Source: an optimization exercise on an open RTL-to-GDS flow (aim: small area and a short achievable clock period). Production flows keep margins and buffers that such runs may drop.
RTL that was checked went through simulation tests only; none was proved equivalent to the original.
Some runs may be left out. An edit can pass the tests and still lose a function that they never use.
For runs 6 and 7, only the layout was checked, not whether the RTL still works.
No driver is modelled on the clock port, so clocking that relies on it looks cheaper here than on a real chip.

**Run 1: routing congestion map**

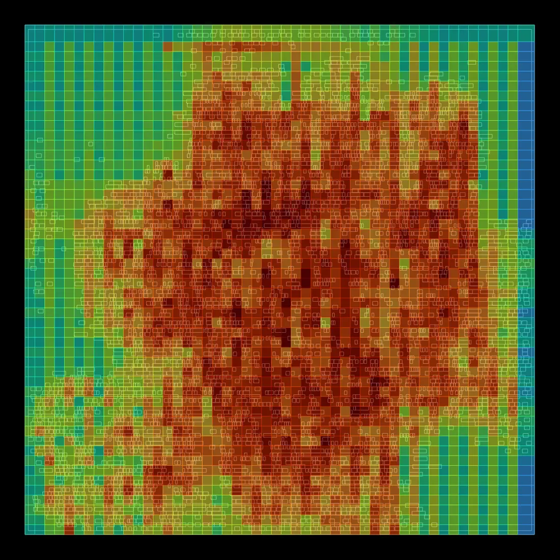
**Run 1: clock wires, drivers and flops**

(1.5 px per micron)
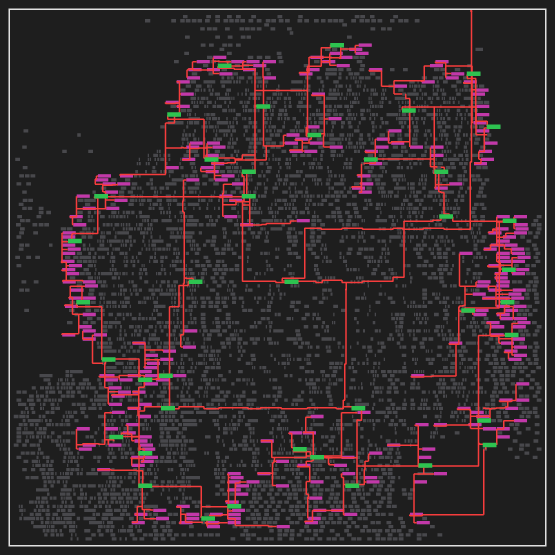
**Run 1: signal metal coverage by tile**

(1 px per micron) 36 x 36 tiles, from dark purple (low) to yellow (high), scaled to the fullest tile. Values are wire area over tile area, all layers added.
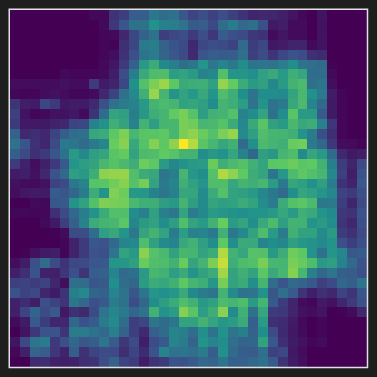
==> design/flow/design.v <==
module axi_stream_insert_header #(
    parameter DATA_WD = 128,
    parameter DATA_BYTE_WD = DATA_WD / 8
) (
    input clk,
    input rst_n,
    input valid_in,
    input [DATA_WD-1 : 0] data_in,
    input [DATA_BYTE_WD-1 : 0] keep_in,
    input last_in,
    output reg ready_in,
    output reg valid_out,
    output reg [DATA_WD-1 : 0] data_out,
    output reg [DATA_BYTE_WD-1 : 0] keep_out,
    output reg last_out,
    input ready_out,
    input valid_insert,
    input [DATA_WD-1 : 0] header_insert,
    input [DATA_BYTE_WD-1 : 0] keep_insert,
    output reg ready_insert
);
function integer clog2;
input integer n;
begin
    for (clog2 = 0; n > 0; clog2 = clog2 + 1)
        n = n >> 1;
end
endfunction
reg [DATA_WD-1:0] data_in_d;
reg ready_in_d;
wire ready_in_rise;
reg last_in_d;
wire [DATA_WD*2-1:0] header_r;
wire [DATA_WD*2-1:0] data_r;
localparam ZEROS_WD = clog2(DATA_BYTE_WD);
wire [ZEROS_WD-1:0] header_zeros;
reg [ZEROS_WD-1:0] header_zeros_d;
wire [ZEROS_WD-1:0] final_zeros;
wire [ZEROS_WD-1:0] cur_header_zeros;
wire [ZEROS_WD-1:0] total_zeros;
reg [ZEROS_WD-1:0] total_zeros_d;
wire last_fits;
wire [DATA_WD-1 : 0] data_out_header;
wire [DATA_WD-1:0] data_out_payload;
assign ready_in_rise = ready_in & ~ready_in_d;
assign header_r = {header_insert, data_in};
assign data_r = {data_in_d, data_in};
function [ZEROS_WD-1:0] cal_zeros;
    input [DATA_BYTE_WD-1:0] keep;
    integer i;
begin
    cal_zeros = {ZEROS_WD{1'b0}};
    for(i=0; i<DATA_BYTE_WD; i=i+1)begin
        if(~keep[i])
            cal_zeros = cal_zeros + 1'b1;
        else
            cal_zeros = cal_zeros;
    end
end
endfunction
assign header_zeros = $unsigned(cal_zeros(keep_insert));
assign final_zeros = $unsigned(cal_zeros(keep_in));
assign cur_header_zeros = ready_in_rise ? header_zeros : header_zeros_d;
assign total_zeros = final_zeros + cur_header_zeros;
assign last_fits = (total_zeros >= DATA_BYTE_WD);
assign data_out_header = header_r[DATA_WD*2-1-(header_zeros*8) -: DATA_WD];
assign data_out_payload = data_r[DATA_WD*2-1-(header_zeros_d*8) -: DATA_WD];
always @(posedge clk or negedge rst_n) begin 
    if(~rst_n) begin
        ready_in_d <= 0;
    end
    else begin
        ready_in_d <= ready_in;
    end
end
always @(posedge clk or negedge rst_n) begin
    if(~rst_n)
        ready_in <= 0;
    else if(~ready_in & ~valid_out & ready_out & valid_insert & valid_in)			
        ready_in <= 1;
    else if(ready_in & last_in)
        ready_in <= 0;
    else
        ready_in <= ready_in;
end
always @(posedge clk or negedge rst_n) begin 
    if(~rst_n)
        ready_insert <= 0;
    else if (ready_in)
        ready_insert <= 0;
    else if (~valid_out & ready_out & valid_insert & valid_in)
        ready_insert <= 1;
    else
        ready_insert <= ready_insert;
end
always @(posedge clk or negedge rst_n) begin 
    if(~rst_n)
        last_in_d <= 0;
    else if(ready_in)
        last_in_d <= last_in & ~last_fits;
    else
        last_in_d <= 0;
end
always @(posedge clk or negedge rst_n) begin 
    if(~rst_n)
        total_zeros_d <= 0;
    else if(ready_in)
        total_zeros_d <= total_zeros;
    else
        total_zeros_d <= total_zeros_d;
end
always @(posedge clk or negedge rst_n) begin 
    if(~rst_n)
        data_in_d <= 0;
    else if (valid_in)
        data_in_d <= data_in;
    else
        data_in_d <= data_in_d;
end
always @(posedge clk or negedge rst_n) begin 
    if(~rst_n) begin
        data_out <= 0;
        keep_out <= 0;
        last_out <= 0;
        valid_out <= 0;
        header_zeros_d <= 0;
    end
    else if (ready_in_rise) begin
        data_out <= data_out_header;
        valid_out <= 1;
        if (last_in & last_fits) begin
            keep_out <= {DATA_BYTE_WD{1'b1}} << (total_zeros - DATA_BYTE_WD);
            last_out <= 1;
        end
        else begin
            keep_out <= {DATA_BYTE_WD{1'b1}};
            last_out <= 0;
        end
        header_zeros_d <= header_zeros;
    end
    else if (last_in_d) begin
        data_out <= data_out_payload;
        keep_out <= {DATA_BYTE_WD{1'b1}} << total_zeros_d;
        valid_out <= 1;
        last_out <= 1;
    end
    else if(ready_in) begin
        data_out  <= data_out_payload;
        valid_out <= 1;
        if (last_in & last_fits) begin
            keep_out <= {DATA_BYTE_WD{1'b1}} << (total_zeros - DATA_BYTE_WD);
            last_out <= 1;
        end
        else begin
            keep_out <= {DATA_BYTE_WD{1'b1}};
            last_out <= 0;
        end
    end
    else begin
        data_out <= {DATA_WD{1'b0}};
        keep_out <= {DATA_BYTE_WD{1'b0}};
        last_out <= 0;
        valid_out <= 0;
    end
end
endmodule
==> design/flow/run.sh <==
#!/bin/bash
# synth_recipe.tcl (not shown) runs the flow's synth.tcl, then flattens the netlist and writes it again
# the make line also repeats each setting of config.mk as NAME=value (left out here)
make -C /OpenROAD-flow-scripts/flow DESIGN_CONFIG=/design/flow/config.mk WORK_HOME=/design/flow/orfs CLKGATE_MAP_FILE= SYNTH_SCRIPT=/design/flow/synth_recipe.tcl finish
==> design/flow/config.mk <==
export PLATFORM = sky130hd
export DESIGN_NAME = axi_stream_insert_header
export DESIGN_NICKNAME = axi_stream_insert_header
export VERILOG_FILES = /design/flow/design.v
export SDC_FILE = /design/flow/constraint.sdc
export NUM_CORES = 4
export LEC_CHECK = 0
export CAP_MARGIN = 20
export CORE_MARGIN = 2
export CORE_UTILIZATION = 30
export SETUP_SLACK_MARGIN = 1.0
export SLEW_MARGIN = 20
==> design/flow/constraint.sdc <==
create_clock -name core_clock -period 14.0 [get_ports {clk}]
set_input_delay 2.8000 -clock core_clock [delete_from_list [all_inputs] [get_ports {clk}]]
set_output_delay 2.8000 -clock core_clock [all_outputs]
set_load 0.01 [all_outputs]
==> metrics.yaml, run 1 <==
setup_path:
  max_stage_delay_ns: 0.64
  cp_max_fo: 9
  rr_endpoint: "data_out[74]"
  cp.required_ns: 14.44
  cp-start-kind: "input pin"
  cp-endpoint: "data_out[96]"
  crit_start: "keep_insert[0]"
  timing.critical_path.buf_inv: 7
  r2r-start: "header_zeros_d[0]"
  cp.depth: 47
  critical_path_class: "in2reg"
  timing.critical_path.to_type: "register"
  critPathTopFamily: "compound AO/OA/AOI/OAI gates"
  crit_path_top_delay_cell: "sky130_fd_sc_hd__o21ai_2"
  cp_data_arrival_time_ns: 13.03
  r2r.worst_path.cells: 14
  regToRegSetupSlack_ns: 7.41
cells_and_area:
  inverters: 48
  multi_input_comb_cells: 3893
  final_net_count: 5219
  leading_cell_type_in_the_layout_fill_and_taps_excluded: "sky130_fd_sc_hd__mux2i_1"
  area_dominant_class: "multi-input combinational cells"
  multi_input_comb_area_sq_um: 28700
  final-clk-cell-share_pct: 3.05
  n_all_buffers: 616
  buffer_area_share_pct: 13.1
  clk_buffers: 48
  largest_registers: "data_in_d (128), data_out (128), keep_out (16)"
  seq_cell_count: 288
  mostFrequentLayoutCells: "810 x sky130_fd_sc_hd__mux2i_1, 593 x sky130_fd_sc_hd__nand2_1, 432 x sky130_fd_sc_hd__clkdlybuf4s50_1"
  final_area_sq_um: 45600
  final.fill_count: 12800
  sh_seq_area_pct: 15.8
  antenna-diode-count: 11
  final-instance-count-excl-fill: 6566
  post_route_cells_drive_above_1_share_pct: 14.1
  multi_input_gate_share_of_the_layout_cell_area_pct: 63.0
  final-seq-area_sq_um: 7210
  area.growth.synth_to_final_pct: 22.1
floorplan:
  dieArea_sq_um: 127000
  initial_utilization_pct: 30.2
  tap-cell-count: 1637
  io_pins: 442
  die_x_microns: 357
  rows: 129
  chipHeight_microns: 357
  total_core_area_sq_um: 124000
sta:
  setup_total_negative_slack_ns: 0
  setup-violations-final: 0
  max-slew-margin-rel_pct: 18.5
  layout_min_cycle_time_ns: 12.59
  final.hold.worst_slack_ns: 0.517
  maxSlewViolCount: 0
  max_freq_mhz: 79.4
  setup_ws_ns: 1.41
  rsz0062_at_grt: "no"
  hold_violations: 0
  timing_worst_slew_pin_value_ns: 1.22
  min_period_over_period_pct: 89.9
logic_synthesis:
  netlist_area_sq_um: 37300
  synth_edf_count: 0
  synth.avg_cell_area_sq_um: 7.99
  synthCells: 4671
  yosys.area_share.adder_pct: 1.35
  synth.area.mux_share_pct: 32.8
  ys_dominant_reg_cell: "sky130_fd_sc_hd__dfrtp_1"
  yosysMostFrequentCell: "sky130_fd_sc_hd__mux2i_1"
  syn_nets: 5003
  largest_family_of_logic_cells_by_synthesized_area: "multiplexers"
  ys_types: 93
  synthTopCellsByArea: "sky130_fd_sc_hd__mux2i_1 22%, sky130_fd_sc_hd__dfrtp_1 19%, sky130_fd_sc_hd__mux2_2 7.1%"
  synth-seq-cells: 288
  yosys.area_share.simple_pct: 14.9
  synth-seq-area-share_pct: 19.3
  netlist.top_cell.by_area: "sky130_fd_sc_hd__mux2i_1"
  synth_commonest_cells: "816 x sky130_fd_sc_hd__mux2i_1, 598 x sky130_fd_sc_hd__nand2_1, 402 x sky130_fd_sc_hd__a21oi_1"
  yosysWarningCount: 1
  synth-compound-area-share_pct: 22.9
  yosys.area.top_type_share_pct: 21.9
  async_flop_share_pct: 100
  post_synth_xor_area_fraction_pct: 3.40
placed_design:
  placedCellCount: 6453
  hpwl_microns: 172000
  place.gp.congestion: 1.06
  placement.setup.worst_slack_ns: -0.154
  place.port_buffers: 441
  post_dp_cell_area_sq_um: 43600
global_route:
  pin_count_of_the_biggest_net_entering_global_routing: 157
  initial_antenna_violation_count: 28
  globalRouteTotalUtil_pct: 33.5
  wire_length_of_the_first_global_routing_pass_microns: 307000
  number_of_global_route_vias_before_repair: 39100
  global_route.overflow_total: 0
  globalRouteMet1Util_pct: 42.1
  met2_usage_pct: 50.2
  groute.layer.met3.usage_pct: 7.37
detailed_routing:
  drt_first_iter_violations: 5846
  postRouteWirelength_microns: 222000
  drt_pre_antenna_iters: 6
  detailroute.wirelength.met2_microns: 95100
  detail_route.vias_per_cell: 6.35
  via_count: 41700
  top_layer: "met5"
  drc: 0
  antenna_left: 0
  routed_wire_length_per_instance_microns: 33.9
  met3RoutedLength_microns: 20900
  routedLengthMet1_microns: 86200
clock_tree:
  ctsLongestPathBuffers: 3
  post_cts_resized: 23
  cts_made_buffers: 40
  cts.root.buffer_cell: "sky130_fd_sc_hd__clkbuf_16"
  ctsHtreeMaxLevel: 2
  post_cts_hold_buffer_count: 0
  cts_sinks: 288
  tritoncts_clock_tree: "done"
  cts_setup_buffers: 12
  clk_transition_reported_paths_ns: 0.06
min_path:
  holdCritStartpoint: "ready_insert"
  holdCritPathClass: "reg2reg"
  number_of_cells_on_the_worst_hold_path: 2
  timing.hold.worst_endpoint: "ready_insert"
job:
  max_cap_violations: 0
outcome:
  status: "timing/DRC/antenna clean"
-- 'routing congestion map' (at the start) --
fin util: 36.9%
busiest layer in global routing: met2

-- 'clock wires, drivers and flops' (at the start) --
legend:
  flip-flops:
    color: magenta
    count: 288
  clock wires:
    color: red
    length: 5720 microns
  clock drivers:
    color: green
    count: 40
routed clock nets: 41
flops lie: widely spread
Final Skew: 0.0478 ns
insertion delay to the later sink of the worst-skew pair: 0.65 ns

-- 'signal metal coverage by tile' (at the start) --
mean over tiles: 0.31
densest ninth of the die: center
tiles over half the peak: 34%
emptiest ninth of the die: upper left

**Run 1: met2 routing**

(1 px per micron)
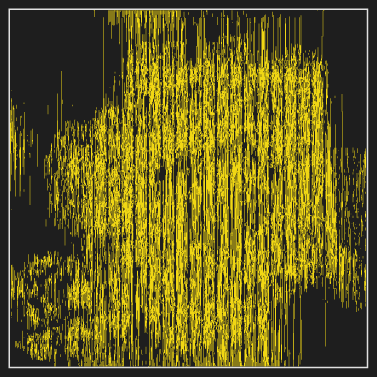

--- run 2 (diff from run 1) ---
==> design/flow/design.v (replaced) <==
module axi_stream_insert_header #(
    parameter DATA_WD = 128,
    parameter DATA_BYTE_WD = DATA_WD / 8
) (
    input clk,
    input rst_n,
    input valid_in,
    input [DATA_WD-1 : 0] data_in,
    input [DATA_BYTE_WD-1 : 0] keep_in,
    input last_in,
    output reg ready_in,
    output reg valid_out,
    output reg [DATA_WD-1 : 0] data_out,
    output reg [DATA_BYTE_WD-1 : 0] keep_out,
    output reg last_out,
    input ready_out,
    input valid_insert,
    input [DATA_WD-1 : 0] header_insert,
    input [DATA_BYTE_WD-1 : 0] keep_insert,
    output reg ready_insert
);
function integer clog2;
input integer n;
begin
    for (clog2 = 0; n > 0; clog2 = clog2 + 1)
        n = n >> 1;
end
endfunction
localparam BW = DATA_BYTE_WD;
localparam ZW = clog2(BW);
function hz_ge;
    input [BW-1:0] keep;
    input integer k;
begin
    if (k <= 0)
        hz_ge = 1'b1;
    else if (k >= BW)
        hz_ge = 1'b0;
    else
        hz_ge = ~keep[BW-k];
end
endfunction
function [ZW-1:0] therm_zeros;
    input [BW-1:0] keep;
    integer i, m;
    reg acc;
begin
    for (i = 0; i < ZW; i = i + 1) begin
        acc = 1'b0;
        for (m = (1 << i); m < BW; m = m + (2 << i))
            acc = acc | (hz_ge(keep, m) & ~hz_ge(keep, m + (1 << i)));
        therm_zeros[i] = acc;
    end
end
endfunction
reg [DATA_WD-1:0] prev;         
reg [ZW-1:0] hz;                
reg [BW-1:0] keep_tail;         
reg pend;                       
wire start = ~ready_in & ~valid_out & ready_out & valid_insert & valid_in;
wire [2*DATA_WD-1:0] win0 = {prev, data_in};
wire [2*DATA_WD-1:0] win1 = hz[3] ? {win0[2*DATA_WD-1-64:0], 64'b0} : win0;
wire [2*DATA_WD-1:0] win2 = hz[2] ? {win1[2*DATA_WD-1-32:0], 32'b0} : win1;
wire [2*DATA_WD-1:0] win3 = hz[1] ? {win2[2*DATA_WD-1-16:0], 16'b0} : win2;
wire [2*DATA_WD-1:0] win4 = hz[0] ? {win3[2*DATA_WD-1-8:0], 8'b0} : win3;
wire [2*BW-1:0] kr0 = {keep_in, keep_in};
wire [2*BW-1:0] kr1 = hz[3] ? {kr0[2*BW-1-8:0], 8'b0} : kr0;
wire [2*BW-1:0] kr2 = hz[2] ? {kr1[2*BW-1-4:0], 4'b0} : kr1;
wire [2*BW-1:0] kr3 = hz[1] ? {kr2[2*BW-1-2:0], 2'b0} : kr2;
wire [2*BW-1:0] kr4 = hz[0] ? {kr3[2*BW-1-1:0], 1'b0} : kr3;
wire [BW-1:0] krot = kr4[2*BW-1:BW];
wire [BW-1:0] hmask = {BW{1'b1}} << hz;
wire spill = krot[BW-1];
always @(posedge clk or negedge rst_n) begin
    if (~rst_n) begin
        ready_in <= 1'b0;
        ready_insert <= 1'b0;
        valid_out <= 1'b0;
        pend <= 1'b0;
    end
    else begin
        ready_in <= start | (ready_in & ~last_in);
        ready_insert <= start;
        valid_out <= ready_in | pend;
        pend <= ready_in & last_in & spill;
    end
end
always @(posedge clk) begin
    if (~ready_in & ~valid_out)
        hz <= therm_zeros(keep_insert);
    prev <= ready_in ? data_in : header_insert;
    data_out <= win4[2*DATA_WD-1:DATA_WD];
    keep_tail <= krot & hmask;
    keep_out <= pend ? keep_tail : (krot | hmask);
    last_out <= pend | (ready_in & last_in & ~spill);
end
endmodule
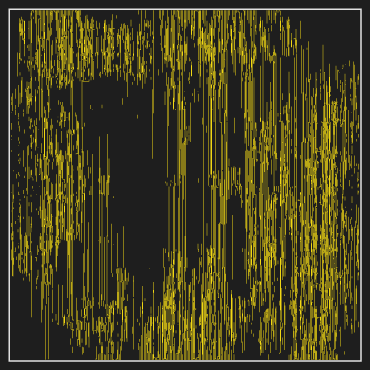
**Above:** run 2 (met2 routing).
(1.5 px per micron)
main direction: vertical
nets with wire on the layer: 1613
wire length on this layer: 29.8 mm

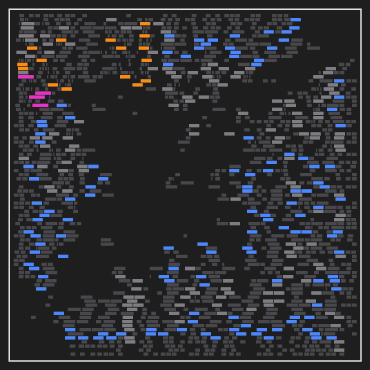
**Above:** run 2 (sequential cells colored by netlist name).
(1.5 px per micron) Other sequential cells in the stronger gray, the rest of the logic in the fainter gray.
legend:
  prev:
    color: blue
    placed_flops: 128
    where: widely spread
  hz:
    color: magenta
    placed_flops: 4
    where: upper left
  keep_tail:
    color: orange
    placed_flops: 16
not colored: 149
share of cell area taken by flip-flops and latches: 27.6%
fin util: 41.6%
Sequential Area: 6010 sq um

==> run 2 against run 1 <==
Flip-flop and latch count rose by 9. Clock skew down 0.026 ns. Setup slack better by 8.1 ns. Global-route usage shrank 14 points. Routed wire length decreased by 75%. Critical endpoint is now ready_in.
==> metrics.yaml, run 2 <==
job:
  max_cap_violations: 0
outcome:
  status: "timing/DRC/antenna clean"
clock_tree:
  post_cts_hold_buffer_count: 0
  cts_sinks: 297
  tritoncts_clock_tree: "done"
  ctsLongestPathBuffers: 3
  clk_latency_ns: 0.56
  post_cts_resized: 0
  ctsHtreeMaxLevel: 2
  cts_setup_buffers: 0
sta:
  max-slew-margin-rel_pct: 21.3
  final.hold.worst_slack_ns: 0.404
  clock-skew-final_ns: 0.0214
  maxSlewViolCount: 0
  rsz0062_at_grt: "no"
  setup_ws_ns: 9.47
  timing_worst_slew_pin_value_ns: 1.18
  layout_min_cycle_time_ns: 4.53
  max_freq_mhz: 221
  min_period_over_period_pct: 32.4
  hold_violations: 0
min_path:
  timing.hold.worst_endpoint: "keep_out[15]"
  holdCritPathClass: "reg2reg"
  holdCritStartpoint: "keep_tail[15]"
  number_of_cells_on_the_worst_hold_path: 1
cells_and_area:
  final-clk-cell-share_pct: 5.35
  final_net_count: 1768
  antenna-diode-count: 2
  multi_input_comb_area_sq_um: 9180
  area.growth.synth_to_final_pct: 37.8
  final_area_sq_um: 21800
  area_dominant_class: "multi-input combinational cells"
  leading_cell_type_in_the_layout_fill_and_taps_excluded: "sky130_fd_sc_hd__clkdlybuf4s50_1"
  final-instance-count-excl-fill: 2191
  largest_registers: "data_out (128), prev (128)"
  multi_input_comb_cells: 676
  inverters: 12
  post_route_cells_drive_above_1_share_pct: 31.2
  n_all_buffers: 450
logic_synthesis:
  yosys.area.top_type_share_pct: 36.6
  ys_dominant_reg_cell: "sky130_fd_sc_hd__dfxtp_1"
  async_flop_share_pct: 1.35
  synth-compound-area-share_pct: 3.18
  yosysWarningCount: 1
  synth_edf_count: 4
  yosys.area_share.adder_pct: 0
  synthCells: 1086
  synth.avg_cell_area_sq_um: 14.6
  largest_family_of_logic_cells_by_synthesized_area: "multiplexers"
  netlist_area_sq_um: 15800
  yosys.area_share.simple_pct: 1.99
  post_synth_xor_area_fraction_pct: 0
  yosysMostFrequentCell: "sky130_fd_sc_hd__dfxtp_1"
  syn_nets: 1380
  netlist.top_cell.by_area: "sky130_fd_sc_hd__dfxtp_1"
  ys_types: 49
  synthTopCellsByArea: "sky130_fd_sc_hd__dfxtp_1 37%, sky130_fd_sc_hd__mux4_2 32%, sky130_fd_sc_hd__mux2_2 12%"
  synth.area.mux_share_pct: 52.9
  synth-seq-cells: 297
floorplan:
  die_x_microns: 234
  rows: 84
  tap-cell-count: 688
  dieArea_sq_um: 54500
  io_pins: 442
  chipHeight_microns: 234
  initial_utilization_pct: 30.2
setup_path:
  cp.depth: 1
  crit_path_top_delay_cell: "sky130_fd_sc_hd__clkdlybuf4s50_1"
  cp_max_fo: 18
  timing.critical_path.to_type: "output pin"
  r2r.worst_path.cells: 6
  cp.required_ns: 11.20
  critical_path_class: "reg2out"
  r2r-start: "hz[3]"
  cp_data_arrival_time_ns: 1.73
  critPathTopFamily: "buffers and inverters"
  regToRegSetupSlack_ns: 10.75
  timing.critical_path.buf_inv: 1
  max_stage_delay_ns: 0.60
  rr_endpoint: "data_out[116]"
detailed_routing:
  met3RoutedLength_microns: 3320
  routedLengthMet1_microns: 19800
  detailroute.wirelength.met2_microns: 29800
  top_layer: "met5"
  drt_first_iter_violations: 551
  drt_pre_antenna_iters: 4
  via_count: 11500
  antenna_left: 0
  routed_wire_length_per_instance_microns: 25.1
  postRouteWirelength_microns: 55000
placed_design:
  post_dp_cell_area_sq_um: 20600
  place.gp.congestion: 0.874
  hpwl_microns: 41900
  placement.setup.worst_slack_ns: 9.23
  placedCellCount: 2123
  place.port_buffers: 440
global_route:
  globalRouteMet1Util_pct: 21.6
  initial_antenna_violation_count: 4
  met2_usage_pct: 37.1
  number_of_global_route_vias_before_repair: 12000
  global_route.overflow_total: 0
  grt-busiest-layer: "met2"
  groute.layer.met3.usage_pct: 3.77
  globalRouteTotalUtil_pct: 19.7
  wire_length_of_the_first_global_routing_pass_microns: 78400
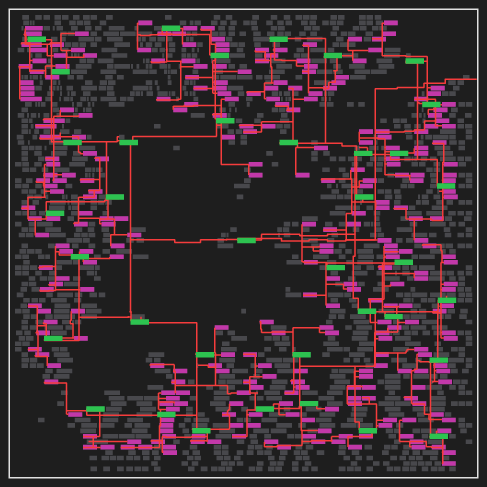
**Above:** run 2 (clock wires, drivers and flops).
(2 px per micron)
legend:
  clock wires:
    color: red
    length: 4460 microns
  clock drivers:
    color: green
    count: 37
  flip-flops:
    color: magenta
    count: 297
routed clock nets: 38
flops lie: widely spread

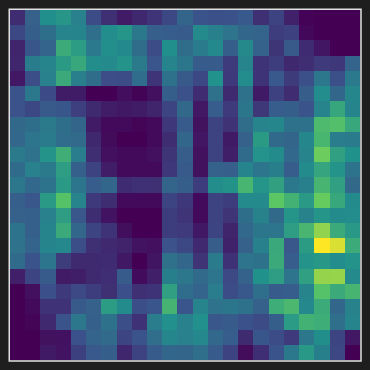
**Above:** run 2 (signal metal coverage by tile).
(1.5 px per micron) 23 x 23 tiles, from dark purple (low) to yellow (high), scaled to the fullest tile. Values are wire area over tile area, all layers added.
emptiest ninth of the die: center
fullest tile: 0.54
nearly empty tiles: 5.7%
tiles over half the peak: 14%
mean over tiles: 0.16

**Run 2: routing congestion map**

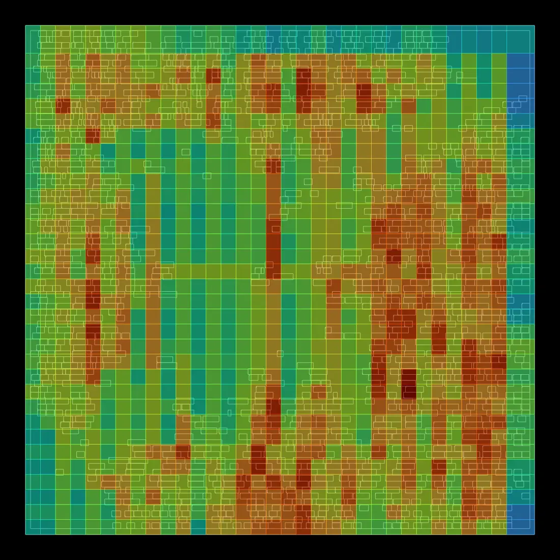

--- run 3 (diff from run 2) ---
--- a/design/flow/design.v
+++ b/design/flow/design.v
@@ -29,3 +29,3 @@
 localparam BW = DATA_BYTE_WD;
-localparam ZW = clog2(BW);
+localparam ZW = clog2(BW - 1);
 function hz_ge;
@@ -59,3 +59,4 @@
 reg pend;                       
-wire start = ~ready_in & ~valid_out & ready_out & valid_insert & valid_in;
+reg rin;                        
+wire start = ~rin & ~valid_out & ready_out & valid_insert & valid_in;
 wire [2*DATA_WD-1:0] win0 = {prev, data_in};
@@ -76,2 +77,3 @@
         ready_in <= 1'b0;
+        rin <= 1'b0;
         ready_insert <= 1'b0;
@@ -82,5 +84,6 @@
         ready_in <= start | (ready_in & ~last_in);
+        rin <= start | (rin & ~last_in);
         ready_insert <= start;
-        valid_out <= ready_in | pend;
-        pend <= ready_in & last_in & spill;
+        valid_out <= rin | pend;
+        pend <= rin & last_in & spill;
     end
@@ -88,5 +91,5 @@
 always @(posedge clk) begin
-    if (~ready_in & ~valid_out)
+    if (~rin & ~valid_out)
         hz <= therm_zeros(keep_insert);
-    prev <= ready_in ? data_in : header_insert;
+    prev <= rin ? data_in : header_insert;
     data_out <= win4[2*DATA_WD-1:DATA_WD];
@@ -94,3 +97,3 @@
     keep_out <= pend ? keep_tail : (krot | hmask);
-    last_out <= pend | (ready_in & last_in & ~spill);
+    last_out <= pend | (rin & last_in & ~spill);
 end
==> design/flow/flow/run.sh (new file) <==
#!/bin/bash
# Standard ORFS layout, but with plain buf_1 cells as the port buffers.
set -euo pipefail
export BUFFER_PORTS_ARGS="-buffer_cell sky130_fd_sc_hd__buf_1"
bash standard.sh > standard_flow.log 2>&1
==> design/flow/standard.sh (new file) <==
#!/bin/bash
# synth_recipe.tcl (not shown) runs the flow's synth.tcl, then flattens the netlist and writes it again
# the make line also repeats each setting of config.mk as NAME=value (left out here)
make -C /OpenROAD-flow-scripts/flow DESIGN_CONFIG=/design/flow/config.mk WORK_HOME=/design/flow/orfs CLKGATE_MAP_FILE= SYNTH_SCRIPT=/design/flow/synth_recipe.tcl "${@:-finish}"
removed: design/flow/run.sh
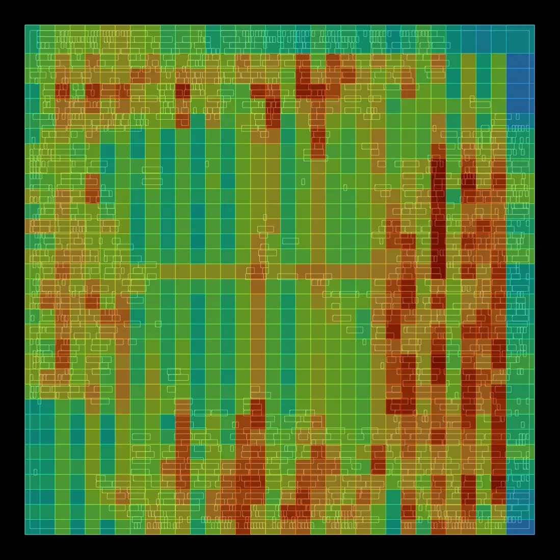
**Above:** run 3 (routing congestion map).
fin util: 36.7%
global-route track usage on met3: 3.85%
GR met2 Demand/Resource: 35.3%
global routing usage on met1: 20.6%
GRT Resource Usage Total: 18.9%

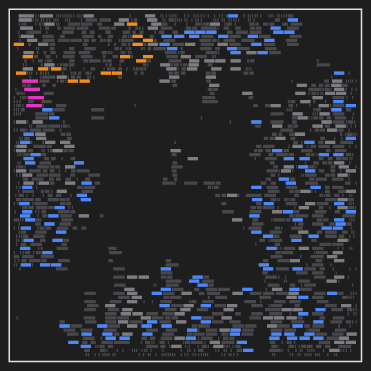
**Above:** run 3 (sequential cells colored by netlist name).
(1.5 px per micron) Other sequential cells in the stronger gray, the rest of the logic in the fainter gray.
legend:
  hz:
    color: magenta
    placed_flops: 4
    where: upper left
  prev:
    color: blue
    placed_flops: 128
    where: widely spread
  keep_tail:
    color: orange
    placed_flops: 16
share of cell area taken by flip-flops and latches: 31.4%

==> run 3 against run 2 <==
Still clean on timing, DRC and antenna. Sequential share of layout area grew 3.8 points. Die area rose by 0.21%. Clock-buffer cell count down 2.
==> metrics.yaml, run 3 <==
sta:
  max-slew-margin-rel_pct: 32.8
  max_freq_mhz: 251
  hold_violations: 0
  setup-violations-final: 0
  setup_total_negative_slack_ns: 0
  rsz0062_at_grt: "no"
  min_period_over_period_pct: 28.5
  final.hold.worst_slack_ns: 0.409
  layout_min_cycle_time_ns: 3.99
logic_synthesis:
  ys_dominant_reg_cell: "sky130_fd_sc_hd__dfxtp_1"
  async_flop_share_pct: 1.68
  syn_nets: 1384
  synth_commonest_cells: "289 x sky130_fd_sc_hd__dfxtp_1, 227 x sky130_fd_sc_hd__mux4_2, 172 x sky130_fd_sc_hd__mux2_2"
  yosys.area_share.adder_pct: 0
  post_synth_xor_area_fraction_pct: 0
  yosys.area.top_type_share_pct: 36.5
  synthTopCellsByArea: "sky130_fd_sc_hd__dfxtp_1 37%, sky130_fd_sc_hd__mux4_2 32%, sky130_fd_sc_hd__mux2_2 12%"
  synth-seq-area-share_pct: 38.1
  synth_edf_count: 4
setup_path:
  r2r-start: "hz[1]"
  critical_path_class: "reg2out"
  rr_endpoint: "data_out[114]"
  crit_path_top_delay_cell: "sky130_fd_sc_hd__buf_1"
  crit_start: "data_out[58]"
  regToRegSetupSlack_ns: 11.24
  max_stage_delay_ns: 0.33
  cp-start-kind: "register"
  cp_max_fo: 1
  timing.critical_path.to_type: "output pin"
  cp_data_arrival_time_ns: 1.19
cells_and_area:
  multi_input_comb_area_sq_um: 9180
  n_all_buffers: 449
  post_route_cells_drive_above_1_share_pct: 31.3
  area.growth.synth_to_final_pct: 21.2
  mostFrequentLayoutCells: "440 x sky130_fd_sc_hd__buf_1, 289 x sky130_fd_sc_hd__dfxtp_1, 227 x sky130_fd_sc_hd__mux4_2"
  leading_cell_type_in_the_layout_fill_and_taps_excluded: "sky130_fd_sc_hd__buf_1"
  final-seq-area_sq_um: 6030
  inverters: 14
  final-instance-count-excl-fill: 2193
  multi_input_gate_share_of_the_layout_cell_area_pct: 47.8
  final-clk-cell-share_pct: 6.77
  seq_cell_count: 298
global_route:
  wire_length_of_the_first_global_routing_pass_microns: 75500
  pin_count_of_the_biggest_net_entering_global_routing: 158
detailed_routing:
  routedLengthMet1_microns: 19200
  detail_route.vias_per_cell: 5.23
  drc: 0
  drt_first_iter_violations: 543
  postRouteWirelength_microns: 53200
  antenna_left: 0
clock_tree:
  post_cts_hold_buffer_count: 0
  cts_made_buffers: 36
  post_cts_resized: 0
  cts_setup_buffers: 0
  ctsHtreeMaxLevel: 2
  clk_transition_reported_paths_ns: 0.06
min_path:
  number_of_cells_on_the_worst_hold_path: 1
  holdCritPathClass: "reg2reg"
  timing.hold.worst_endpoint: "keep_out[15]"
  holdCritStartpoint: "keep_tail[15]"
floorplan:
  tap-cell-count: 688
  dieArea_sq_um: 54700
  initial_utilization_pct: 30.3
  die_x_microns: 234
placed_design:
  post_dp_cell_area_sq_um: 17900
  hpwl_microns: 40400
  place.gp.congestion: 0.857
outcome:
  status: "timing/DRC/antenna clean"
job:
  max_cap_violations: 0
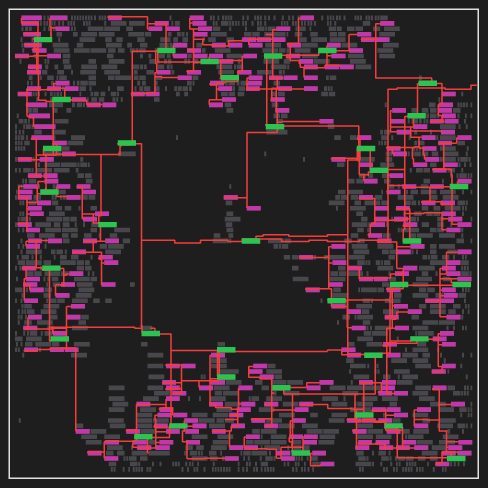
**Above:** run 3 (clock wires, drivers and flops).
(2 px per micron)
legend:
  clock drivers:
    color: green
    count: 36
  flip-flops:
    color: magenta
    count: 298
  clock wires:
    color: red
    length: 4600 microns
routed clock nets: 37
flops lie: widely spread
insertion delay to the later sink of the worst-skew pair: 0.55 ns
Final Skew: 0.0189 ns

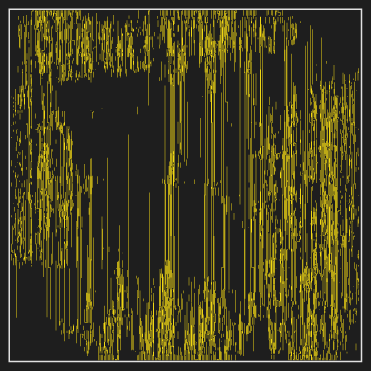
**Above:** run 3 (met2 routing).
(1.5 px per micron)
wire length on this layer: 28.5 mm
longest straight run: 180 microns
share of all routed wire: 54%

**Run 3: signal metal coverage by tile**

(1.5 px per micron) 23 x 23 tiles, from dark purple (low) to yellow (high), scaled to the fullest tile. Values are wire area over tile area, all layers added.
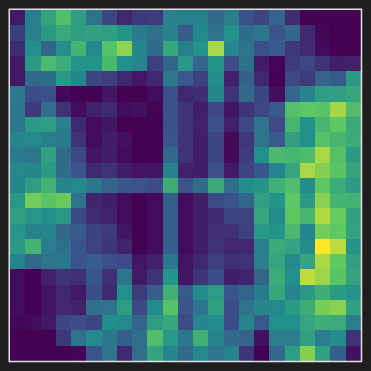

--- run 4 (diff from run 3) ---
--- a/design/flow/config.mk
+++ b/design/flow/config.mk
@@ -9,3 +9,4 @@
 export CORE_MARGIN = 2
-export CORE_UTILIZATION = 30
+export CORE_UTILIZATION = 50
+export CTS_BUF_LIST = sky130_fd_sc_hd__clkbuf_4 sky130_fd_sc_hd__clkbuf_8
 export SETUP_SLACK_MARGIN = 1.0
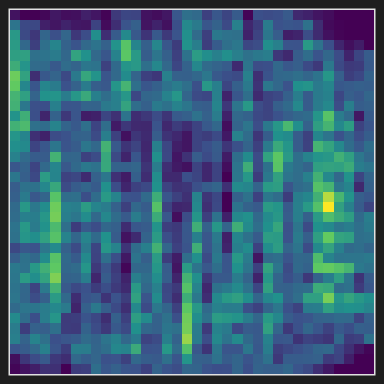
**Above:** run 4 (signal metal coverage by tile).
(2 px per micron) 36 x 36 tiles, from dark purple (low) to yellow (high), scaled to the fullest tile. Values are wire area over tile area, all layers added.
tiles over half the peak: 15%
fullest tile: 0.70
densest ninth of the die: middle right

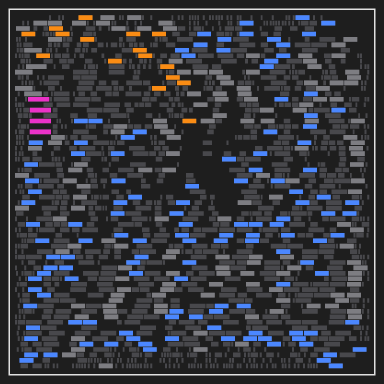
**Above:** run 4 (sequential cells colored by netlist name).
(2 px per micron) Other sequential cells in the stronger gray, the rest of the logic in the fainter gray.
legend:
  keep_tail:
    color: orange
    placed_flops: 16
  hz:
    color: magenta
    placed_flops: 4
  prev:
    color: blue
    placed_flops: 128
    where: widely spread
Sequential Area: 6030 sq um
share of cell area taken by flip-flops and latches: 32.3%

==> run 4 against run 3 <==
Critical path type unchanged. Setup slack worse by 0.058 ns. Routed wire length is 13% lower. Synthesized cell count stayed put. Cell count is 12% lower. Global-route usage is 8.9 points higher. Hold slack hardly changed. Die area is 39% lower.
==> metrics.yaml, run 4 <==
clock_tree:
  cts_made_buffers: 53
  ctsLongestPathBuffers: 3
  cts_sinks: 298
  clk_latency_ns: 0.61
  cts.root.buffer_cell: "sky130_fd_sc_hd__clkbuf_8"
  post_cts_hold_buffer_count: 0
  post_cts_resized: 0
  ctsHtreeMaxLevel: 2
  cts_setup_buffers: 0
  tritoncts_clock_tree: "done"
  clk_transition_reported_paths_ns: 0.06
cells_and_area:
  area_dominant_class: "multi-input combinational cells"
  area.growth.synth_to_final_pct: 18.0
  largest_registers: "data_out (128), prev (128)"
  multi_input_comb_area_sq_um: 9180
  multi_input_comb_cells: 677
  clk_buffers: 91
  final_area_sq_um: 18700
  final.fill_count: 2672
  n_all_buffers: 451
  utilization_pct: 59.6
  final-clk-cell-share_pct: 6.20
  antenna-diode-count: 3
  post_route_cells_drive_above_1_share_pct: 33.2
  mostFrequentLayoutCells: "440 x sky130_fd_sc_hd__buf_1, 289 x sky130_fd_sc_hd__dfxtp_1, 227 x sky130_fd_sc_hd__mux4_2"
  seq_cell_count: 298
  final-instance-count-excl-fill: 1940
  multi_input_gate_share_of_the_layout_cell_area_pct: 49.1
  inverters: 14
  final_net_count: 1789
  leading_cell_type_in_the_layout_fill_and_taps_excluded: "sky130_fd_sc_hd__buf_1"
min_path:
  holdCritPathClass: "reg2reg"
  holdCritStartpoint: "keep_tail[15]"
  number_of_cells_on_the_worst_hold_path: 1
  timing.hold.worst_endpoint: "keep_out[15]"
placed_design:
  place.gp.congestion: 0.891
  placement.setup.worst_slack_ns: 9.66
  post_dp_cell_area_sq_um: 17500
  place.port_buffers: 440
  hpwl_microns: 35100
sta:
  setup_total_negative_slack_ns: 0
  max-slew-margin-rel_pct: 34.0
  clock-skew-final_ns: 0.0259
  setup_ws_ns: 9.95
  final.hold.worst_slack_ns: 0.409
  min_period_over_period_pct: 28.9
  hold_violations: 0
  max_freq_mhz: 247
  timing_worst_slew_pin_value_ns: 0.990
  rsz0062_at_grt: "no"
  setup-violations-final: 0
  layout_min_cycle_time_ns: 4.05
detailed_routing:
  antenna_left: 0
  detail_route.vias_per_cell: 5.95
  top_layer: "met4"
  detailroute.wirelength.met2_microns: 24700
  routedLengthMet1_microns: 15700
  drt_first_iter_violations: 403
  met3RoutedLength_microns: 3300
  postRouteWirelength_microns: 46200
  drc: 0
setup_path:
  max_stage_delay_ns: 0.44
  cp.required_ns: 11.20
  r2r.worst_path.cells: 5
  cp-endpoint: "data_out[82]"
  timing.critical_path.to_type: "output pin"
  regToRegSetupSlack_ns: 10.77
  cp.depth: 1
  rr_endpoint: "keep_out[7]"
  r2r-start: "hz[0]"
  critical_path_class: "reg2out"
  crit_path_top_delay_cell: "sky130_fd_sc_hd__dfxtp_1"
  timing.critical_path.buf_inv: 1
  crit_start: "data_out[82]"
  critPathTopFamily: "flip-flops"
  cp-start-kind: "register"
  cp_data_arrival_time_ns: 1.25
floorplan:
  rows: 65
  io_pins: 442
  initial_utilization_pct: 50.5
  dieArea_sq_um: 33100
  total_core_area_sq_um: 31400
  chipHeight_microns: 182
  tap-cell-count: 402
logic_synthesis:
  synthCells: 1090
  post_synth_xor_area_fraction_pct: 0
  yosysWarningCount: 1
  synth_edf_count: 4
  synthTopCellsByArea: "sky130_fd_sc_hd__dfxtp_1 37%, sky130_fd_sc_hd__mux4_2 32%, sky130_fd_sc_hd__mux2_2 12%"
  yosys.area.top_type_share_pct: 36.5
  synth.area.mux_share_pct: 52.8
  yosys.area_share.adder_pct: 0
  synth_commonest_cells: "289 x sky130_fd_sc_hd__dfxtp_1, 227 x sky130_fd_sc_hd__mux4_2, 172 x sky130_fd_sc_hd__mux2_2"
  yosys.area_share.simple_pct: 1.97
  synth.avg_cell_area_sq_um: 14.5
  largest_family_of_logic_cells_by_synthesized_area: "multiplexers"
  yosysMostFrequentCell: "sky130_fd_sc_hd__dfxtp_1"
  netlist.top_cell.by_area: "sky130_fd_sc_hd__dfxtp_1"
  syn_nets: 1384
  synth-seq-cells: 298
  synth-seq-area-share_pct: 38.1
  ys_dominant_reg_cell: "sky130_fd_sc_hd__dfxtp_1"
  async_flop_share_pct: 1.68
  ys_types: 48
  synth-compound-area-share_pct: 3.19
global_route:
  wire_length_of_the_first_global_routing_pass_microns: 69200
  initial_antenna_violation_count: 3
  number_of_global_route_vias_before_repair: 12000
  grt-busiest-layer: "met2"
  global_route.overflow_total: 0
outcome:
  status: "timing/DRC/antenna clean"
job:
  max_cap_violations: 0
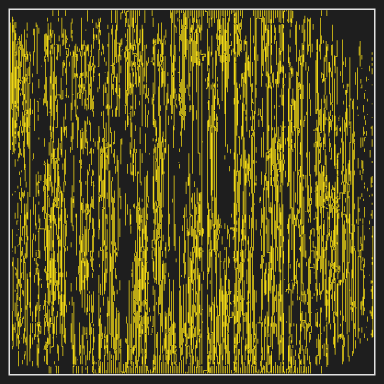
**Above:** run 4 (met2 routing).
(2 px per micron)
wire length on this layer: 24.7 mm
nets with wire on the layer: 1615
share of all routed wire: 53%
main direction: vertical
longest straight run: 119 microns

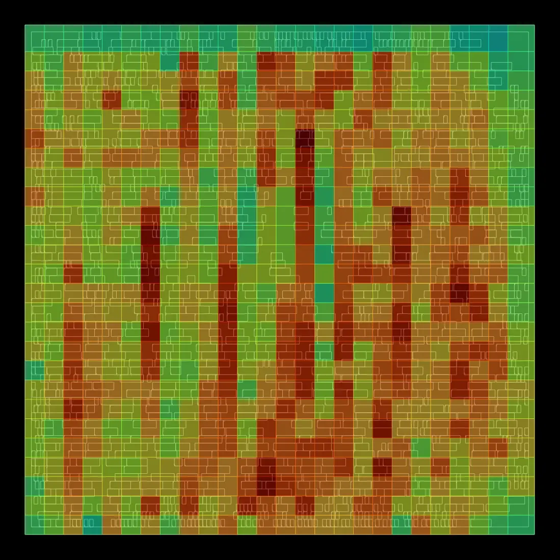
**Above:** run 4 (routing congestion map).
global-route track usage on met3: 7.10%
global routing usage on met1: 28.3%
GR met2 Demand/Resource: 51.7%
routed wirelength normalized by instance count: 23.8 microns
GRT Resource Usage Total: 27.8%

--- run 5 (diff from run 4) ---
==> design/flow/flow/run.sh (replaced) <==
#!/bin/bash
# The standard ORFS layout (standard.sh), with these changes made through
# ORFS's own hooks and variables:
#  - the port buffers are buf_1 cells, resized after placement (post_gp.tcl)
#  - clock tree synthesis without dummy loads, from clkbuf_8 cells
set -euo pipefail
here=$(pwd)
export BUFFER_PORTS_ARGS="-buffer_cell sky130_fd_sc_hd__buf_1"
export POST_GLOBAL_PLACE_TCL="$here/flow/post_gp.tcl"
export CTS_ARGS="-sink_clustering_enable -repair_clock_nets -dont_use_dummy_load -buf_list sky130_fd_sc_hd__clkbuf_8"
bash standard.sh > standard_flow.log 2>&1
==> design/flow/flow/post_gp.tcl (new file) <==
# Give the output ports a stronger buffer than the buf_1 that buffer_ports inserted.
set out_buf [get_lib_cells sky130_fd_sc_hd__buf_2]
foreach port [get_ports -filter "direction == output"] {
  set net [get_nets -of_objects $port]
  foreach pin [get_pins -of_objects $net -filter "direction == output"] {
    set inst [get_cells -of_objects $pin]
    if {[get_property [get_lib_cells -of_objects $inst] name] == "sky130_fd_sc_hd__buf_1"} {
      replace_cell $inst $out_buf
    }
  }
}
--- a/design/flow/config.mk
+++ b/design/flow/config.mk
@@ -10,3 +10,2 @@
 export CORE_UTILIZATION = 50
-export CTS_BUF_LIST = sky130_fd_sc_hd__clkbuf_4 sky130_fd_sc_hd__clkbuf_8
 export SETUP_SLACK_MARGIN = 1.0
==> run 5 against run 4 <==
The run now fails in global placement. Synthesized area stayed put. Synthesized cell count did not move.
==> metrics.yaml, run 5 <==
outcome:
  status: "did not finish"
  lastStage: "global placement"
  run.stop_error: "[ERROR STA-0100] unsupported object type Port."
floorplan:
  io_pins: 442
  rows: 65
  die_x_microns: 182
  chipHeight_microns: 182
  initial_utilization_pct: 50.5
logic_synthesis:
  synth.area.mux_share_pct: 52.8
  yosysMostFrequentCell: "sky130_fd_sc_hd__dfxtp_1"
  largest_family_of_logic_cells_by_synthesized_area: "multiplexers"
  yosys.area_share.simple_pct: 1.97
  synth-seq-area-share_pct: 38.1
  post_synth_xor_area_fraction_pct: 0
  synth.avg_cell_area_sq_um: 14.5
  synthTopCellsByArea: "sky130_fd_sc_hd__dfxtp_1 37%, sky130_fd_sc_hd__mux4_2 32%, sky130_fd_sc_hd__mux2_2 12%"
  synth_commonest_cells: "289 x sky130_fd_sc_hd__dfxtp_1, 227 x sky130_fd_sc_hd__mux4_2, 172 x sky130_fd_sc_hd__mux2_2"
  yosysWarningCount: 1
  async_flop_share_pct: 1.68
  synth-compound-area-share_pct: 3.19
  synth_edf_count: 4
  syn_nets: 1384
  netlist.top_cell.by_area: "sky130_fd_sc_hd__dfxtp_1"
  ys_types: 48
  ys_dominant_reg_cell: "sky130_fd_sc_hd__dfxtp_1"
  netlist_area_sq_um: 15800
  yosys.area.top_type_share_pct: 36.5
  synthCells: 1090
  synth-seq-cells: 298
  yosys.area_share.adder_pct: 0
placed_design:
  place.port_buffers: 440
--- run 6 (diff from run 5) ---
--- a/design/flow/design.v
+++ b/design/flow/design.v
@@ -57,3 +57,2 @@
 reg [ZW-1:0] hz;                
-reg [BW-1:0] keep_tail;         
 reg pend;                       
@@ -66,10 +65,16 @@
 wire [2*DATA_WD-1:0] win4 = hz[0] ? {win3[2*DATA_WD-1-8:0], 8'b0} : win3;
-wire [2*BW-1:0] kr0 = {keep_in, keep_in};
-wire [2*BW-1:0] kr1 = hz[3] ? {kr0[2*BW-1-8:0], 8'b0} : kr0;
-wire [2*BW-1:0] kr2 = hz[2] ? {kr1[2*BW-1-4:0], 4'b0} : kr1;
-wire [2*BW-1:0] kr3 = hz[1] ? {kr2[2*BW-1-2:0], 2'b0} : kr2;
-wire [2*BW-1:0] kr4 = hz[0] ? {kr3[2*BW-1-1:0], 1'b0} : kr3;
-wire [BW-1:0] krot = kr4[2*BW-1:BW];
-wire [BW-1:0] hmask = {BW{1'b1}} << hz;
-wire spill = krot[BW-1];
+reg [BW-1:0] prevk;
+wire [BW-1:0] curk = {rin, keep_in[BW-2:0] & {(BW-1){rin}}};
+wire [2*BW-1:0] wk0 = {prevk, curk};
+wire [2*BW-1:0] wk1 = hz[3] ? {wk0[2*BW-1-8:0], 8'b0} : wk0;
+wire [2*BW-1:0] wk2 = hz[2] ? {wk1[2*BW-1-4:0], 4'b0} : wk1;
+wire [2*BW-1:0] wk3 = hz[1] ? {wk2[2*BW-1-2:0], 2'b0} : wk2;
+wire [2*BW-1:0] wk4 = hz[0] ? {wk3[2*BW-1-1:0], 1'b0} : wk3;
+reg spill;
+integer k;
+always @(*) begin
+    spill = 1'b1;
+    for (k = 1; k < BW; k = k + 1)
+        spill = spill & ((hz < k) | keep_in[BW-1-k]);
+end
 always @(posedge clk or negedge rst_n) begin
@@ -95,4 +100,4 @@
     data_out <= win4[2*DATA_WD-1:DATA_WD];
-    keep_tail <= krot & hmask;
-    keep_out <= pend ? keep_tail : (krot | hmask);
+    prevk <= keep_in | {BW{~rin}};
+    keep_out <= wk4[2*BW-1:BW];
     last_out <= pend | (rin & last_in & ~spill);
==> run 6 against run 5 <==
The run again fails in global placement. Synthesized cell count rose by 26%. Synthesized area rose by 0.85%.
==> metrics.yaml, run 6 <==
outcome:
  status: "did not finish"
  lastStage: "global placement"
  run.stop_error: "[ERROR STA-0100] unsupported object type Port."
logic_synthesis:
  synthTopCellsByArea: "sky130_fd_sc_hd__dfxtp_1 36%, sky130_fd_sc_hd__mux4_2 17%, sky130_fd_sc_hd__mux2i_1 13%"
  synth-compound-area-share_pct: 7.55
  syn_nets: 1663
  synthCells: 1369
  netlist_area_sq_um: 16000
  yosys.area_share.simple_pct: 5.75
  synth_commonest_cells: "289 x sky130_fd_sc_hd__dfxtp_1, 207 x sky130_fd_sc_hd__mux2i_1, 179 x sky130_fd_sc_hd__mux2_2"
  synth.area.mux_share_pct: 43.1
  yosysMostFrequentCell: "sky130_fd_sc_hd__dfxtp_1"
  yosys.area_share.adder_pct: 0
  yosysWarningCount: 1
  yosys.area.top_type_share_pct: 36.2
  synth.avg_cell_area_sq_um: 11.7
  synth-seq-area-share_pct: 37.8
  ys_types: 47
  async_flop_share_pct: 1.68
  synth_edf_count: 4
  largest_family_of_logic_cells_by_synthesized_area: "multiplexers"
  ys_dominant_reg_cell: "sky130_fd_sc_hd__dfxtp_1"
  synth-seq-cells: 298
  post_synth_xor_area_fraction_pct: 0
  netlist.top_cell.by_area: "sky130_fd_sc_hd__dfxtp_1"
floorplan:
  rows: 65
  chipHeight_microns: 183
  io_pins: 442
  die_x_microns: 183
  initial_utilization_pct: 50.8
placed_design:
  place.port_buffers: 440
--- run 7 (diff from run 6) ---
==> design/flow/flow/post_gp.tcl (replaced) <==
# Give the output ports a stronger buffer than the buf_1 that buffer_ports inserted.
set out_buf sky130_fd_sc_hd__buf_2
set n 0
foreach bterm [[ord::get_db_block] getBTerms] {
  if {[$bterm getIoType] != "OUTPUT"} { continue }
  set net [$bterm getNet]
  if {$net == "NULL"} { continue }
  foreach iterm [$net getITerms] {
    if {![$iterm isOutputSignal]} { continue }
    set inst [$iterm getInst]
    if {[[$inst getMaster] getName] == "sky130_fd_sc_hd__buf_1"} {
      replace_cell [get_cells [$inst getName]] [get_lib_cells $out_buf]
      incr n
    }
  }
}
puts "post_gp.tcl: $n output buffers now $out_buf"
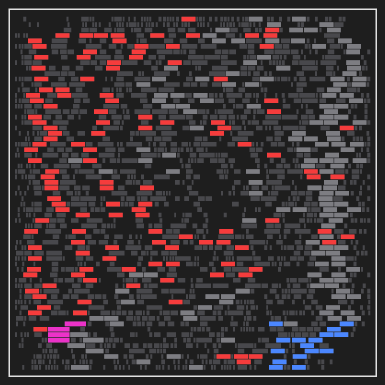
**Above:** run 7 (sequential cells colored by netlist name).
(2 px per micron) Other sequential cells in the stronger gray, the rest of the logic in the fainter gray.
legend:
  hz:
    color: magenta
    placed_flops: 4
    where: lower left
  keep_out:
    color: blue
    placed_flops: 16
    where: lower right
  prev:
    color: red
    placed_flops: 128
    where: widely spread
fin util: 58.4%

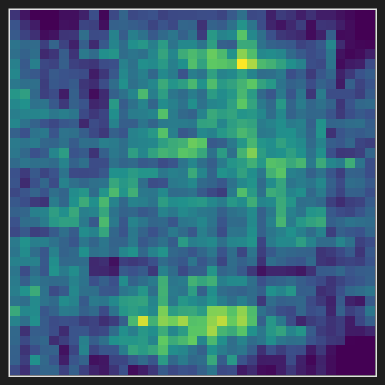
**Above:** run 7 (signal metal coverage by tile).
(2 px per micron) 37 x 37 tiles, from dark purple (low) to yellow (high), scaled to the fullest tile. Values are wire area over tile area, all layers added.
fullest tile: 0.75
tiles over half the peak: 17%
nearly empty tiles: 2.3%
routed wirelength normalized by instance count: 25.2 microns
GRT Resource Usage Total: 31.9%
via count: 12600
sum of routed wire length over all layers: 54500 microns

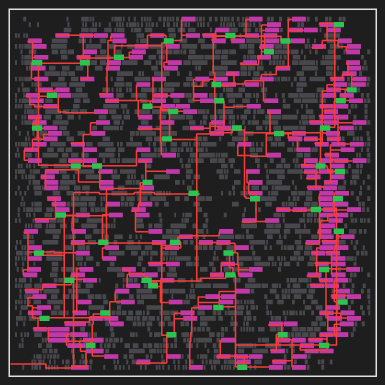
**Above:** run 7 (clock wires, drivers and flops).
(2 px per micron)
legend:
  flip-flops:
    color: magenta
    count: 298
  clock drivers:
    color: green
    count: 49
  clock wires:
    color: red
    length: 3780 microns
flops lie: widely spread
insertion delay to the later sink of the worst-skew pair: 0.58 ns
Final Skew: 0.0522 ns

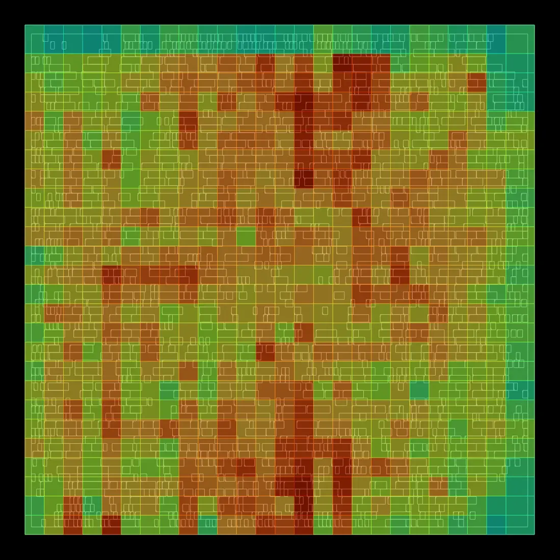
**Above:** run 7 (routing congestion map).
global routing usage on met1: 49.1%
GR met2 Demand/Resource: 46.2%
global-route track usage on met3: 5.80%
busiest layer in global routing: met1

==> run 7 against run 6 <==
Now clean on timing, DRC and antenna. Synthesized cell count stayed put. Synthesized area stayed put.
==> metrics.yaml, run 7 <==
setup_path:
  regToRegSetupSlack_ns: 9.81
  max_stage_delay_ns: 0.79
  cp_data_arrival_time_ns: 4.59
  cp.required_ns: 14.40
  timing.critical_path.to_type: "register"
  timing.critical_path.buf_inv: 3
  cp.depth: 6
  crit_path_top_delay_cell: "sky130_fd_sc_hd__buf_4"
  critical_path_class: "reg2reg"
  r2r-start: "hz[3]"
  cp-endpoint: "data_out[100]"
  crit_start: "hz[3]"
sta:
  layout_min_cycle_time_ns: 4.19
  rsz0062_at_grt: "no"
  max-slew-margin-rel_pct: 29.4
  max_freq_mhz: 239
  setup_total_negative_slack_ns: 0
  setup-violations-final: 0
  setup_ws_ns: 9.81
  hold_violations: 0
  min_period_over_period_pct: 29.9
  maxSlewViolCount: 0
cells_and_area:
  sh_seq_area_pct: 32.8
  antenna-diode-count: 5
  largest_registers: "data_out (128), prev (128)"
  inverters: 45
  leading_cell_type_in_the_layout_fill_and_taps_excluded: "sky130_fd_sc_hd__buf_1"
  clk_buffers: 49
  final-instance-count-excl-fill: 2164
  mostFrequentLayoutCells: "292 x sky130_fd_sc_hd__buf_1, 289 x sky130_fd_sc_hd__dfxtp_1, 207 x sky130_fd_sc_hd__mux2i_1"
  area.growth.synth_to_final_pct: 15.0
  multi_input_comb_area_sq_um: 9020
  area_dominant_class: "multi-input combinational cells"
  final_area_sq_um: 18400
  final-clk-cell-share_pct: 3.67
  buffer_area_share_pct: 10.7
  multi_input_gate_share_of_the_layout_cell_area_pct: 49.1
  final-seq-area_sq_um: 6030
  n_all_buffers: 455
clock_tree:
  clk_transition_reported_paths_ns: 0.06
  cts.root.buffer_cell: "sky130_fd_sc_hd__clkbuf_8"
  tritoncts_clock_tree: "done"
  post_cts_resized: 0
  cts_setup_buffers: 0
  ctsHtreeMaxLevel: 2
  cts_sinks: 298
  post_cts_hold_buffer_count: 0
placed_design:
  placedCellCount: 2110
  hpwl_microns: 43100
  post_dp_cell_area_sq_um: 17700
  placement.setup.worst_slack_ns: 9.68
  place.port_buffers: 440
logic_synthesis:
  synth_commonest_cells: "289 x sky130_fd_sc_hd__dfxtp_1, 207 x sky130_fd_sc_hd__mux2i_1, 179 x sky130_fd_sc_hd__mux2_2"
  synthCells: 1369
  async_flop_share_pct: 1.68
  netlist.top_cell.by_area: "sky130_fd_sc_hd__dfxtp_1"
  yosysWarningCount: 1
  synth_edf_count: 4
  syn_nets: 1663
  largest_family_of_logic_cells_by_synthesized_area: "multiplexers"
  synth-seq-cells: 298
  synth.avg_cell_area_sq_um: 11.7
  synth-compound-area-share_pct: 7.55
  netlist_area_sq_um: 16000
  yosysMostFrequentCell: "sky130_fd_sc_hd__dfxtp_1"
  yosys.area_share.simple_pct: 5.75
  ys_dominant_reg_cell: "sky130_fd_sc_hd__dfxtp_1"
  yosys.area.top_type_share_pct: 36.2
  post_synth_xor_area_fraction_pct: 0
  yosys.area_share.adder_pct: 0
  synthTopCellsByArea: "sky130_fd_sc_hd__dfxtp_1 36%, sky130_fd_sc_hd__mux4_2 17%, sky130_fd_sc_hd__mux2i_1 13%"
  synth.area.mux_share_pct: 43.1
detailed_routing:
  routedLengthMet1_microns: 25400
  drt_pre_antenna_iters: 5
  detail_route.vias_per_cell: 5.80
  detailroute.wirelength.met2_microns: 23000
  top_layer: "met4"
  drc: 0
  antenna_left: 0
  drt_first_iter_violations: 1288
  met3RoutedLength_microns: 4970
floorplan:
  die_x_microns: 183
  tap-cell-count: 402
  chipHeight_microns: 183
  dieArea_sq_um: 33400
  rows: 65
  initial_utilization_pct: 50.8
  io_pins: 442
  total_core_area_sq_um: 31500
global_route:
  number_of_global_route_vias_before_repair: 11900
  wire_length_of_the_first_global_routing_pass_microns: 77700
  initial_antenna_violation_count: 5
  global_route.overflow_total: 0
outcome:
  status: "timing/DRC/antenna clean"
min_path:
  holdCritPathClass: "reg2reg"
  timing.hold.worst_endpoint: "valid_out"
  number_of_cells_on_the_worst_hold_path: 1
job:
  max_cap_violations: 0
**Run 7: met2 routing**

(2 px per micron)
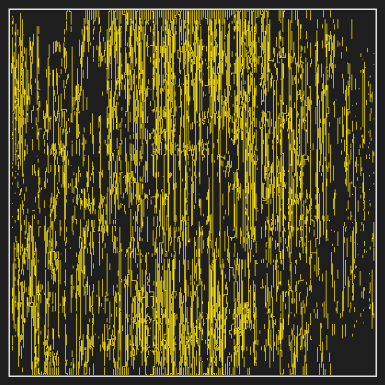

--- run 8 (diff from run 7) ---
--- a/design/flow/design.v
+++ b/design/flow/design.v
@@ -57,2 +57,3 @@
 reg [ZW-1:0] hz;                
+reg [BW-1:0] keep_tail;         
 reg pend;                       
@@ -65,16 +66,10 @@
 wire [2*DATA_WD-1:0] win4 = hz[0] ? {win3[2*DATA_WD-1-8:0], 8'b0} : win3;
-reg [BW-1:0] prevk;
-wire [BW-1:0] curk = {rin, keep_in[BW-2:0] & {(BW-1){rin}}};
-wire [2*BW-1:0] wk0 = {prevk, curk};
-wire [2*BW-1:0] wk1 = hz[3] ? {wk0[2*BW-1-8:0], 8'b0} : wk0;
-wire [2*BW-1:0] wk2 = hz[2] ? {wk1[2*BW-1-4:0], 4'b0} : wk1;
-wire [2*BW-1:0] wk3 = hz[1] ? {wk2[2*BW-1-2:0], 2'b0} : wk2;
-wire [2*BW-1:0] wk4 = hz[0] ? {wk3[2*BW-1-1:0], 1'b0} : wk3;
-reg spill;
-integer k;
-always @(*) begin
-    spill = 1'b1;
-    for (k = 1; k < BW; k = k + 1)
-        spill = spill & ((hz < k) | keep_in[BW-1-k]);
-end
+wire [2*BW-1:0] kr0 = {keep_in, keep_in};
+wire [2*BW-1:0] kr1 = hz[3] ? {kr0[2*BW-1-8:0], 8'b0} : kr0;
+wire [2*BW-1:0] kr2 = hz[2] ? {kr1[2*BW-1-4:0], 4'b0} : kr1;
+wire [2*BW-1:0] kr3 = hz[1] ? {kr2[2*BW-1-2:0], 2'b0} : kr2;
+wire [2*BW-1:0] kr4 = hz[0] ? {kr3[2*BW-1-1:0], 1'b0} : kr3;
+wire [BW-1:0] krot = kr4[2*BW-1:BW];
+wire [BW-1:0] hmask = {BW{1'b1}} << hz;
+wire spill = krot[BW-1];
 always @(posedge clk or negedge rst_n) begin
@@ -100,4 +95,4 @@
     data_out <= win4[2*DATA_WD-1:DATA_WD];
-    prevk <= keep_in | {BW{~rin}};
-    keep_out <= wk4[2*BW-1:BW];
+    keep_tail <= krot & hmask;
+    keep_out <= pend ? keep_tail : (krot | hmask);
     last_out <= pend | (rin & last_in & ~spill);
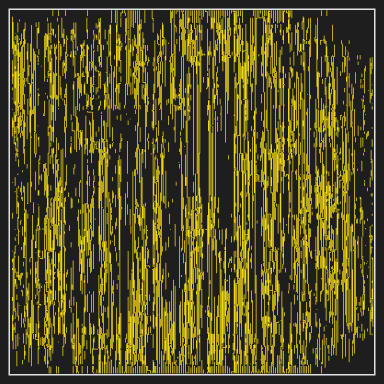
**Above:** run 8 (met2 routing).
(2 px per micron)
wire length on this layer: 24.7 mm
nets with wire on the layer: 1609
share of all routed wire: 54%
longest straight run: 124 microns
main direction: vertical
sum of routed wire length over all layers: 45900 microns
GR met2 Demand/Resource: 51.7%

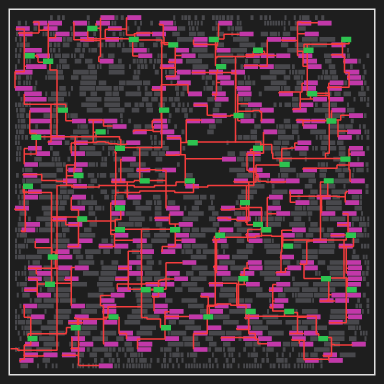
**Above:** run 8 (clock wires, drivers and flops).
(2 px per micron)
legend:
  flip-flops:
    color: magenta
    count: 298
  clock wires:
    color: red
    length: 4000 microns
  clock drivers:
    color: green
    count: 52
flops lie: widely spread
routed clock nets: 53

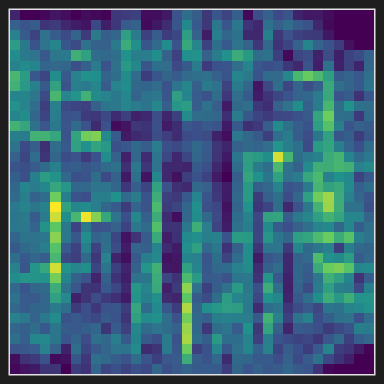
**Above:** run 8 (signal metal coverage by tile).
(2 px per micron) 36 x 36 tiles, from dark purple (low) to yellow (high), scaled to the fullest tile. Values are wire area over tile area, all layers added.
fullest tile: 0.70
mean over tiles: 0.23
tiles over half the peak: 14%
densest ninth of the die: middle right
GRT Resource Usage Total: 27.5%
routed wirelength normalized by instance count: 24.2 microns
via count: 11400

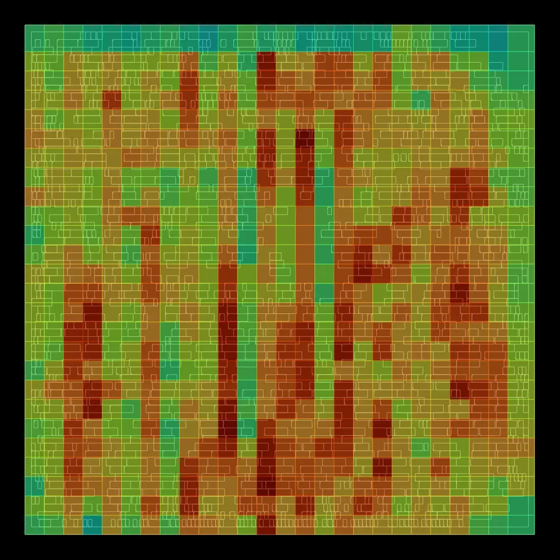
**Above:** run 8 (routing congestion map).
fin util: 58.7%
busiest layer in global routing: met2

==> run 8 against run 7 <==
Fmax rose by 6.0%. Register-to-register slack improved by 0.97 ns. Sequential share of layout area fell by 0.12 points. Cell count fell by 12%. Core utilization rose by 0.37 points. Setup slack improved by 0.24 ns. Non-clock buffer count fell by 4. Die area fell by 0.82%. Routed wire length fell by 16%. Hold slack got worse by 0.12 ns. Largest cell class unchanged.
==> metrics.yaml, run 8 <==
detailed_routing:
  detail_route.vias_per_cell: 6.01
  detailroute.wirelength.met2_microns: 24700
  top_layer: "met5"
  drt_first_iter_violations: 503
  drt_pre_antenna_iters: 5
  drc: 0
logic_synthesis:
  yosys.area_share.simple_pct: 1.97
  synthCells: 1090
  synth_edf_count: 4
  synth.area.mux_share_pct: 52.8
  synth.avg_cell_area_sq_um: 14.5
  netlist_area_sq_um: 15800
  yosysMostFrequentCell: "sky130_fd_sc_hd__dfxtp_1"
  synth-seq-cells: 298
  yosys.area.top_type_share_pct: 36.5
  synth-seq-area-share_pct: 38.1
  async_flop_share_pct: 1.68
global_route:
  initial_antenna_violation_count: 7
  wire_length_of_the_first_global_routing_pass_microns: 68800
  global_route.overflow_total: 0
  pin_count_of_the_biggest_net_entering_global_routing: 158
  globalRouteMet1Util_pct: 28.5
floorplan:
  dieArea_sq_um: 33100
  die_x_microns: 182
  tap-cell-count: 402
  total_core_area_sq_um: 31400
  io_pins: 442
  rows: 65
sta:
  setup-violations-final: 0
  setup_ws_ns: 10.04
  min_period_over_period_pct: 28.3
  hold_violations: 0
  final.hold.worst_slack_ns: 0.403
  maxSlewViolCount: 0
  setup_total_negative_slack_ns: 0
  layout_min_cycle_time_ns: 3.96
setup_path:
  crit_path_top_delay_cell: "sky130_fd_sc_hd__dfxtp_1"
  cp_max_fo: 1
  cp-endpoint: "data_out[82]"
  r2r.worst_path.cells: 5
  cp.required_ns: 11.20
  rr_endpoint: "keep_out[7]"
  cp.depth: 1
  crit_start: "data_out[82]"
cells_and_area:
  seq_cell_count: 298
  antenna-diode-count: 3
  inverters: 14
  area_dominant_class: "multi-input combinational cells"
  leading_cell_type_in_the_layout_fill_and_taps_excluded: "sky130_fd_sc_hd__buf_1"
  buffer_area_share_pct: 10.6
  final_net_count: 1788
  final-seq-area_sq_um: 6030
  final_area_sq_um: 18400
  multi_input_comb_area_sq_um: 9180
  post_route_cells_drive_above_1_share_pct: 41.2
  multi_input_gate_share_of_the_layout_cell_area_pct: 49.8
  final.fill_count: 2641
outcome:
  status: "timing/DRC/antenna clean"
placed_design:
  hpwl_microns: 34900
  place.port_buffers: 440
  placedCellCount: 1842
  post_dp_cell_area_sq_um: 17700
min_path:
  holdCritStartpoint: "keep_tail[15]"
  holdCritPathClass: "reg2reg"
  timing.hold.worst_endpoint: "keep_out[15]"
clock_tree:
  cts_made_buffers: 52
  cts.root.buffer_cell: "sky130_fd_sc_hd__clkbuf_8"
  post_cts_resized: 0
  ctsLongestPathBuffers: 3
job:
  max_cap_violations: 0
**Run 8: sequential cells colored by netlist name**

(2 px per micron) Other sequential cells in the stronger gray, the rest of the logic in the fainter gray.
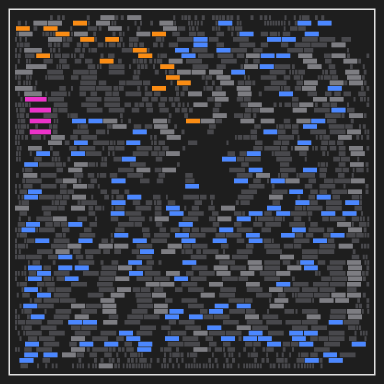

--- run 9 (diff from run 8) ---
--- a/design/flow/flow/run.sh
+++ b/design/flow/flow/run.sh
@@ -10,2 +10,3 @@
 export CTS_ARGS="-sink_clustering_enable -repair_clock_nets -dont_use_dummy_load -buf_list sky130_fd_sc_hd__clkbuf_8"
+export POST_CTS_TCL="$here/flow/post_cts.tcl"
 bash standard.sh > standard_flow.log 2>&1
==> design/flow/flow/post_cts.tcl (new file) <==
# Push setup timing past what the 14 ns clock asks for, so that the paths that set
# the achieved period get buffered and sized like critical paths.
repair_timing -setup -setup_margin 10.0 -skip_last_gasp
detailed_placement
check_placement -verbose
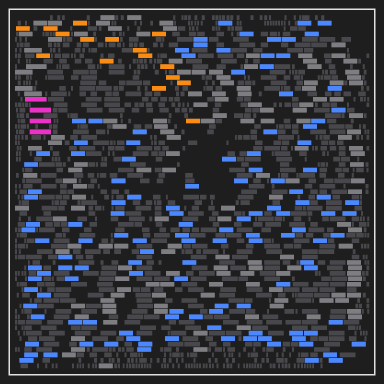
**Above:** run 9 (sequential cells colored by netlist name).
(2 px per micron) Other sequential cells in the stronger gray, the rest of the logic in the fainter gray.
legend:
  prev:
    color: blue
    placed_flops: 128
    where: widely spread
  keep_tail:
    color: orange
    placed_flops: 16
  hz:
    color: magenta
    placed_flops: 4
not colored: 150

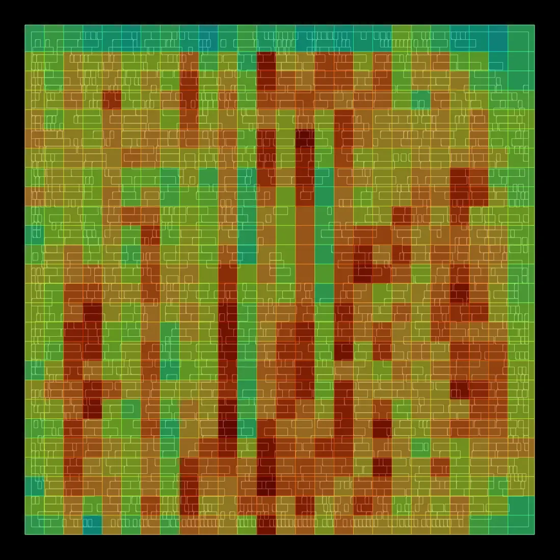
**Above:** run 9 (routing congestion map).
fin util: 58.7%
global routing usage on met1: 28.5%
global-route track usage on met3: 6.90%

==> run 9 against run 8 <==
Highest routed layer unchanged. Hold slack stayed put. Critical path type unchanged. Via count stayed put. First-iteration DRC count is the same. Fmax rose by 2.1%. Critical endpoint unchanged.
==> metrics.yaml, run 9 <==
setup_path:
  crit_path_top_delay_cell: "sky130_fd_sc_hd__dfxtp_2"
  r2r.worst_path.cells: 5
  cp.depth: 1
  r2r-start: "hz[0]"
  cp_max_fo: 1
  path_cells: "buf_2"
  timing.critical_path.buf_inv: 1
  cp-start-kind: "register"
  cp-endpoint: "data_out[82]"
  regToRegSetupSlack_ns: 10.78
  critical_path_class: "reg2out"
  rr_endpoint: "keep_out[7]"
  timing.critical_path.to_type: "output pin"
  crit_start: "data_out[82]"
  cp.required_ns: 11.20
  max_stage_delay_ns: 0.38
  cp_data_arrival_time_ns: 1.08
  critPathTopFamily: "flip-flops"
logic_synthesis:
  synth-seq-area-share_pct: 38.1
  async_flop_share_pct: 1.68
  yosysWarningCount: 1
  synth.area.mux_share_pct: 52.8
  post_synth_xor_area_fraction_pct: 0
  yosysMostFrequentCell: "sky130_fd_sc_hd__dfxtp_1"
  yosys.area.top_type_share_pct: 36.5
  largest_family_of_logic_cells_by_synthesized_area: "multiplexers"
  synthTopCellsByArea: "sky130_fd_sc_hd__dfxtp_1 37%, sky130_fd_sc_hd__mux4_2 32%, sky130_fd_sc_hd__mux2_2 12%"
  synth_edf_count: 4
  syn_nets: 1384
  netlist_area_sq_um: 15800
  synth.avg_cell_area_sq_um: 14.5
  synth-seq-cells: 298
  netlist.top_cell.by_area: "sky130_fd_sc_hd__dfxtp_1"
  ys_dominant_reg_cell: "sky130_fd_sc_hd__dfxtp_1"
  synth-compound-area-share_pct: 3.19
  yosys.area_share.adder_pct: 0
  ys_types: 48
  synth_commonest_cells: "289 x sky130_fd_sc_hd__dfxtp_1, 227 x sky130_fd_sc_hd__mux4_2, 172 x sky130_fd_sc_hd__mux2_2"
  synthCells: 1090
  yosys.area_share.simple_pct: 1.97
clock_tree:
  clk_transition_reported_paths_ns: 0.05
  tritoncts_clock_tree: "done"
  cts_sinks: 298
  clk_latency_ns: 0.57
floorplan:
  io_pins: 442
  chipHeight_microns: 182
  initial_utilization_pct: 50.5
  dieArea_sq_um: 33100
  die_x_microns: 182
  tap-cell-count: 402
  total_core_area_sq_um: 31400
  rows: 65
sta:
  hold_violations: 0
  layout_min_cycle_time_ns: 3.88
  min_period_over_period_pct: 27.7
  max-slew-margin-rel_pct: 33.8
  clock-skew-final_ns: 0.0375
  setup_total_negative_slack_ns: 0
  maxSlewViolCount: 0
  final.hold.worst_slack_ns: 0.403
  setup-violations-final: 0
  rsz0062_at_grt: "no"
  max_freq_mhz: 258
  setup_ws_ns: 10.12
  timing_worst_slew_pin_value_ns: 0.993
detailed_routing:
  drc: 0
  via_count: 11400
  drt_pre_antenna_iters: 5
  antenna_left: 0
  detailroute.wirelength.met2_microns: 24700
  postRouteWirelength_microns: 45900
  routedLengthMet1_microns: 15600
  drt_first_iter_violations: 503
  met3RoutedLength_microns: 3230
  detail_route.vias_per_cell: 6.01
  top_layer: "met5"
  routed_wire_length_per_instance_microns: 24.2
cells_and_area:
  final_net_count: 1788
  mostFrequentLayoutCells: "292 x sky130_fd_sc_hd__buf_1, 288 x sky130_fd_sc_hd__dfxtp_1, 227 x sky130_fd_sc_hd__mux4_2"
  final_area_sq_um: 18400
  clk_buffers: 52
  inverters: 14
  final-seq-area_sq_um: 6040
  multi_input_comb_area_sq_um: 9180
  n_all_buffers: 451
  area.growth.synth_to_final_pct: 16.4
  leading_cell_type_in_the_layout_fill_and_taps_excluded: "sky130_fd_sc_hd__buf_1"
  final-instance-count-excl-fill: 1897
  final-clk-cell-share_pct: 3.88
  final.fill_count: 2641
  post_route_cells_drive_above_1_share_pct: 41.3
  multi_input_gate_share_of_the_layout_cell_area_pct: 49.8
  seq_cell_count: 298
  largest_registers: "data_out (128), prev (128)"
  sh_seq_area_pct: 32.7
  antenna-diode-count: 3
  buffer_area_share_pct: 10.6
  multi_input_comb_cells: 677
  area_dominant_class: "multi-input combinational cells"
global_route:
  grt-busiest-layer: "met2"
  number_of_global_route_vias_before_repair: 11800
  globalRouteTotalUtil_pct: 27.5
  wire_length_of_the_first_global_routing_pass_microns: 68800
  initial_antenna_violation_count: 7
  pin_count_of_the_biggest_net_entering_global_routing: 158
  met2_usage_pct: 51.7
  global_route.overflow_total: 0
placed_design:
  post_dp_cell_area_sq_um: 17700
  hpwl_microns: 34900
  placement.setup.worst_slack_ns: 9.65
  placedCellCount: 1842
  place.port_buffers: 440
job:
  max_cap_violations: 0
min_path:
  timing.hold.worst_endpoint: "keep_out[15]"
  holdCritPathClass: "reg2reg"
  holdCritStartpoint: "keep_tail[15]"
  number_of_cells_on_the_worst_hold_path: 1
outcome:
  status: "timing/DRC/antenna clean"
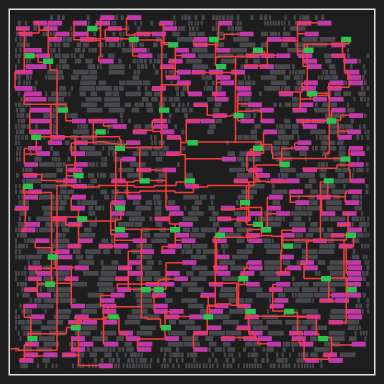
**Above:** run 9 (clock wires, drivers and flops).
(2 px per micron)
legend:
  clock wires:
    color: red
    length: 4000 microns
  clock drivers:
    color: green
    count: 52
  flip-flops:
    color: magenta
    count: 298
routed clock nets: 53

--- run 10 (diff from run 9) ---
--- a/design/flow/config.mk
+++ b/design/flow/config.mk
@@ -7,2 +7,3 @@
 export LEC_CHECK = 0
+export ABC_AREA = 1
 export CAP_MARGIN = 20
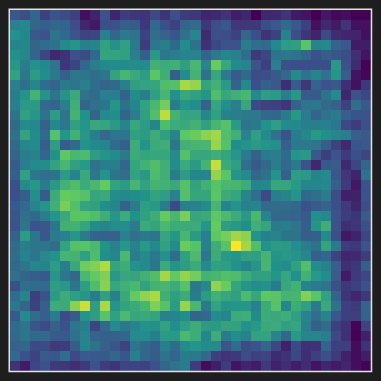
**Above:** run 10 (signal metal coverage by tile).
(2 px per micron) 36 x 36 tiles, from dark purple (low) to yellow (high), scaled to the fullest tile. Values are wire area over tile area, all layers added.
mean over tiles: 0.37
fullest tile: 0.88
tiles over half the peak: 36%
emptiest ninth of the die: upper right
via count: 18600
sum of routed wire length over all layers: 70000 microns
routed wirelength normalized by instance count: 21.5 microns
GRT Resource Usage Total: 40.7%

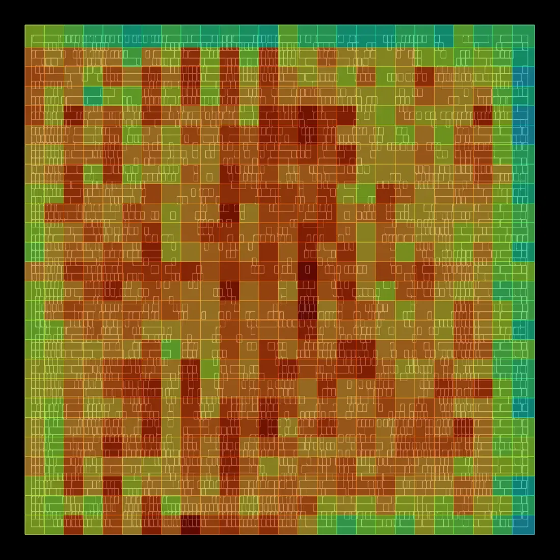
**Above:** run 10 (routing congestion map).
global routing usage on met1: 58.7%
fin util: 58.5%
GR met2 Demand/Resource: 61.5%

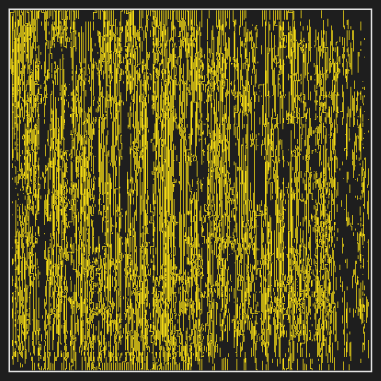
**Above:** run 10 (met2 routing).
(2 px per micron)
wire length on this layer: 30.0 mm
longest straight run: 83.0 microns
nets with wire on the layer: 2556
main direction: vertical
share of all routed wire: 43%

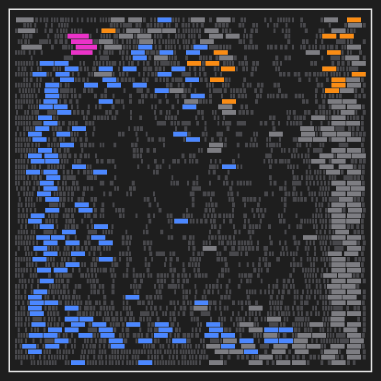
**Above:** run 10 (sequential cells colored by netlist name).
(2 px per micron) Other sequential cells in the stronger gray, the rest of the logic in the fainter gray.
legend:
  prev:
    color: blue
    placed_flops: 128
  keep_tail:
    color: orange
    placed_flops: 16
  hz:
    color: magenta
    placed_flops: 4
    where: upper left
share of cell area taken by flip-flops and latches: 33.7%

==> run 10 against run 9 <==
Synthesized cell count grew 130%. Critical path depth grew 8. Setup slack lost 0.36 ns. First-iteration DRC count grew to 5.4 times the previous value. Hold slack gained 0.0093 ns. Register-to-register slack lost 1.0 ns. Cell area shrank 3.0%. Cell count grew 72%. Highest routed layer is now met4.
==> metrics.yaml, run 10 <==
outcome:
  status: "timing/DRC/antenna clean"
detailed_routing:
  detail_route.vias_per_cell: 5.72
  drt_pre_antenna_iters: 6
  antenna_left: 0
  detailroute.wirelength.met2_microns: 30000
  drt_first_iter_violations: 2736
  met3RoutedLength_microns: 8390
  drc: 0
  top_layer: "met4"
sta:
  hold_violations: 0
  maxSlewViolCount: 0
  min_period_over_period_pct: 30.3
  max_freq_mhz: 236
  rsz0062_at_grt: "no"
  layout_min_cycle_time_ns: 4.24
cells_and_area:
  multi_input_comb_cells: 1996
  final-seq-area_sq_um: 6030
  final-clk-cell-share_pct: 3.54
  mostFrequentLayoutCells: "1235 x sky130_fd_sc_hd__nand2_1, 329 x sky130_fd_sc_hd__nand3_1, 292 x sky130_fd_sc_hd__buf_1"
  inverters: 69
  largest_registers: "data_out (128), prev (128)"
  area_dominant_class: "multi-input combinational cells"
  final-instance-count-excl-fill: 3262
  final.fill_count: 2971
  multi_input_gate_share_of_the_layout_cell_area_pct: 47.5
  antenna-diode-count: 0
  multi_input_comb_area_sq_um: 8490
  leading_cell_type_in_the_layout_fill_and_taps_excluded: "sky130_fd_sc_hd__nand2_1"
  final_net_count: 3162
  seq_cell_count: 298
logic_synthesis:
  netlist_area_sq_um: 15600
  yosys.area.top_type_share_pct: 37.2
  synthTopCellsByArea: "sky130_fd_sc_hd__dfxtp_1 37%, sky130_fd_sc_hd__nand2_1 30%, sky130_fd_sc_hd__nand3_1 11%"
  syn_nets: 2830
  synth.avg_cell_area_sq_um: 6.13
  synth_edf_count: 4
  async_flop_share_pct: 1.68
  ys_dominant_reg_cell: "sky130_fd_sc_hd__dfxtp_1"
  synth.area.mux_share_pct: 0.515
  synthCells: 2536
  ys_types: 30
  synth-compound-area-share_pct: 9.45
  yosysMostFrequentCell: "sky130_fd_sc_hd__nand2_1"
  post_synth_xor_area_fraction_pct: 0
  yosys.area_share.simple_pct: 44.6
setup_path:
  regToRegSetupSlack_ns: 9.76
  cp_max_fo: 103
  critical_path_class: "reg2reg"
  max_stage_delay_ns: 0.85
  r2r-start: "hz[3]"
  crit_path_top_delay_cell: "sky130_fd_sc_hd__o21ai_0"
  rr_endpoint: "data_out[20]"
  cp-endpoint: "data_out[20]"
  timing.critical_path.buf_inv: 3
  critPathTopFamily: "buffers and inverters"
  cp.required_ns: 14.48
  cp-start-kind: "register"
global_route:
  pin_count_of_the_biggest_net_entering_global_routing: 114
  groute.layer.met3.usage_pct: 6.43
  number_of_global_route_vias_before_repair: 16100
  wire_length_of_the_first_global_routing_pass_microns: 99300
floorplan:
  initial_utilization_pct: 50.8
  io_pins: 442
  die_x_microns: 180
min_path:
  holdCritPathClass: "reg2reg"
  holdCritStartpoint: "keep_tail[15]"
  timing.hold.worst_endpoint: "keep_out[15]"
placed_design:
  post_dp_cell_area_sq_um: 17200
  place.port_buffers: 440
clock_tree:
  tritoncts_clock_tree: "done"
  clk_transition_reported_paths_ns: 0.06
job:
  max_cap_violations: 0
**Run 10: clock wires, drivers and flops**

(2 px per micron)
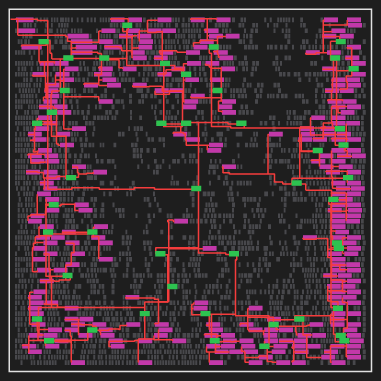

--- run 11 (diff from run 10) ---
==> design/flow/flow/post_cts.tcl (replaced) <==
# Push setup timing past what the 14 ns clock asks for, so that the paths that set
# the achieved period get buffered and sized like critical paths.
repair_timing -setup -setup_margin 10.3 -skip_last_gasp
detailed_placement
check_placement -verbose
--- a/design/flow/config.mk
+++ b/design/flow/config.mk
@@ -7,3 +7,2 @@
 export LEC_CHECK = 0
-export ABC_AREA = 1
 export CAP_MARGIN = 20
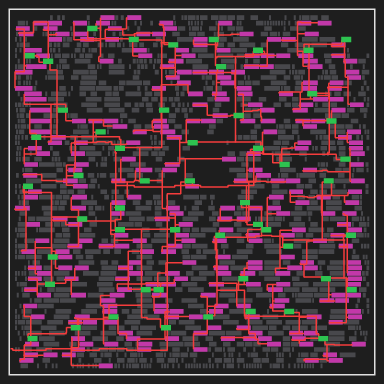
**Above:** run 11 (clock wires, drivers and flops).
(2 px per micron)
legend:
  flip-flops:
    color: magenta
    count: 298
  clock wires:
    color: red
    length: 3990 microns
  clock drivers:
    color: green
    count: 52
routed clock nets: 53

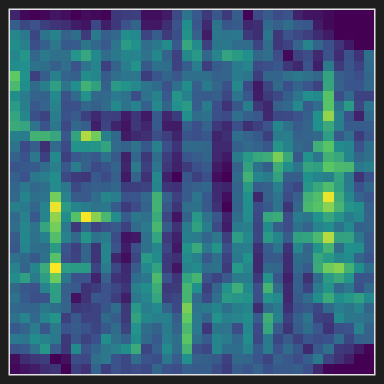
**Above:** run 11 (signal metal coverage by tile).
(2 px per micron) 36 x 36 tiles, from dark purple (low) to yellow (high), scaled to the fullest tile. Values are wire area over tile area, all layers added.
densest ninth of the die: middle right
nearly empty tiles: 2.4%
emptiest ninth of the die: upper right
fullest tile: 0.70
mean over tiles: 0.23
GRT Resource Usage Total: 27.8%
via count: 11500

==> run 11 against run 10 <==
Hold slack got worse by 0.0080 ns. Clock-buffer cell count increased by 6. Highest routed layer is now met5. Cell area increased by 7.0%. Via count decreased by 39%.
==> metrics.yaml, run 11 <==
outcome:
  status: "timing/DRC/antenna clean"
cells_and_area:
  final_area_sq_um: 19100
  seq_cell_count: 298
  final-seq-area_sq_um: 6150
  antenna-diode-count: 4
  multi_input_comb_cells: 677
  final.fill_count: 2551
  sh_seq_area_pct: 32.1
  clk_buffers: 52
  inverters: 14
  n_all_buffers: 451
  area_dominant_class: "multi-input combinational cells"
  final-clk-cell-share_pct: 3.74
  final_net_count: 1788
  leading_cell_type_in_the_layout_fill_and_taps_excluded: "sky130_fd_sc_hd__buf_1"
  multi_input_comb_area_sq_um: 9190
  utilization_pct: 61.0
detailed_routing:
  antenna_left: 0
  postRouteWirelength_microns: 46200
  drt_first_iter_violations: 499
  drt_pre_antenna_iters: 6
  top_layer: "met5"
setup_path:
  critical_path_class: "reg2out"
  timing.critical_path.to_type: "output pin"
  timing.critical_path.buf_inv: 1
  cp-start-kind: "register"
  crit_start: "ready_in"
  r2r-start: "hz[0]"
  regToRegSetupSlack_ns: 10.79
placed_design:
  placedCellCount: 1842
  post_dp_cell_area_sq_um: 17700
  hpwl_microns: 34900
  place.port_buffers: 440
logic_synthesis:
  ys_types: 48
  ys_dominant_reg_cell: "sky130_fd_sc_hd__dfxtp_1"
  netlist_area_sq_um: 15800
  synth-seq-area-share_pct: 38.1
  largest_family_of_logic_cells_by_synthesized_area: "multiplexers"
  syn_nets: 1384
  synth.avg_cell_area_sq_um: 14.5
  synth_commonest_cells: "289 x sky130_fd_sc_hd__dfxtp_1, 227 x sky130_fd_sc_hd__mux4_2, 172 x sky130_fd_sc_hd__mux2_2"
  synth_edf_count: 4
  yosysWarningCount: 1
  yosys.area_share.simple_pct: 1.97
  synthTopCellsByArea: "sky130_fd_sc_hd__dfxtp_1 37%, sky130_fd_sc_hd__mux4_2 32%, sky130_fd_sc_hd__mux2_2 12%"
global_route:
  initial_antenna_violation_count: 7
  wire_length_of_the_first_global_routing_pass_microns: 69600
  pin_count_of_the_biggest_net_entering_global_routing: 158
  grt-busiest-layer: "met2"
  global_route.overflow_total: 0
sta:
  setup-violations-final: 0
  max_freq_mhz: 259
  max-slew-margin-rel_pct: 31.9
  clock-skew-final_ns: 0.0339
  rsz0062_at_grt: "no"
  layout_min_cycle_time_ns: 3.86
clock_tree:
  tritoncts_clock_tree: "done"
  clk_transition_reported_paths_ns: 0.05
  cts_sinks: 298
min_path:
  number_of_cells_on_the_worst_hold_path: 1
  holdCritStartpoint: "keep_tail[15]"
floorplan:
  total_core_area_sq_um: 31400
  dieArea_sq_um: 33100
  io_pins: 442
  initial_utilization_pct: 50.5
  tap-cell-count: 402
job:
  max_cap_violations: 0
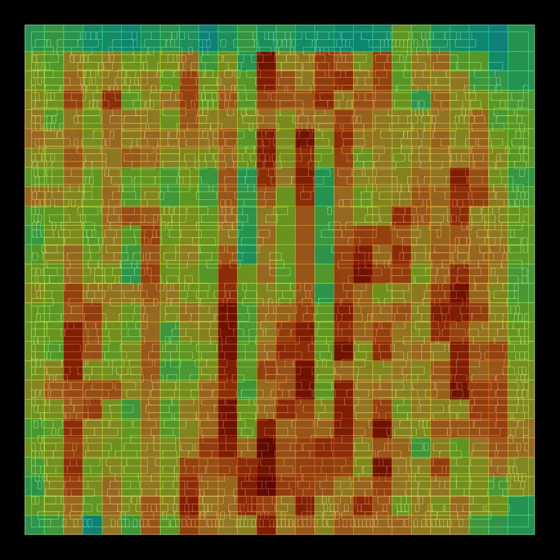
**Above:** run 11 (routing congestion map).
global-route track usage on met3: 6.80%
global routing usage on met1: 28.9%
GR met2 Demand/Resource: 52.2%
routed wirelength normalized by instance count: 24.3 microns

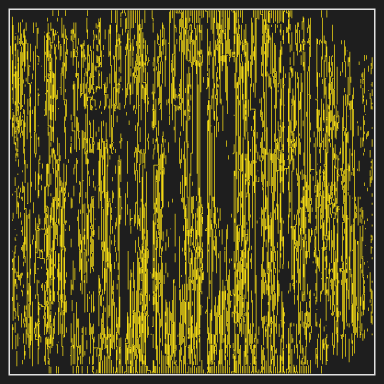
**Above:** run 11 (met2 routing).
(2 px per micron)
main direction: vertical
share of all routed wire: 54%
nets with wire on the layer: 1614
longest straight run: 129 microns
wire length on this layer: 24.9 mm

**Run 11: sequential cells colored by netlist name**

(2 px per micron) Other sequential cells in the stronger gray, the rest of the logic in the fainter gray.
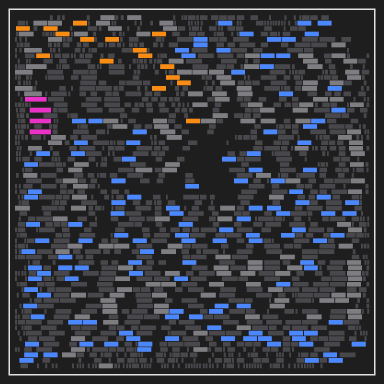

--- run 12 (diff from run 11) ---
--- a/design/flow/flow/run.sh
+++ b/design/flow/flow/run.sh
@@ -9,3 +9,3 @@
 export POST_GLOBAL_PLACE_TCL="$here/flow/post_gp.tcl"
-export CTS_ARGS="-sink_clustering_enable -repair_clock_nets -dont_use_dummy_load -buf_list sky130_fd_sc_hd__clkbuf_8"
+export CTS_ARGS="-sink_clustering_enable -repair_clock_nets -dont_use_dummy_load -buf_list sky130_fd_sc_hd__clkbuf_8 -sink_clustering_size 16 -sink_clustering_max_diameter 60"
 export POST_CTS_TCL="$here/flow/post_cts.tcl"
==> design/flow/flow/post_cts.tcl (replaced) <==
# Push setup timing past what the 14 ns clock asks for, so that the paths that set
# the achieved period get buffered and sized like critical paths.
repair_timing -setup -setup_margin 10.0 -skip_last_gasp
detailed_placement
check_placement -verbose
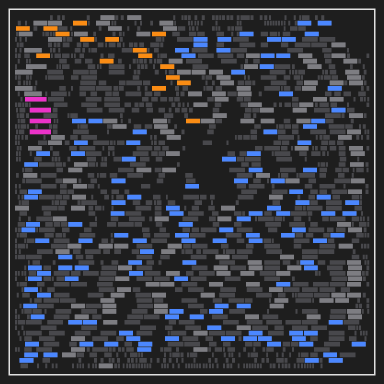
**Above:** run 12 (sequential cells colored by netlist name).
(2 px per micron) Other sequential cells in the stronger gray, the rest of the logic in the fainter gray.
legend:
  keep_tail:
    color: orange
    placed_flops: 16
  hz:
    color: magenta
    placed_flops: 4
  prev:
    color: blue
    placed_flops: 128
    where: widely spread
not colored: 150
fin util: 57.7%
share of cell area taken by flip-flops and latches: 33.3%
Sequential Area: 6040 sq um

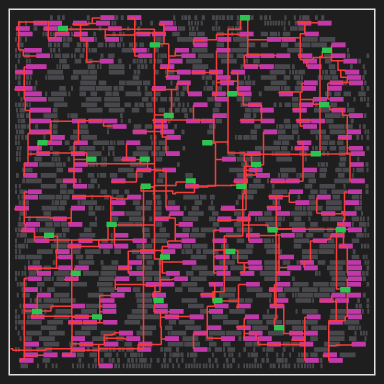
**Above:** run 12 (clock wires, drivers and flops).
(2 px per micron)
legend:
  clock drivers:
    color: green
    count: 29
  flip-flops:
    color: magenta
    count: 298
  clock wires:
    color: red
    length: 3600 microns
flops lie: widely spread
routed clock nets: 30
insertion delay to the later sink of the worst-skew pair: 0.60 ns
Final Skew: 0.0555 ns

==> run 12 against run 11 <==
Flip-flop and latch count is the same. Critical endpoint unchanged. Sequential share of layout area rose by 1.2 points. Synthesized area unchanged.
==> metrics.yaml, run 12 <==
setup_path:
  cp_max_fo: 2
  r2r.worst_path.cells: 5
  critical_path_class: "reg2out"
  r2r-start: "hz[0]"
  critPathTopFamily: "flip-flops"
  timing.critical_path.buf_inv: 1
  crit_path_top_delay_cell: "sky130_fd_sc_hd__dfrtp_1"
  cp_data_arrival_time_ns: 1.13
  regToRegSetupSlack_ns: 10.79
  cp.required_ns: 11.20
  crit_start: "ready_in"
  cp.depth: 1
  timing.critical_path.to_type: "output pin"
  cp-endpoint: "ready_in"
  cp-start-kind: "register"
  max_stage_delay_ns: 0.39
  rr_endpoint: "keep_out[7]"
  path_cells: "buf_2"
logic_synthesis:
  synthCells: 1090
  yosys.area_share.adder_pct: 0
  async_flop_share_pct: 1.68
  largest_family_of_logic_cells_by_synthesized_area: "multiplexers"
  yosysMostFrequentCell: "sky130_fd_sc_hd__dfxtp_1"
  netlist_area_sq_um: 15800
  ys_dominant_reg_cell: "sky130_fd_sc_hd__dfxtp_1"
  synth_commonest_cells: "289 x sky130_fd_sc_hd__dfxtp_1, 227 x sky130_fd_sc_hd__mux4_2, 172 x sky130_fd_sc_hd__mux2_2"
  yosysWarningCount: 1
  synth-seq-cells: 298
  netlist.top_cell.by_area: "sky130_fd_sc_hd__dfxtp_1"
  ys_types: 48
  yosys.area.top_type_share_pct: 36.5
  synth.area.mux_share_pct: 52.8
  post_synth_xor_area_fraction_pct: 0
  yosys.area_share.simple_pct: 1.97
  synth-seq-area-share_pct: 38.1
  synth_edf_count: 4
  synth.avg_cell_area_sq_um: 14.5
  synthTopCellsByArea: "sky130_fd_sc_hd__dfxtp_1 37%, sky130_fd_sc_hd__mux4_2 32%, sky130_fd_sc_hd__mux2_2 12%"
  syn_nets: 1384
  synth-compound-area-share_pct: 3.19
detailed_routing:
  drt_pre_antenna_iters: 5
  drt_first_iter_violations: 471
  routedLengthMet1_microns: 15600
  top_layer: "met5"
  detail_route.vias_per_cell: 6.03
  detailroute.wirelength.met2_microns: 24200
  met3RoutedLength_microns: 2870
  drc: 0
  antenna_left: 0
global_route:
  number_of_global_route_vias_before_repair: 11600
  grt-busiest-layer: "met2"
  pin_count_of_the_biggest_net_entering_global_routing: 158
  globalRouteMet1Util_pct: 28.4
  initial_antenna_violation_count: 7
  met2_usage_pct: 50.7
  global_route.overflow_total: 0
  wire_length_of_the_first_global_routing_pass_microns: 67900
cells_and_area:
  multi_input_gate_share_of_the_layout_cell_area_pct: 50.6
  mostFrequentLayoutCells: "292 x sky130_fd_sc_hd__buf_1, 288 x sky130_fd_sc_hd__dfxtp_1, 227 x sky130_fd_sc_hd__mux4_2"
  buffer_area_share_pct: 10.7
  final_net_count: 1765
  final-clk-cell-share_pct: 2.20
  largest_registers: "data_out (128), prev (128)"
  multi_input_comb_cells: 677
  n_all_buffers: 451
  clk_buffers: 29
  final-instance-count-excl-fill: 1874
  multi_input_comb_area_sq_um: 9180
  inverters: 14
  post_route_cells_drive_above_1_share_pct: 40.4
  final.fill_count: 2662
  antenna-diode-count: 3
  leading_cell_type_in_the_layout_fill_and_taps_excluded: "sky130_fd_sc_hd__buf_1"
  final_area_sq_um: 18100
  area_dominant_class: "multi-input combinational cells"
  seq_cell_count: 298
  area.growth.synth_to_final_pct: 14.4
sta:
  min_period_over_period_pct: 28.0
  setup_ws_ns: 10.07
  maxSlewViolCount: 0
  timing_worst_slew_pin_value_ns: 0.986
  rsz0062_at_grt: "no"
  max_freq_mhz: 255
  max-slew-margin-rel_pct: 34.2
  setup_total_negative_slack_ns: 0
  final.hold.worst_slack_ns: 0.416
  hold_violations: 0
  layout_min_cycle_time_ns: 3.93
  setup-violations-final: 0
placed_design:
  post_dp_cell_area_sq_um: 17700
  hpwl_microns: 34900
  place.port_buffers: 440
  placedCellCount: 1842
  placement.setup.worst_slack_ns: 9.65
min_path:
  number_of_cells_on_the_worst_hold_path: 1
  holdCritStartpoint: "keep_tail[15]"
  holdCritPathClass: "reg2reg"
  timing.hold.worst_endpoint: "keep_out[15]"
floorplan:
  chipHeight_microns: 182
  initial_utilization_pct: 50.5
  die_x_microns: 182
  total_core_area_sq_um: 31400
  dieArea_sq_um: 33100
  io_pins: 442
  rows: 65
  tap-cell-count: 402
job:
  max_cap_violations: 0
clock_tree:
  clk_transition_reported_paths_ns: 0.09
  tritoncts_clock_tree: "done"
  cts_sinks: 298
outcome:
  status: "timing/DRC/antenna clean"
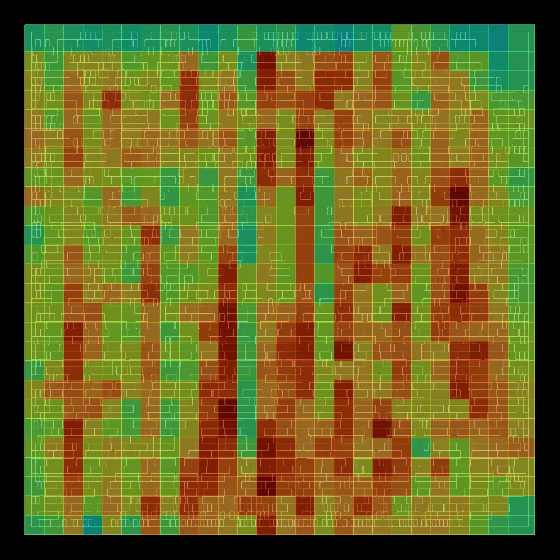
**Above:** run 12 (routing congestion map).
GRT Resource Usage Total: 27.1%
routed wirelength normalized by instance count: 24.2 microns
global-route track usage on met3: 5.90%

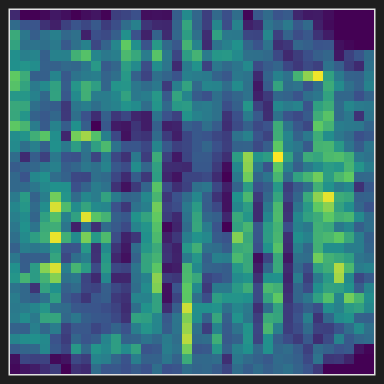
**Above:** run 12 (signal metal coverage by tile).
(2 px per micron) 36 x 36 tiles, from dark purple (low) to yellow (high), scaled to the fullest tile. Values are wire area over tile area, all layers added.
emptiest ninth of the die: upper right
densest ninth of the die: middle right
fullest tile: 0.62
nearly empty tiles: 2.5%
tiles over half the peak: 23%
via count: 11300
sum of routed wire length over all layers: 45400 microns

**Run 12: met2 routing**

(2 px per micron)
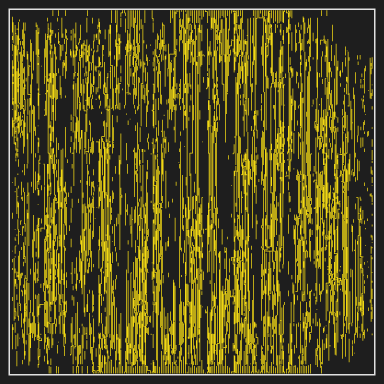

--- run 13 (diff from run 12) ---
--- a/design/flow/flow/run.sh
+++ b/design/flow/flow/run.sh
@@ -9,3 +9,3 @@
 export POST_GLOBAL_PLACE_TCL="$here/flow/post_gp.tcl"
-export CTS_ARGS="-sink_clustering_enable -repair_clock_nets -dont_use_dummy_load -buf_list sky130_fd_sc_hd__clkbuf_8 -sink_clustering_size 16 -sink_clustering_max_diameter 60"
+export CTS_ARGS="-sink_clustering_enable -repair_clock_nets -dont_use_dummy_load -buf_list sky130_fd_sc_hd__clkbuf_16 -sink_clustering_size 24 -sink_clustering_max_diameter 80"
 export POST_CTS_TCL="$here/flow/post_cts.tcl"
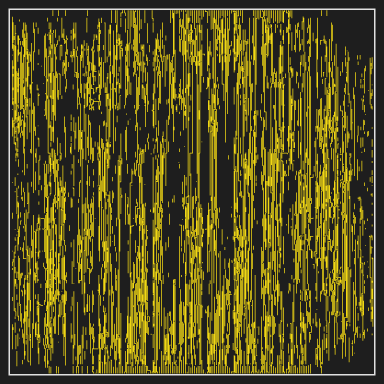
**Above:** run 13 (met2 routing).
(2 px per micron)
longest straight run: 124 microns
nets with wire on the layer: 1575
main direction: vertical

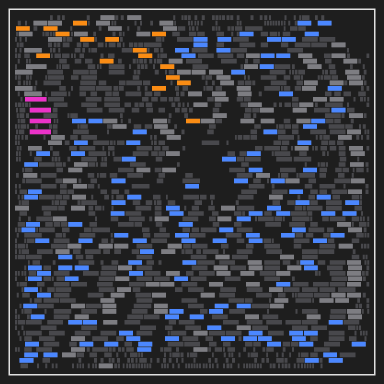
**Above:** run 13 (sequential cells colored by netlist name).
(2 px per micron) Other sequential cells in the stronger gray, the rest of the logic in the fainter gray.
legend:
  prev:
    color: blue
    placed_flops: 128
    where: widely spread
  keep_tail:
    color: orange
    placed_flops: 16
  hz:
    color: magenta
    placed_flops: 4
share of cell area taken by flip-flops and latches: 33.2%
fin util: 57.9%
Sequential Area: 6030 sq um

==> run 13 against run 12 <==
Still clean. Fmax about the same. Sequential share of layout area is 0.094 points lower. Flip-flop and latch count stayed put. Critical path type unchanged.
==> metrics.yaml, run 13 <==
min_path:
  holdCritStartpoint: "keep_tail[15]"
  number_of_cells_on_the_worst_hold_path: 1
  holdCritPathClass: "reg2reg"
  timing.hold.worst_endpoint: "keep_out[15]"
cells_and_area:
  final_area_sq_um: 18200
  final.fill_count: 2652
  antenna-diode-count: 2
  seq_cell_count: 298
  mostFrequentLayoutCells: "292 x sky130_fd_sc_hd__buf_1, 289 x sky130_fd_sc_hd__dfxtp_1, 227 x sky130_fd_sc_hd__mux4_2"
  multi_input_gate_share_of_the_layout_cell_area_pct: 50.5
  multi_input_comb_area_sq_um: 9180
  area.growth.synth_to_final_pct: 14.7
  n_all_buffers: 451
  inverters: 14
  buffer_area_share_pct: 10.7
  final_net_count: 1754
  leading_cell_type_in_the_layout_fill_and_taps_excluded: "sky130_fd_sc_hd__buf_1"
  area_dominant_class: "multi-input combinational cells"
  clk_buffers: 18
  post_route_cells_drive_above_1_share_pct: 39.8
  final-clk-cell-share_pct: 2.48
  multi_input_comb_cells: 677
  final-instance-count-excl-fill: 1862
  largest_registers: "data_out (128), prev (128)"
logic_synthesis:
  synth-seq-cells: 298
  post_synth_xor_area_fraction_pct: 0
  yosys.area_share.adder_pct: 0
  synth-compound-area-share_pct: 3.19
  synth.avg_cell_area_sq_um: 14.5
  async_flop_share_pct: 1.68
  ys_types: 48
  synth_commonest_cells: "289 x sky130_fd_sc_hd__dfxtp_1, 227 x sky130_fd_sc_hd__mux4_2, 172 x sky130_fd_sc_hd__mux2_2"
  yosysWarningCount: 1
  ys_dominant_reg_cell: "sky130_fd_sc_hd__dfxtp_1"
  yosysMostFrequentCell: "sky130_fd_sc_hd__dfxtp_1"
  largest_family_of_logic_cells_by_synthesized_area: "multiplexers"
  synthTopCellsByArea: "sky130_fd_sc_hd__dfxtp_1 37%, sky130_fd_sc_hd__mux4_2 32%, sky130_fd_sc_hd__mux2_2 12%"
  netlist_area_sq_um: 15800
  synth_edf_count: 4
  synthCells: 1090
  yosys.area.top_type_share_pct: 36.5
  synth.area.mux_share_pct: 52.8
  synth-seq-area-share_pct: 38.1
  yosys.area_share.simple_pct: 1.97
  netlist.top_cell.by_area: "sky130_fd_sc_hd__dfxtp_1"
  syn_nets: 1384
sta:
  clock-skew-final_ns: 0.0475
  layout_min_cycle_time_ns: 3.93
  max-slew-margin-rel_pct: 34.9
  rsz0062_at_grt: "no"
  setup-violations-final: 0
  setup_total_negative_slack_ns: 0
  timing_worst_slew_pin_value_ns: 0.976
  hold_violations: 0
  final.hold.worst_slack_ns: 0.413
  maxSlewViolCount: 0
  min_period_over_period_pct: 28.0
  setup_ws_ns: 10.07
  max_freq_mhz: 255
setup_path:
  r2r-start: "hz[0]"
  max_stage_delay_ns: 0.45
  regToRegSetupSlack_ns: 10.78
  critPathTopFamily: "flip-flops"
  cp-start-kind: "register"
  crit_path_top_delay_cell: "sky130_fd_sc_hd__dfxtp_1"
  r2r.worst_path.cells: 5
  cp.required_ns: 11.20
  cp_data_arrival_time_ns: 1.13
  cp-endpoint: "data_out[82]"
  cp_max_fo: 1
  crit_start: "data_out[82]"
  cp.depth: 1
  critical_path_class: "reg2out"
  rr_endpoint: "keep_out[7]"
  path_cells: "buf_2"
  timing.critical_path.to_type: "output pin"
  timing.critical_path.buf_inv: 1
clock_tree:
  cts_sinks: 298
  clk_transition_reported_paths_ns: 0.09
  clk_latency_ns: 0.51
  tritoncts_clock_tree: "done"
placed_design:
  place.port_buffers: 440
  post_dp_cell_area_sq_um: 17700
  placedCellCount: 1842
  hpwl_microns: 34900
  placement.setup.worst_slack_ns: 9.65
floorplan:
  initial_utilization_pct: 50.5
  dieArea_sq_um: 33100
  rows: 65
  io_pins: 442
  tap-cell-count: 402
  chipHeight_microns: 182
  die_x_microns: 182
  total_core_area_sq_um: 31400
detailed_routing:
  drt_pre_antenna_iters: 4
  drt_first_iter_violations: 490
  met3RoutedLength_microns: 3190
  detailroute.wirelength.met2_microns: 24300
  detail_route.vias_per_cell: 6.05
  via_count: 11300
  routedLengthMet1_microns: 15300
  drc: 0
  antenna_left: 0
  top_layer: "met5"
  postRouteWirelength_microns: 45600
outcome:
  status: "timing/DRC/antenna clean"
global_route:
  initial_antenna_violation_count: 8
  global_route.overflow_total: 0
  wire_length_of_the_first_global_routing_pass_microns: 68000
  number_of_global_route_vias_before_repair: 11500
  globalRouteMet1Util_pct: 28.5
  grt-busiest-layer: "met2"
  pin_count_of_the_biggest_net_entering_global_routing: 158
job:
  max_cap_violations: 0
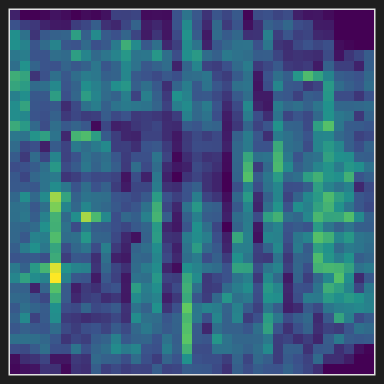
**Above:** run 13 (signal metal coverage by tile).
(2 px per micron) 36 x 36 tiles, from dark purple (low) to yellow (high), scaled to the fullest tile. Values are wire area over tile area, all layers added.
fullest tile: 0.76
densest ninth of the die: middle right
nearly empty tiles: 2.5%
mean over tiles: 0.23
tiles over half the peak: 10%

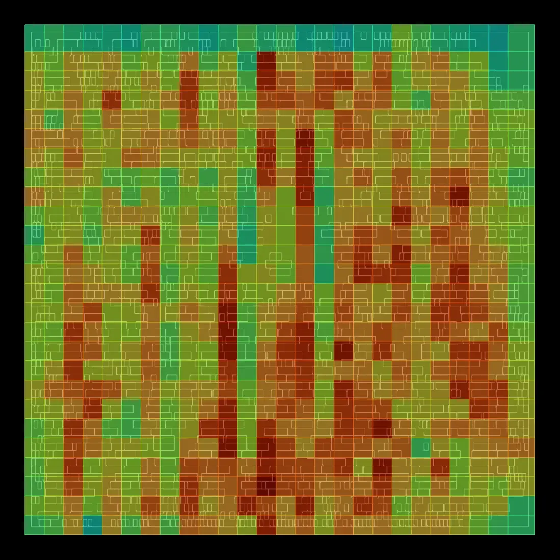
**Above:** run 13 (routing congestion map).
global-route track usage on met3: 6.04%
routed wirelength normalized by instance count: 24.5 microns
GR met2 Demand/Resource: 50.9%
GRT Resource Usage Total: 27.2%

**Run 13: clock wires, drivers and flops**

(2 px per micron)
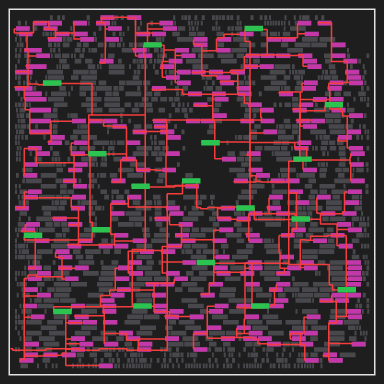

--- run 14 (diff from run 13) ---
--- a/design/flow/flow/run.sh
+++ b/design/flow/flow/run.sh
@@ -9,3 +9,4 @@
 export POST_GLOBAL_PLACE_TCL="$here/flow/post_gp.tcl"
-export CTS_ARGS="-sink_clustering_enable -repair_clock_nets -dont_use_dummy_load -buf_list sky130_fd_sc_hd__clkbuf_16 -sink_clustering_size 24 -sink_clustering_max_diameter 80"
+export CTS_ARGS="-sink_clustering_enable -repair_clock_nets -dont_use_dummy_load -buf_list sky130_fd_sc_hd__clkbuf_8"
+export POST_FLOORPLAN_TCL="$here/flow/post_fp.tcl"
 export POST_CTS_TCL="$here/flow/post_cts.tcl"
==> design/flow/flow/post_fp.tcl (new file) <==
# Cap the fanout that repair_design leaves on any net, so that the few nets with a
# very large fanout (the byte-shift selects) get balanced buffer trees.
set_max_fanout 16 [current_design]
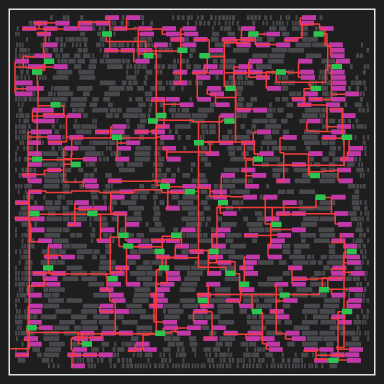
**Above:** run 14 (clock wires, drivers and flops).
(2 px per micron)
legend:
  clock drivers:
    color: green
    count: 50
  clock wires:
    color: red
    length: 3750 microns
  flip-flops:
    color: magenta
    count: 298
routed clock nets: 51
Final Skew: 0.0266 ns
insertion delay to the later sink of the worst-skew pair: 0.57 ns

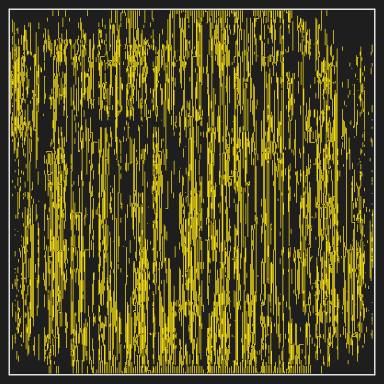
**Above:** run 14 (met2 routing).
(2 px per micron)
nets with wire on the layer: 1683
share of all routed wire: 53%
longest straight run: 130 microns
main direction: vertical
sum of routed wire length over all layers: 47300 microns
GR met2 Demand/Resource: 53.1%
via count: 11700

==> run 14 against run 13 <==
Register-to-register slack lost 0.14 ns. Hold slack lost 0.0027 ns. Sequential share of layout area shrank 1.1 points. Core utilization grew 2.0 points. Flip-flop and latch count is the same. Cell area grew 3.4%. First-iteration DRC count grew 19%. Cell count grew 4.6%. Highest routed layer unchanged.
==> metrics.yaml, run 14 <==
placed_design:
  placedCellCount: 1897
  post_dp_cell_area_sq_um: 18100
  placement.setup.worst_slack_ns: 9.68
  place.port_buffers: 440
  hpwl_microns: 38400
sta:
  timing_worst_slew_pin_value_ns: 0.694
  final.hold.worst_slack_ns: 0.411
  max-slew-margin-rel_pct: 53.7
  layout_min_cycle_time_ns: 3.89
  rsz0062_at_grt: "no"
  setup_ws_ns: 10.11
  max_freq_mhz: 257
  setup_total_negative_slack_ns: 0
  maxSlewViolCount: 0
  min_period_over_period_pct: 27.8
  hold_violations: 0
  setup-violations-final: 0
detailed_routing:
  drt_first_iter_violations: 582
  routedLengthMet1_microns: 16500
  detail_route.vias_per_cell: 6.01
  drt_pre_antenna_iters: 5
  met3RoutedLength_microns: 3030
  top_layer: "met5"
  drc: 0
  detailroute.wirelength.met2_microns: 25300
  antenna_left: 0
setup_path:
  cp.depth: 1
  crit_path_top_delay_cell: "sky130_fd_sc_hd__dfxtp_1"
  critical_path_class: "reg2out"
  timing.critical_path.to_type: "output pin"
  crit_start: "data_out[82]"
  r2r.worst_path.cells: 8
  path_cells: "buf_2"
  cp_data_arrival_time_ns: 1.09
  regToRegSetupSlack_ns: 10.64
  cp_max_fo: 1
  cp.required_ns: 11.20
  timing.critical_path.buf_inv: 1
  cp-endpoint: "data_out[82]"
  cp-start-kind: "register"
  max_stage_delay_ns: 0.36
  rr_endpoint: "data_out[76]"
  r2r-start: "hz[3]"
  critPathTopFamily: "flip-flops"
min_path:
  number_of_cells_on_the_worst_hold_path: 1
  holdCritPathClass: "reg2reg"
  holdCritStartpoint: "keep_tail[15]"
  timing.hold.worst_endpoint: "keep_out[15]"
cells_and_area:
  buffer_area_share_pct: 12.4
  antenna-diode-count: 1
  multi_input_comb_area_sq_um: 9180
  inverters: 14
  utilization_pct: 59.8
  final_area_sq_um: 18800
  area.growth.synth_to_final_pct: 18.6
  leading_cell_type_in_the_layout_fill_and_taps_excluded: "sky130_fd_sc_hd__buf_1"
  seq_cell_count: 298
  mostFrequentLayoutCells: "292 x sky130_fd_sc_hd__buf_1, 289 x sky130_fd_sc_hd__dfxtp_1, 227 x sky130_fd_sc_hd__mux4_2"
  sh_seq_area_pct: 32.1
  multi_input_comb_cells: 677
  post_route_cells_drive_above_1_share_pct: 43.2
  final.fill_count: 2680
  final-clk-cell-share_pct: 3.66
  multi_input_gate_share_of_the_layout_cell_area_pct: 48.9
  final_net_count: 1841
  final-instance-count-excl-fill: 1948
  largest_registers: "data_out (128), prev (128)"
  clk_buffers: 50
  area_dominant_class: "multi-input combinational cells"
  n_all_buffers: 506
  final-seq-area_sq_um: 6030
global_route:
  globalRouteMet1Util_pct: 29.8
  pin_count_of_the_biggest_net_entering_global_routing: 17
  wire_length_of_the_first_global_routing_pass_microns: 69900
  initial_antenna_violation_count: 6
  number_of_global_route_vias_before_repair: 12100
  grt-busiest-layer: "met2"
  globalRouteTotalUtil_pct: 28.3
  global_route.overflow_total: 0
logic_synthesis:
  synth-compound-area-share_pct: 3.19
  synth.avg_cell_area_sq_um: 14.5
  synthTopCellsByArea: "sky130_fd_sc_hd__dfxtp_1 37%, sky130_fd_sc_hd__mux4_2 32%, sky130_fd_sc_hd__mux2_2 12%"
  post_synth_xor_area_fraction_pct: 0
  syn_nets: 1384
  synth_commonest_cells: "289 x sky130_fd_sc_hd__dfxtp_1, 227 x sky130_fd_sc_hd__mux4_2, 172 x sky130_fd_sc_hd__mux2_2"
  yosys.area_share.adder_pct: 0
  synthCells: 1090
  yosysWarningCount: 1
  ys_dominant_reg_cell: "sky130_fd_sc_hd__dfxtp_1"
  synth-seq-area-share_pct: 38.1
  yosys.area_share.simple_pct: 1.97
  largest_family_of_logic_cells_by_synthesized_area: "multiplexers"
  ys_types: 48
  netlist_area_sq_um: 15800
  netlist.top_cell.by_area: "sky130_fd_sc_hd__dfxtp_1"
  async_flop_share_pct: 1.68
  synth_edf_count: 4
  synth.area.mux_share_pct: 52.8
  synth-seq-cells: 298
  yosys.area.top_type_share_pct: 36.5
  yosysMostFrequentCell: "sky130_fd_sc_hd__dfxtp_1"
floorplan:
  initial_utilization_pct: 50.5
  total_core_area_sq_um: 31400
  die_x_microns: 182
  chipHeight_microns: 182
  rows: 65
  io_pins: 442
  dieArea_sq_um: 33100
  tap-cell-count: 402
clock_tree:
  clk_transition_reported_paths_ns: 0.05
  tritoncts_clock_tree: "done"
  cts_sinks: 298
job:
  max_cap_violations: 0
outcome:
  status: "timing/DRC/antenna clean"
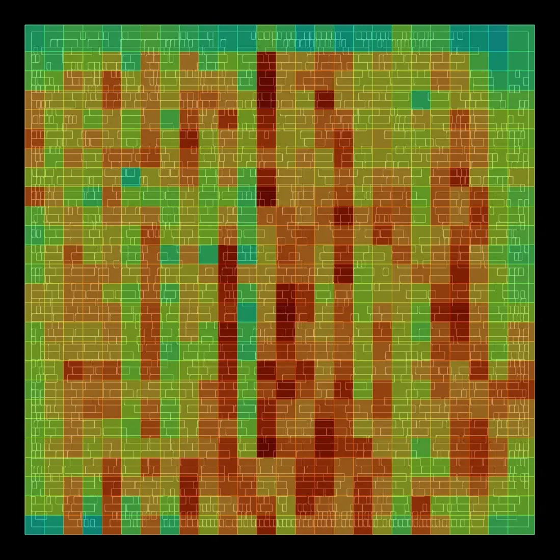
**Above:** run 14 (routing congestion map).
routed wirelength normalized by instance count: 24.3 microns
global-route track usage on met3: 5.98%

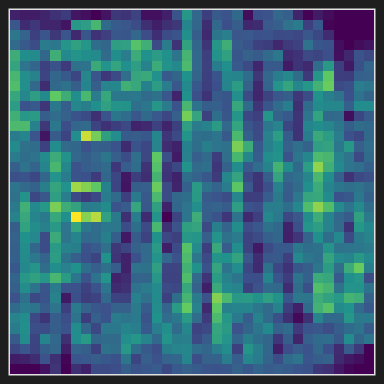
**Above:** run 14 (signal metal coverage by tile).
(2 px per micron) 36 x 36 tiles, from dark purple (low) to yellow (high), scaled to the fullest tile. Values are wire area over tile area, all layers added.
mean over tiles: 0.24
tiles over half the peak: 18%
nearly empty tiles: 2.0%
fullest tile: 0.68
emptiest ninth of the die: upper right

[port drivers added, routing unchanged]
In the flow no input, the clock included, has a driving cell. The finished layouts below were timed again as built, in two steps.
Step 1: set_driving_cell puts a clkbuf_16 on clk and a buf_2 on each other input, an assumption about the parent block.
Step 2 times the ports against the registers' clock, not the clock port: input delays grow and output delays shrink by t, the midpoint of the rising clock arrivals with the driver on.
a / b / c = no drivers / after step 1 / after step 2; a / b = the first two.
| run | t (ns) | setup WS [ns] | worst register clock-pin slew, ns |
|---|---|---|---|
| run 1 | 0.705 | 1.410 / 1.471 / 0.766 | 0.07 / 0.07 |
| run 2 | 0.602 | 9.471 / 9.415 / 9.172 | 0.06 / 0.06 |
| run 3 | 0.597 | 10.012 / 9.956 / 9.599 | 0.06 / 0.06 |
| run 4 | 0.648 | 9.954 / 9.907 / 9.646 | 0.06 / 0.06 |
| run 7 | 0.608 | 9.809 / 9.809 / 9.597 | 0.07 / 0.07 |
| run 8 | 0.604 | 10.044 / 9.996 / 9.621 | 0.06 / 0.06 |
| run 9 | 0.604 | 10.124 / 10.076 / 9.621 | 0.06 / 0.06 |
| run 10 | 0.597 | 9.759 / 9.759 / 9.405 | 0.07 / 0.07 |
| run 11 | 0.601 | 10.140 / 10.094 / 9.667 | 0.07 / 0.07 |
| run 12 | 0.619 | 10.073 / 10.023 / 9.657 | 0.10 / 0.10 |
| run 13 | 0.543 | 10.074 / 10.025 / 9.647 | 0.10 / 0.10 |
| run 14 | 0.601 | 10.111 / 10.062 / 9.616 | 0.06 / 0.06 |
After both steps setup and hold are still met in every run listed. The setup slack of run 1, which loses most, moves by +0.061 ns with the drivers and by -0.644 ns with both steps.
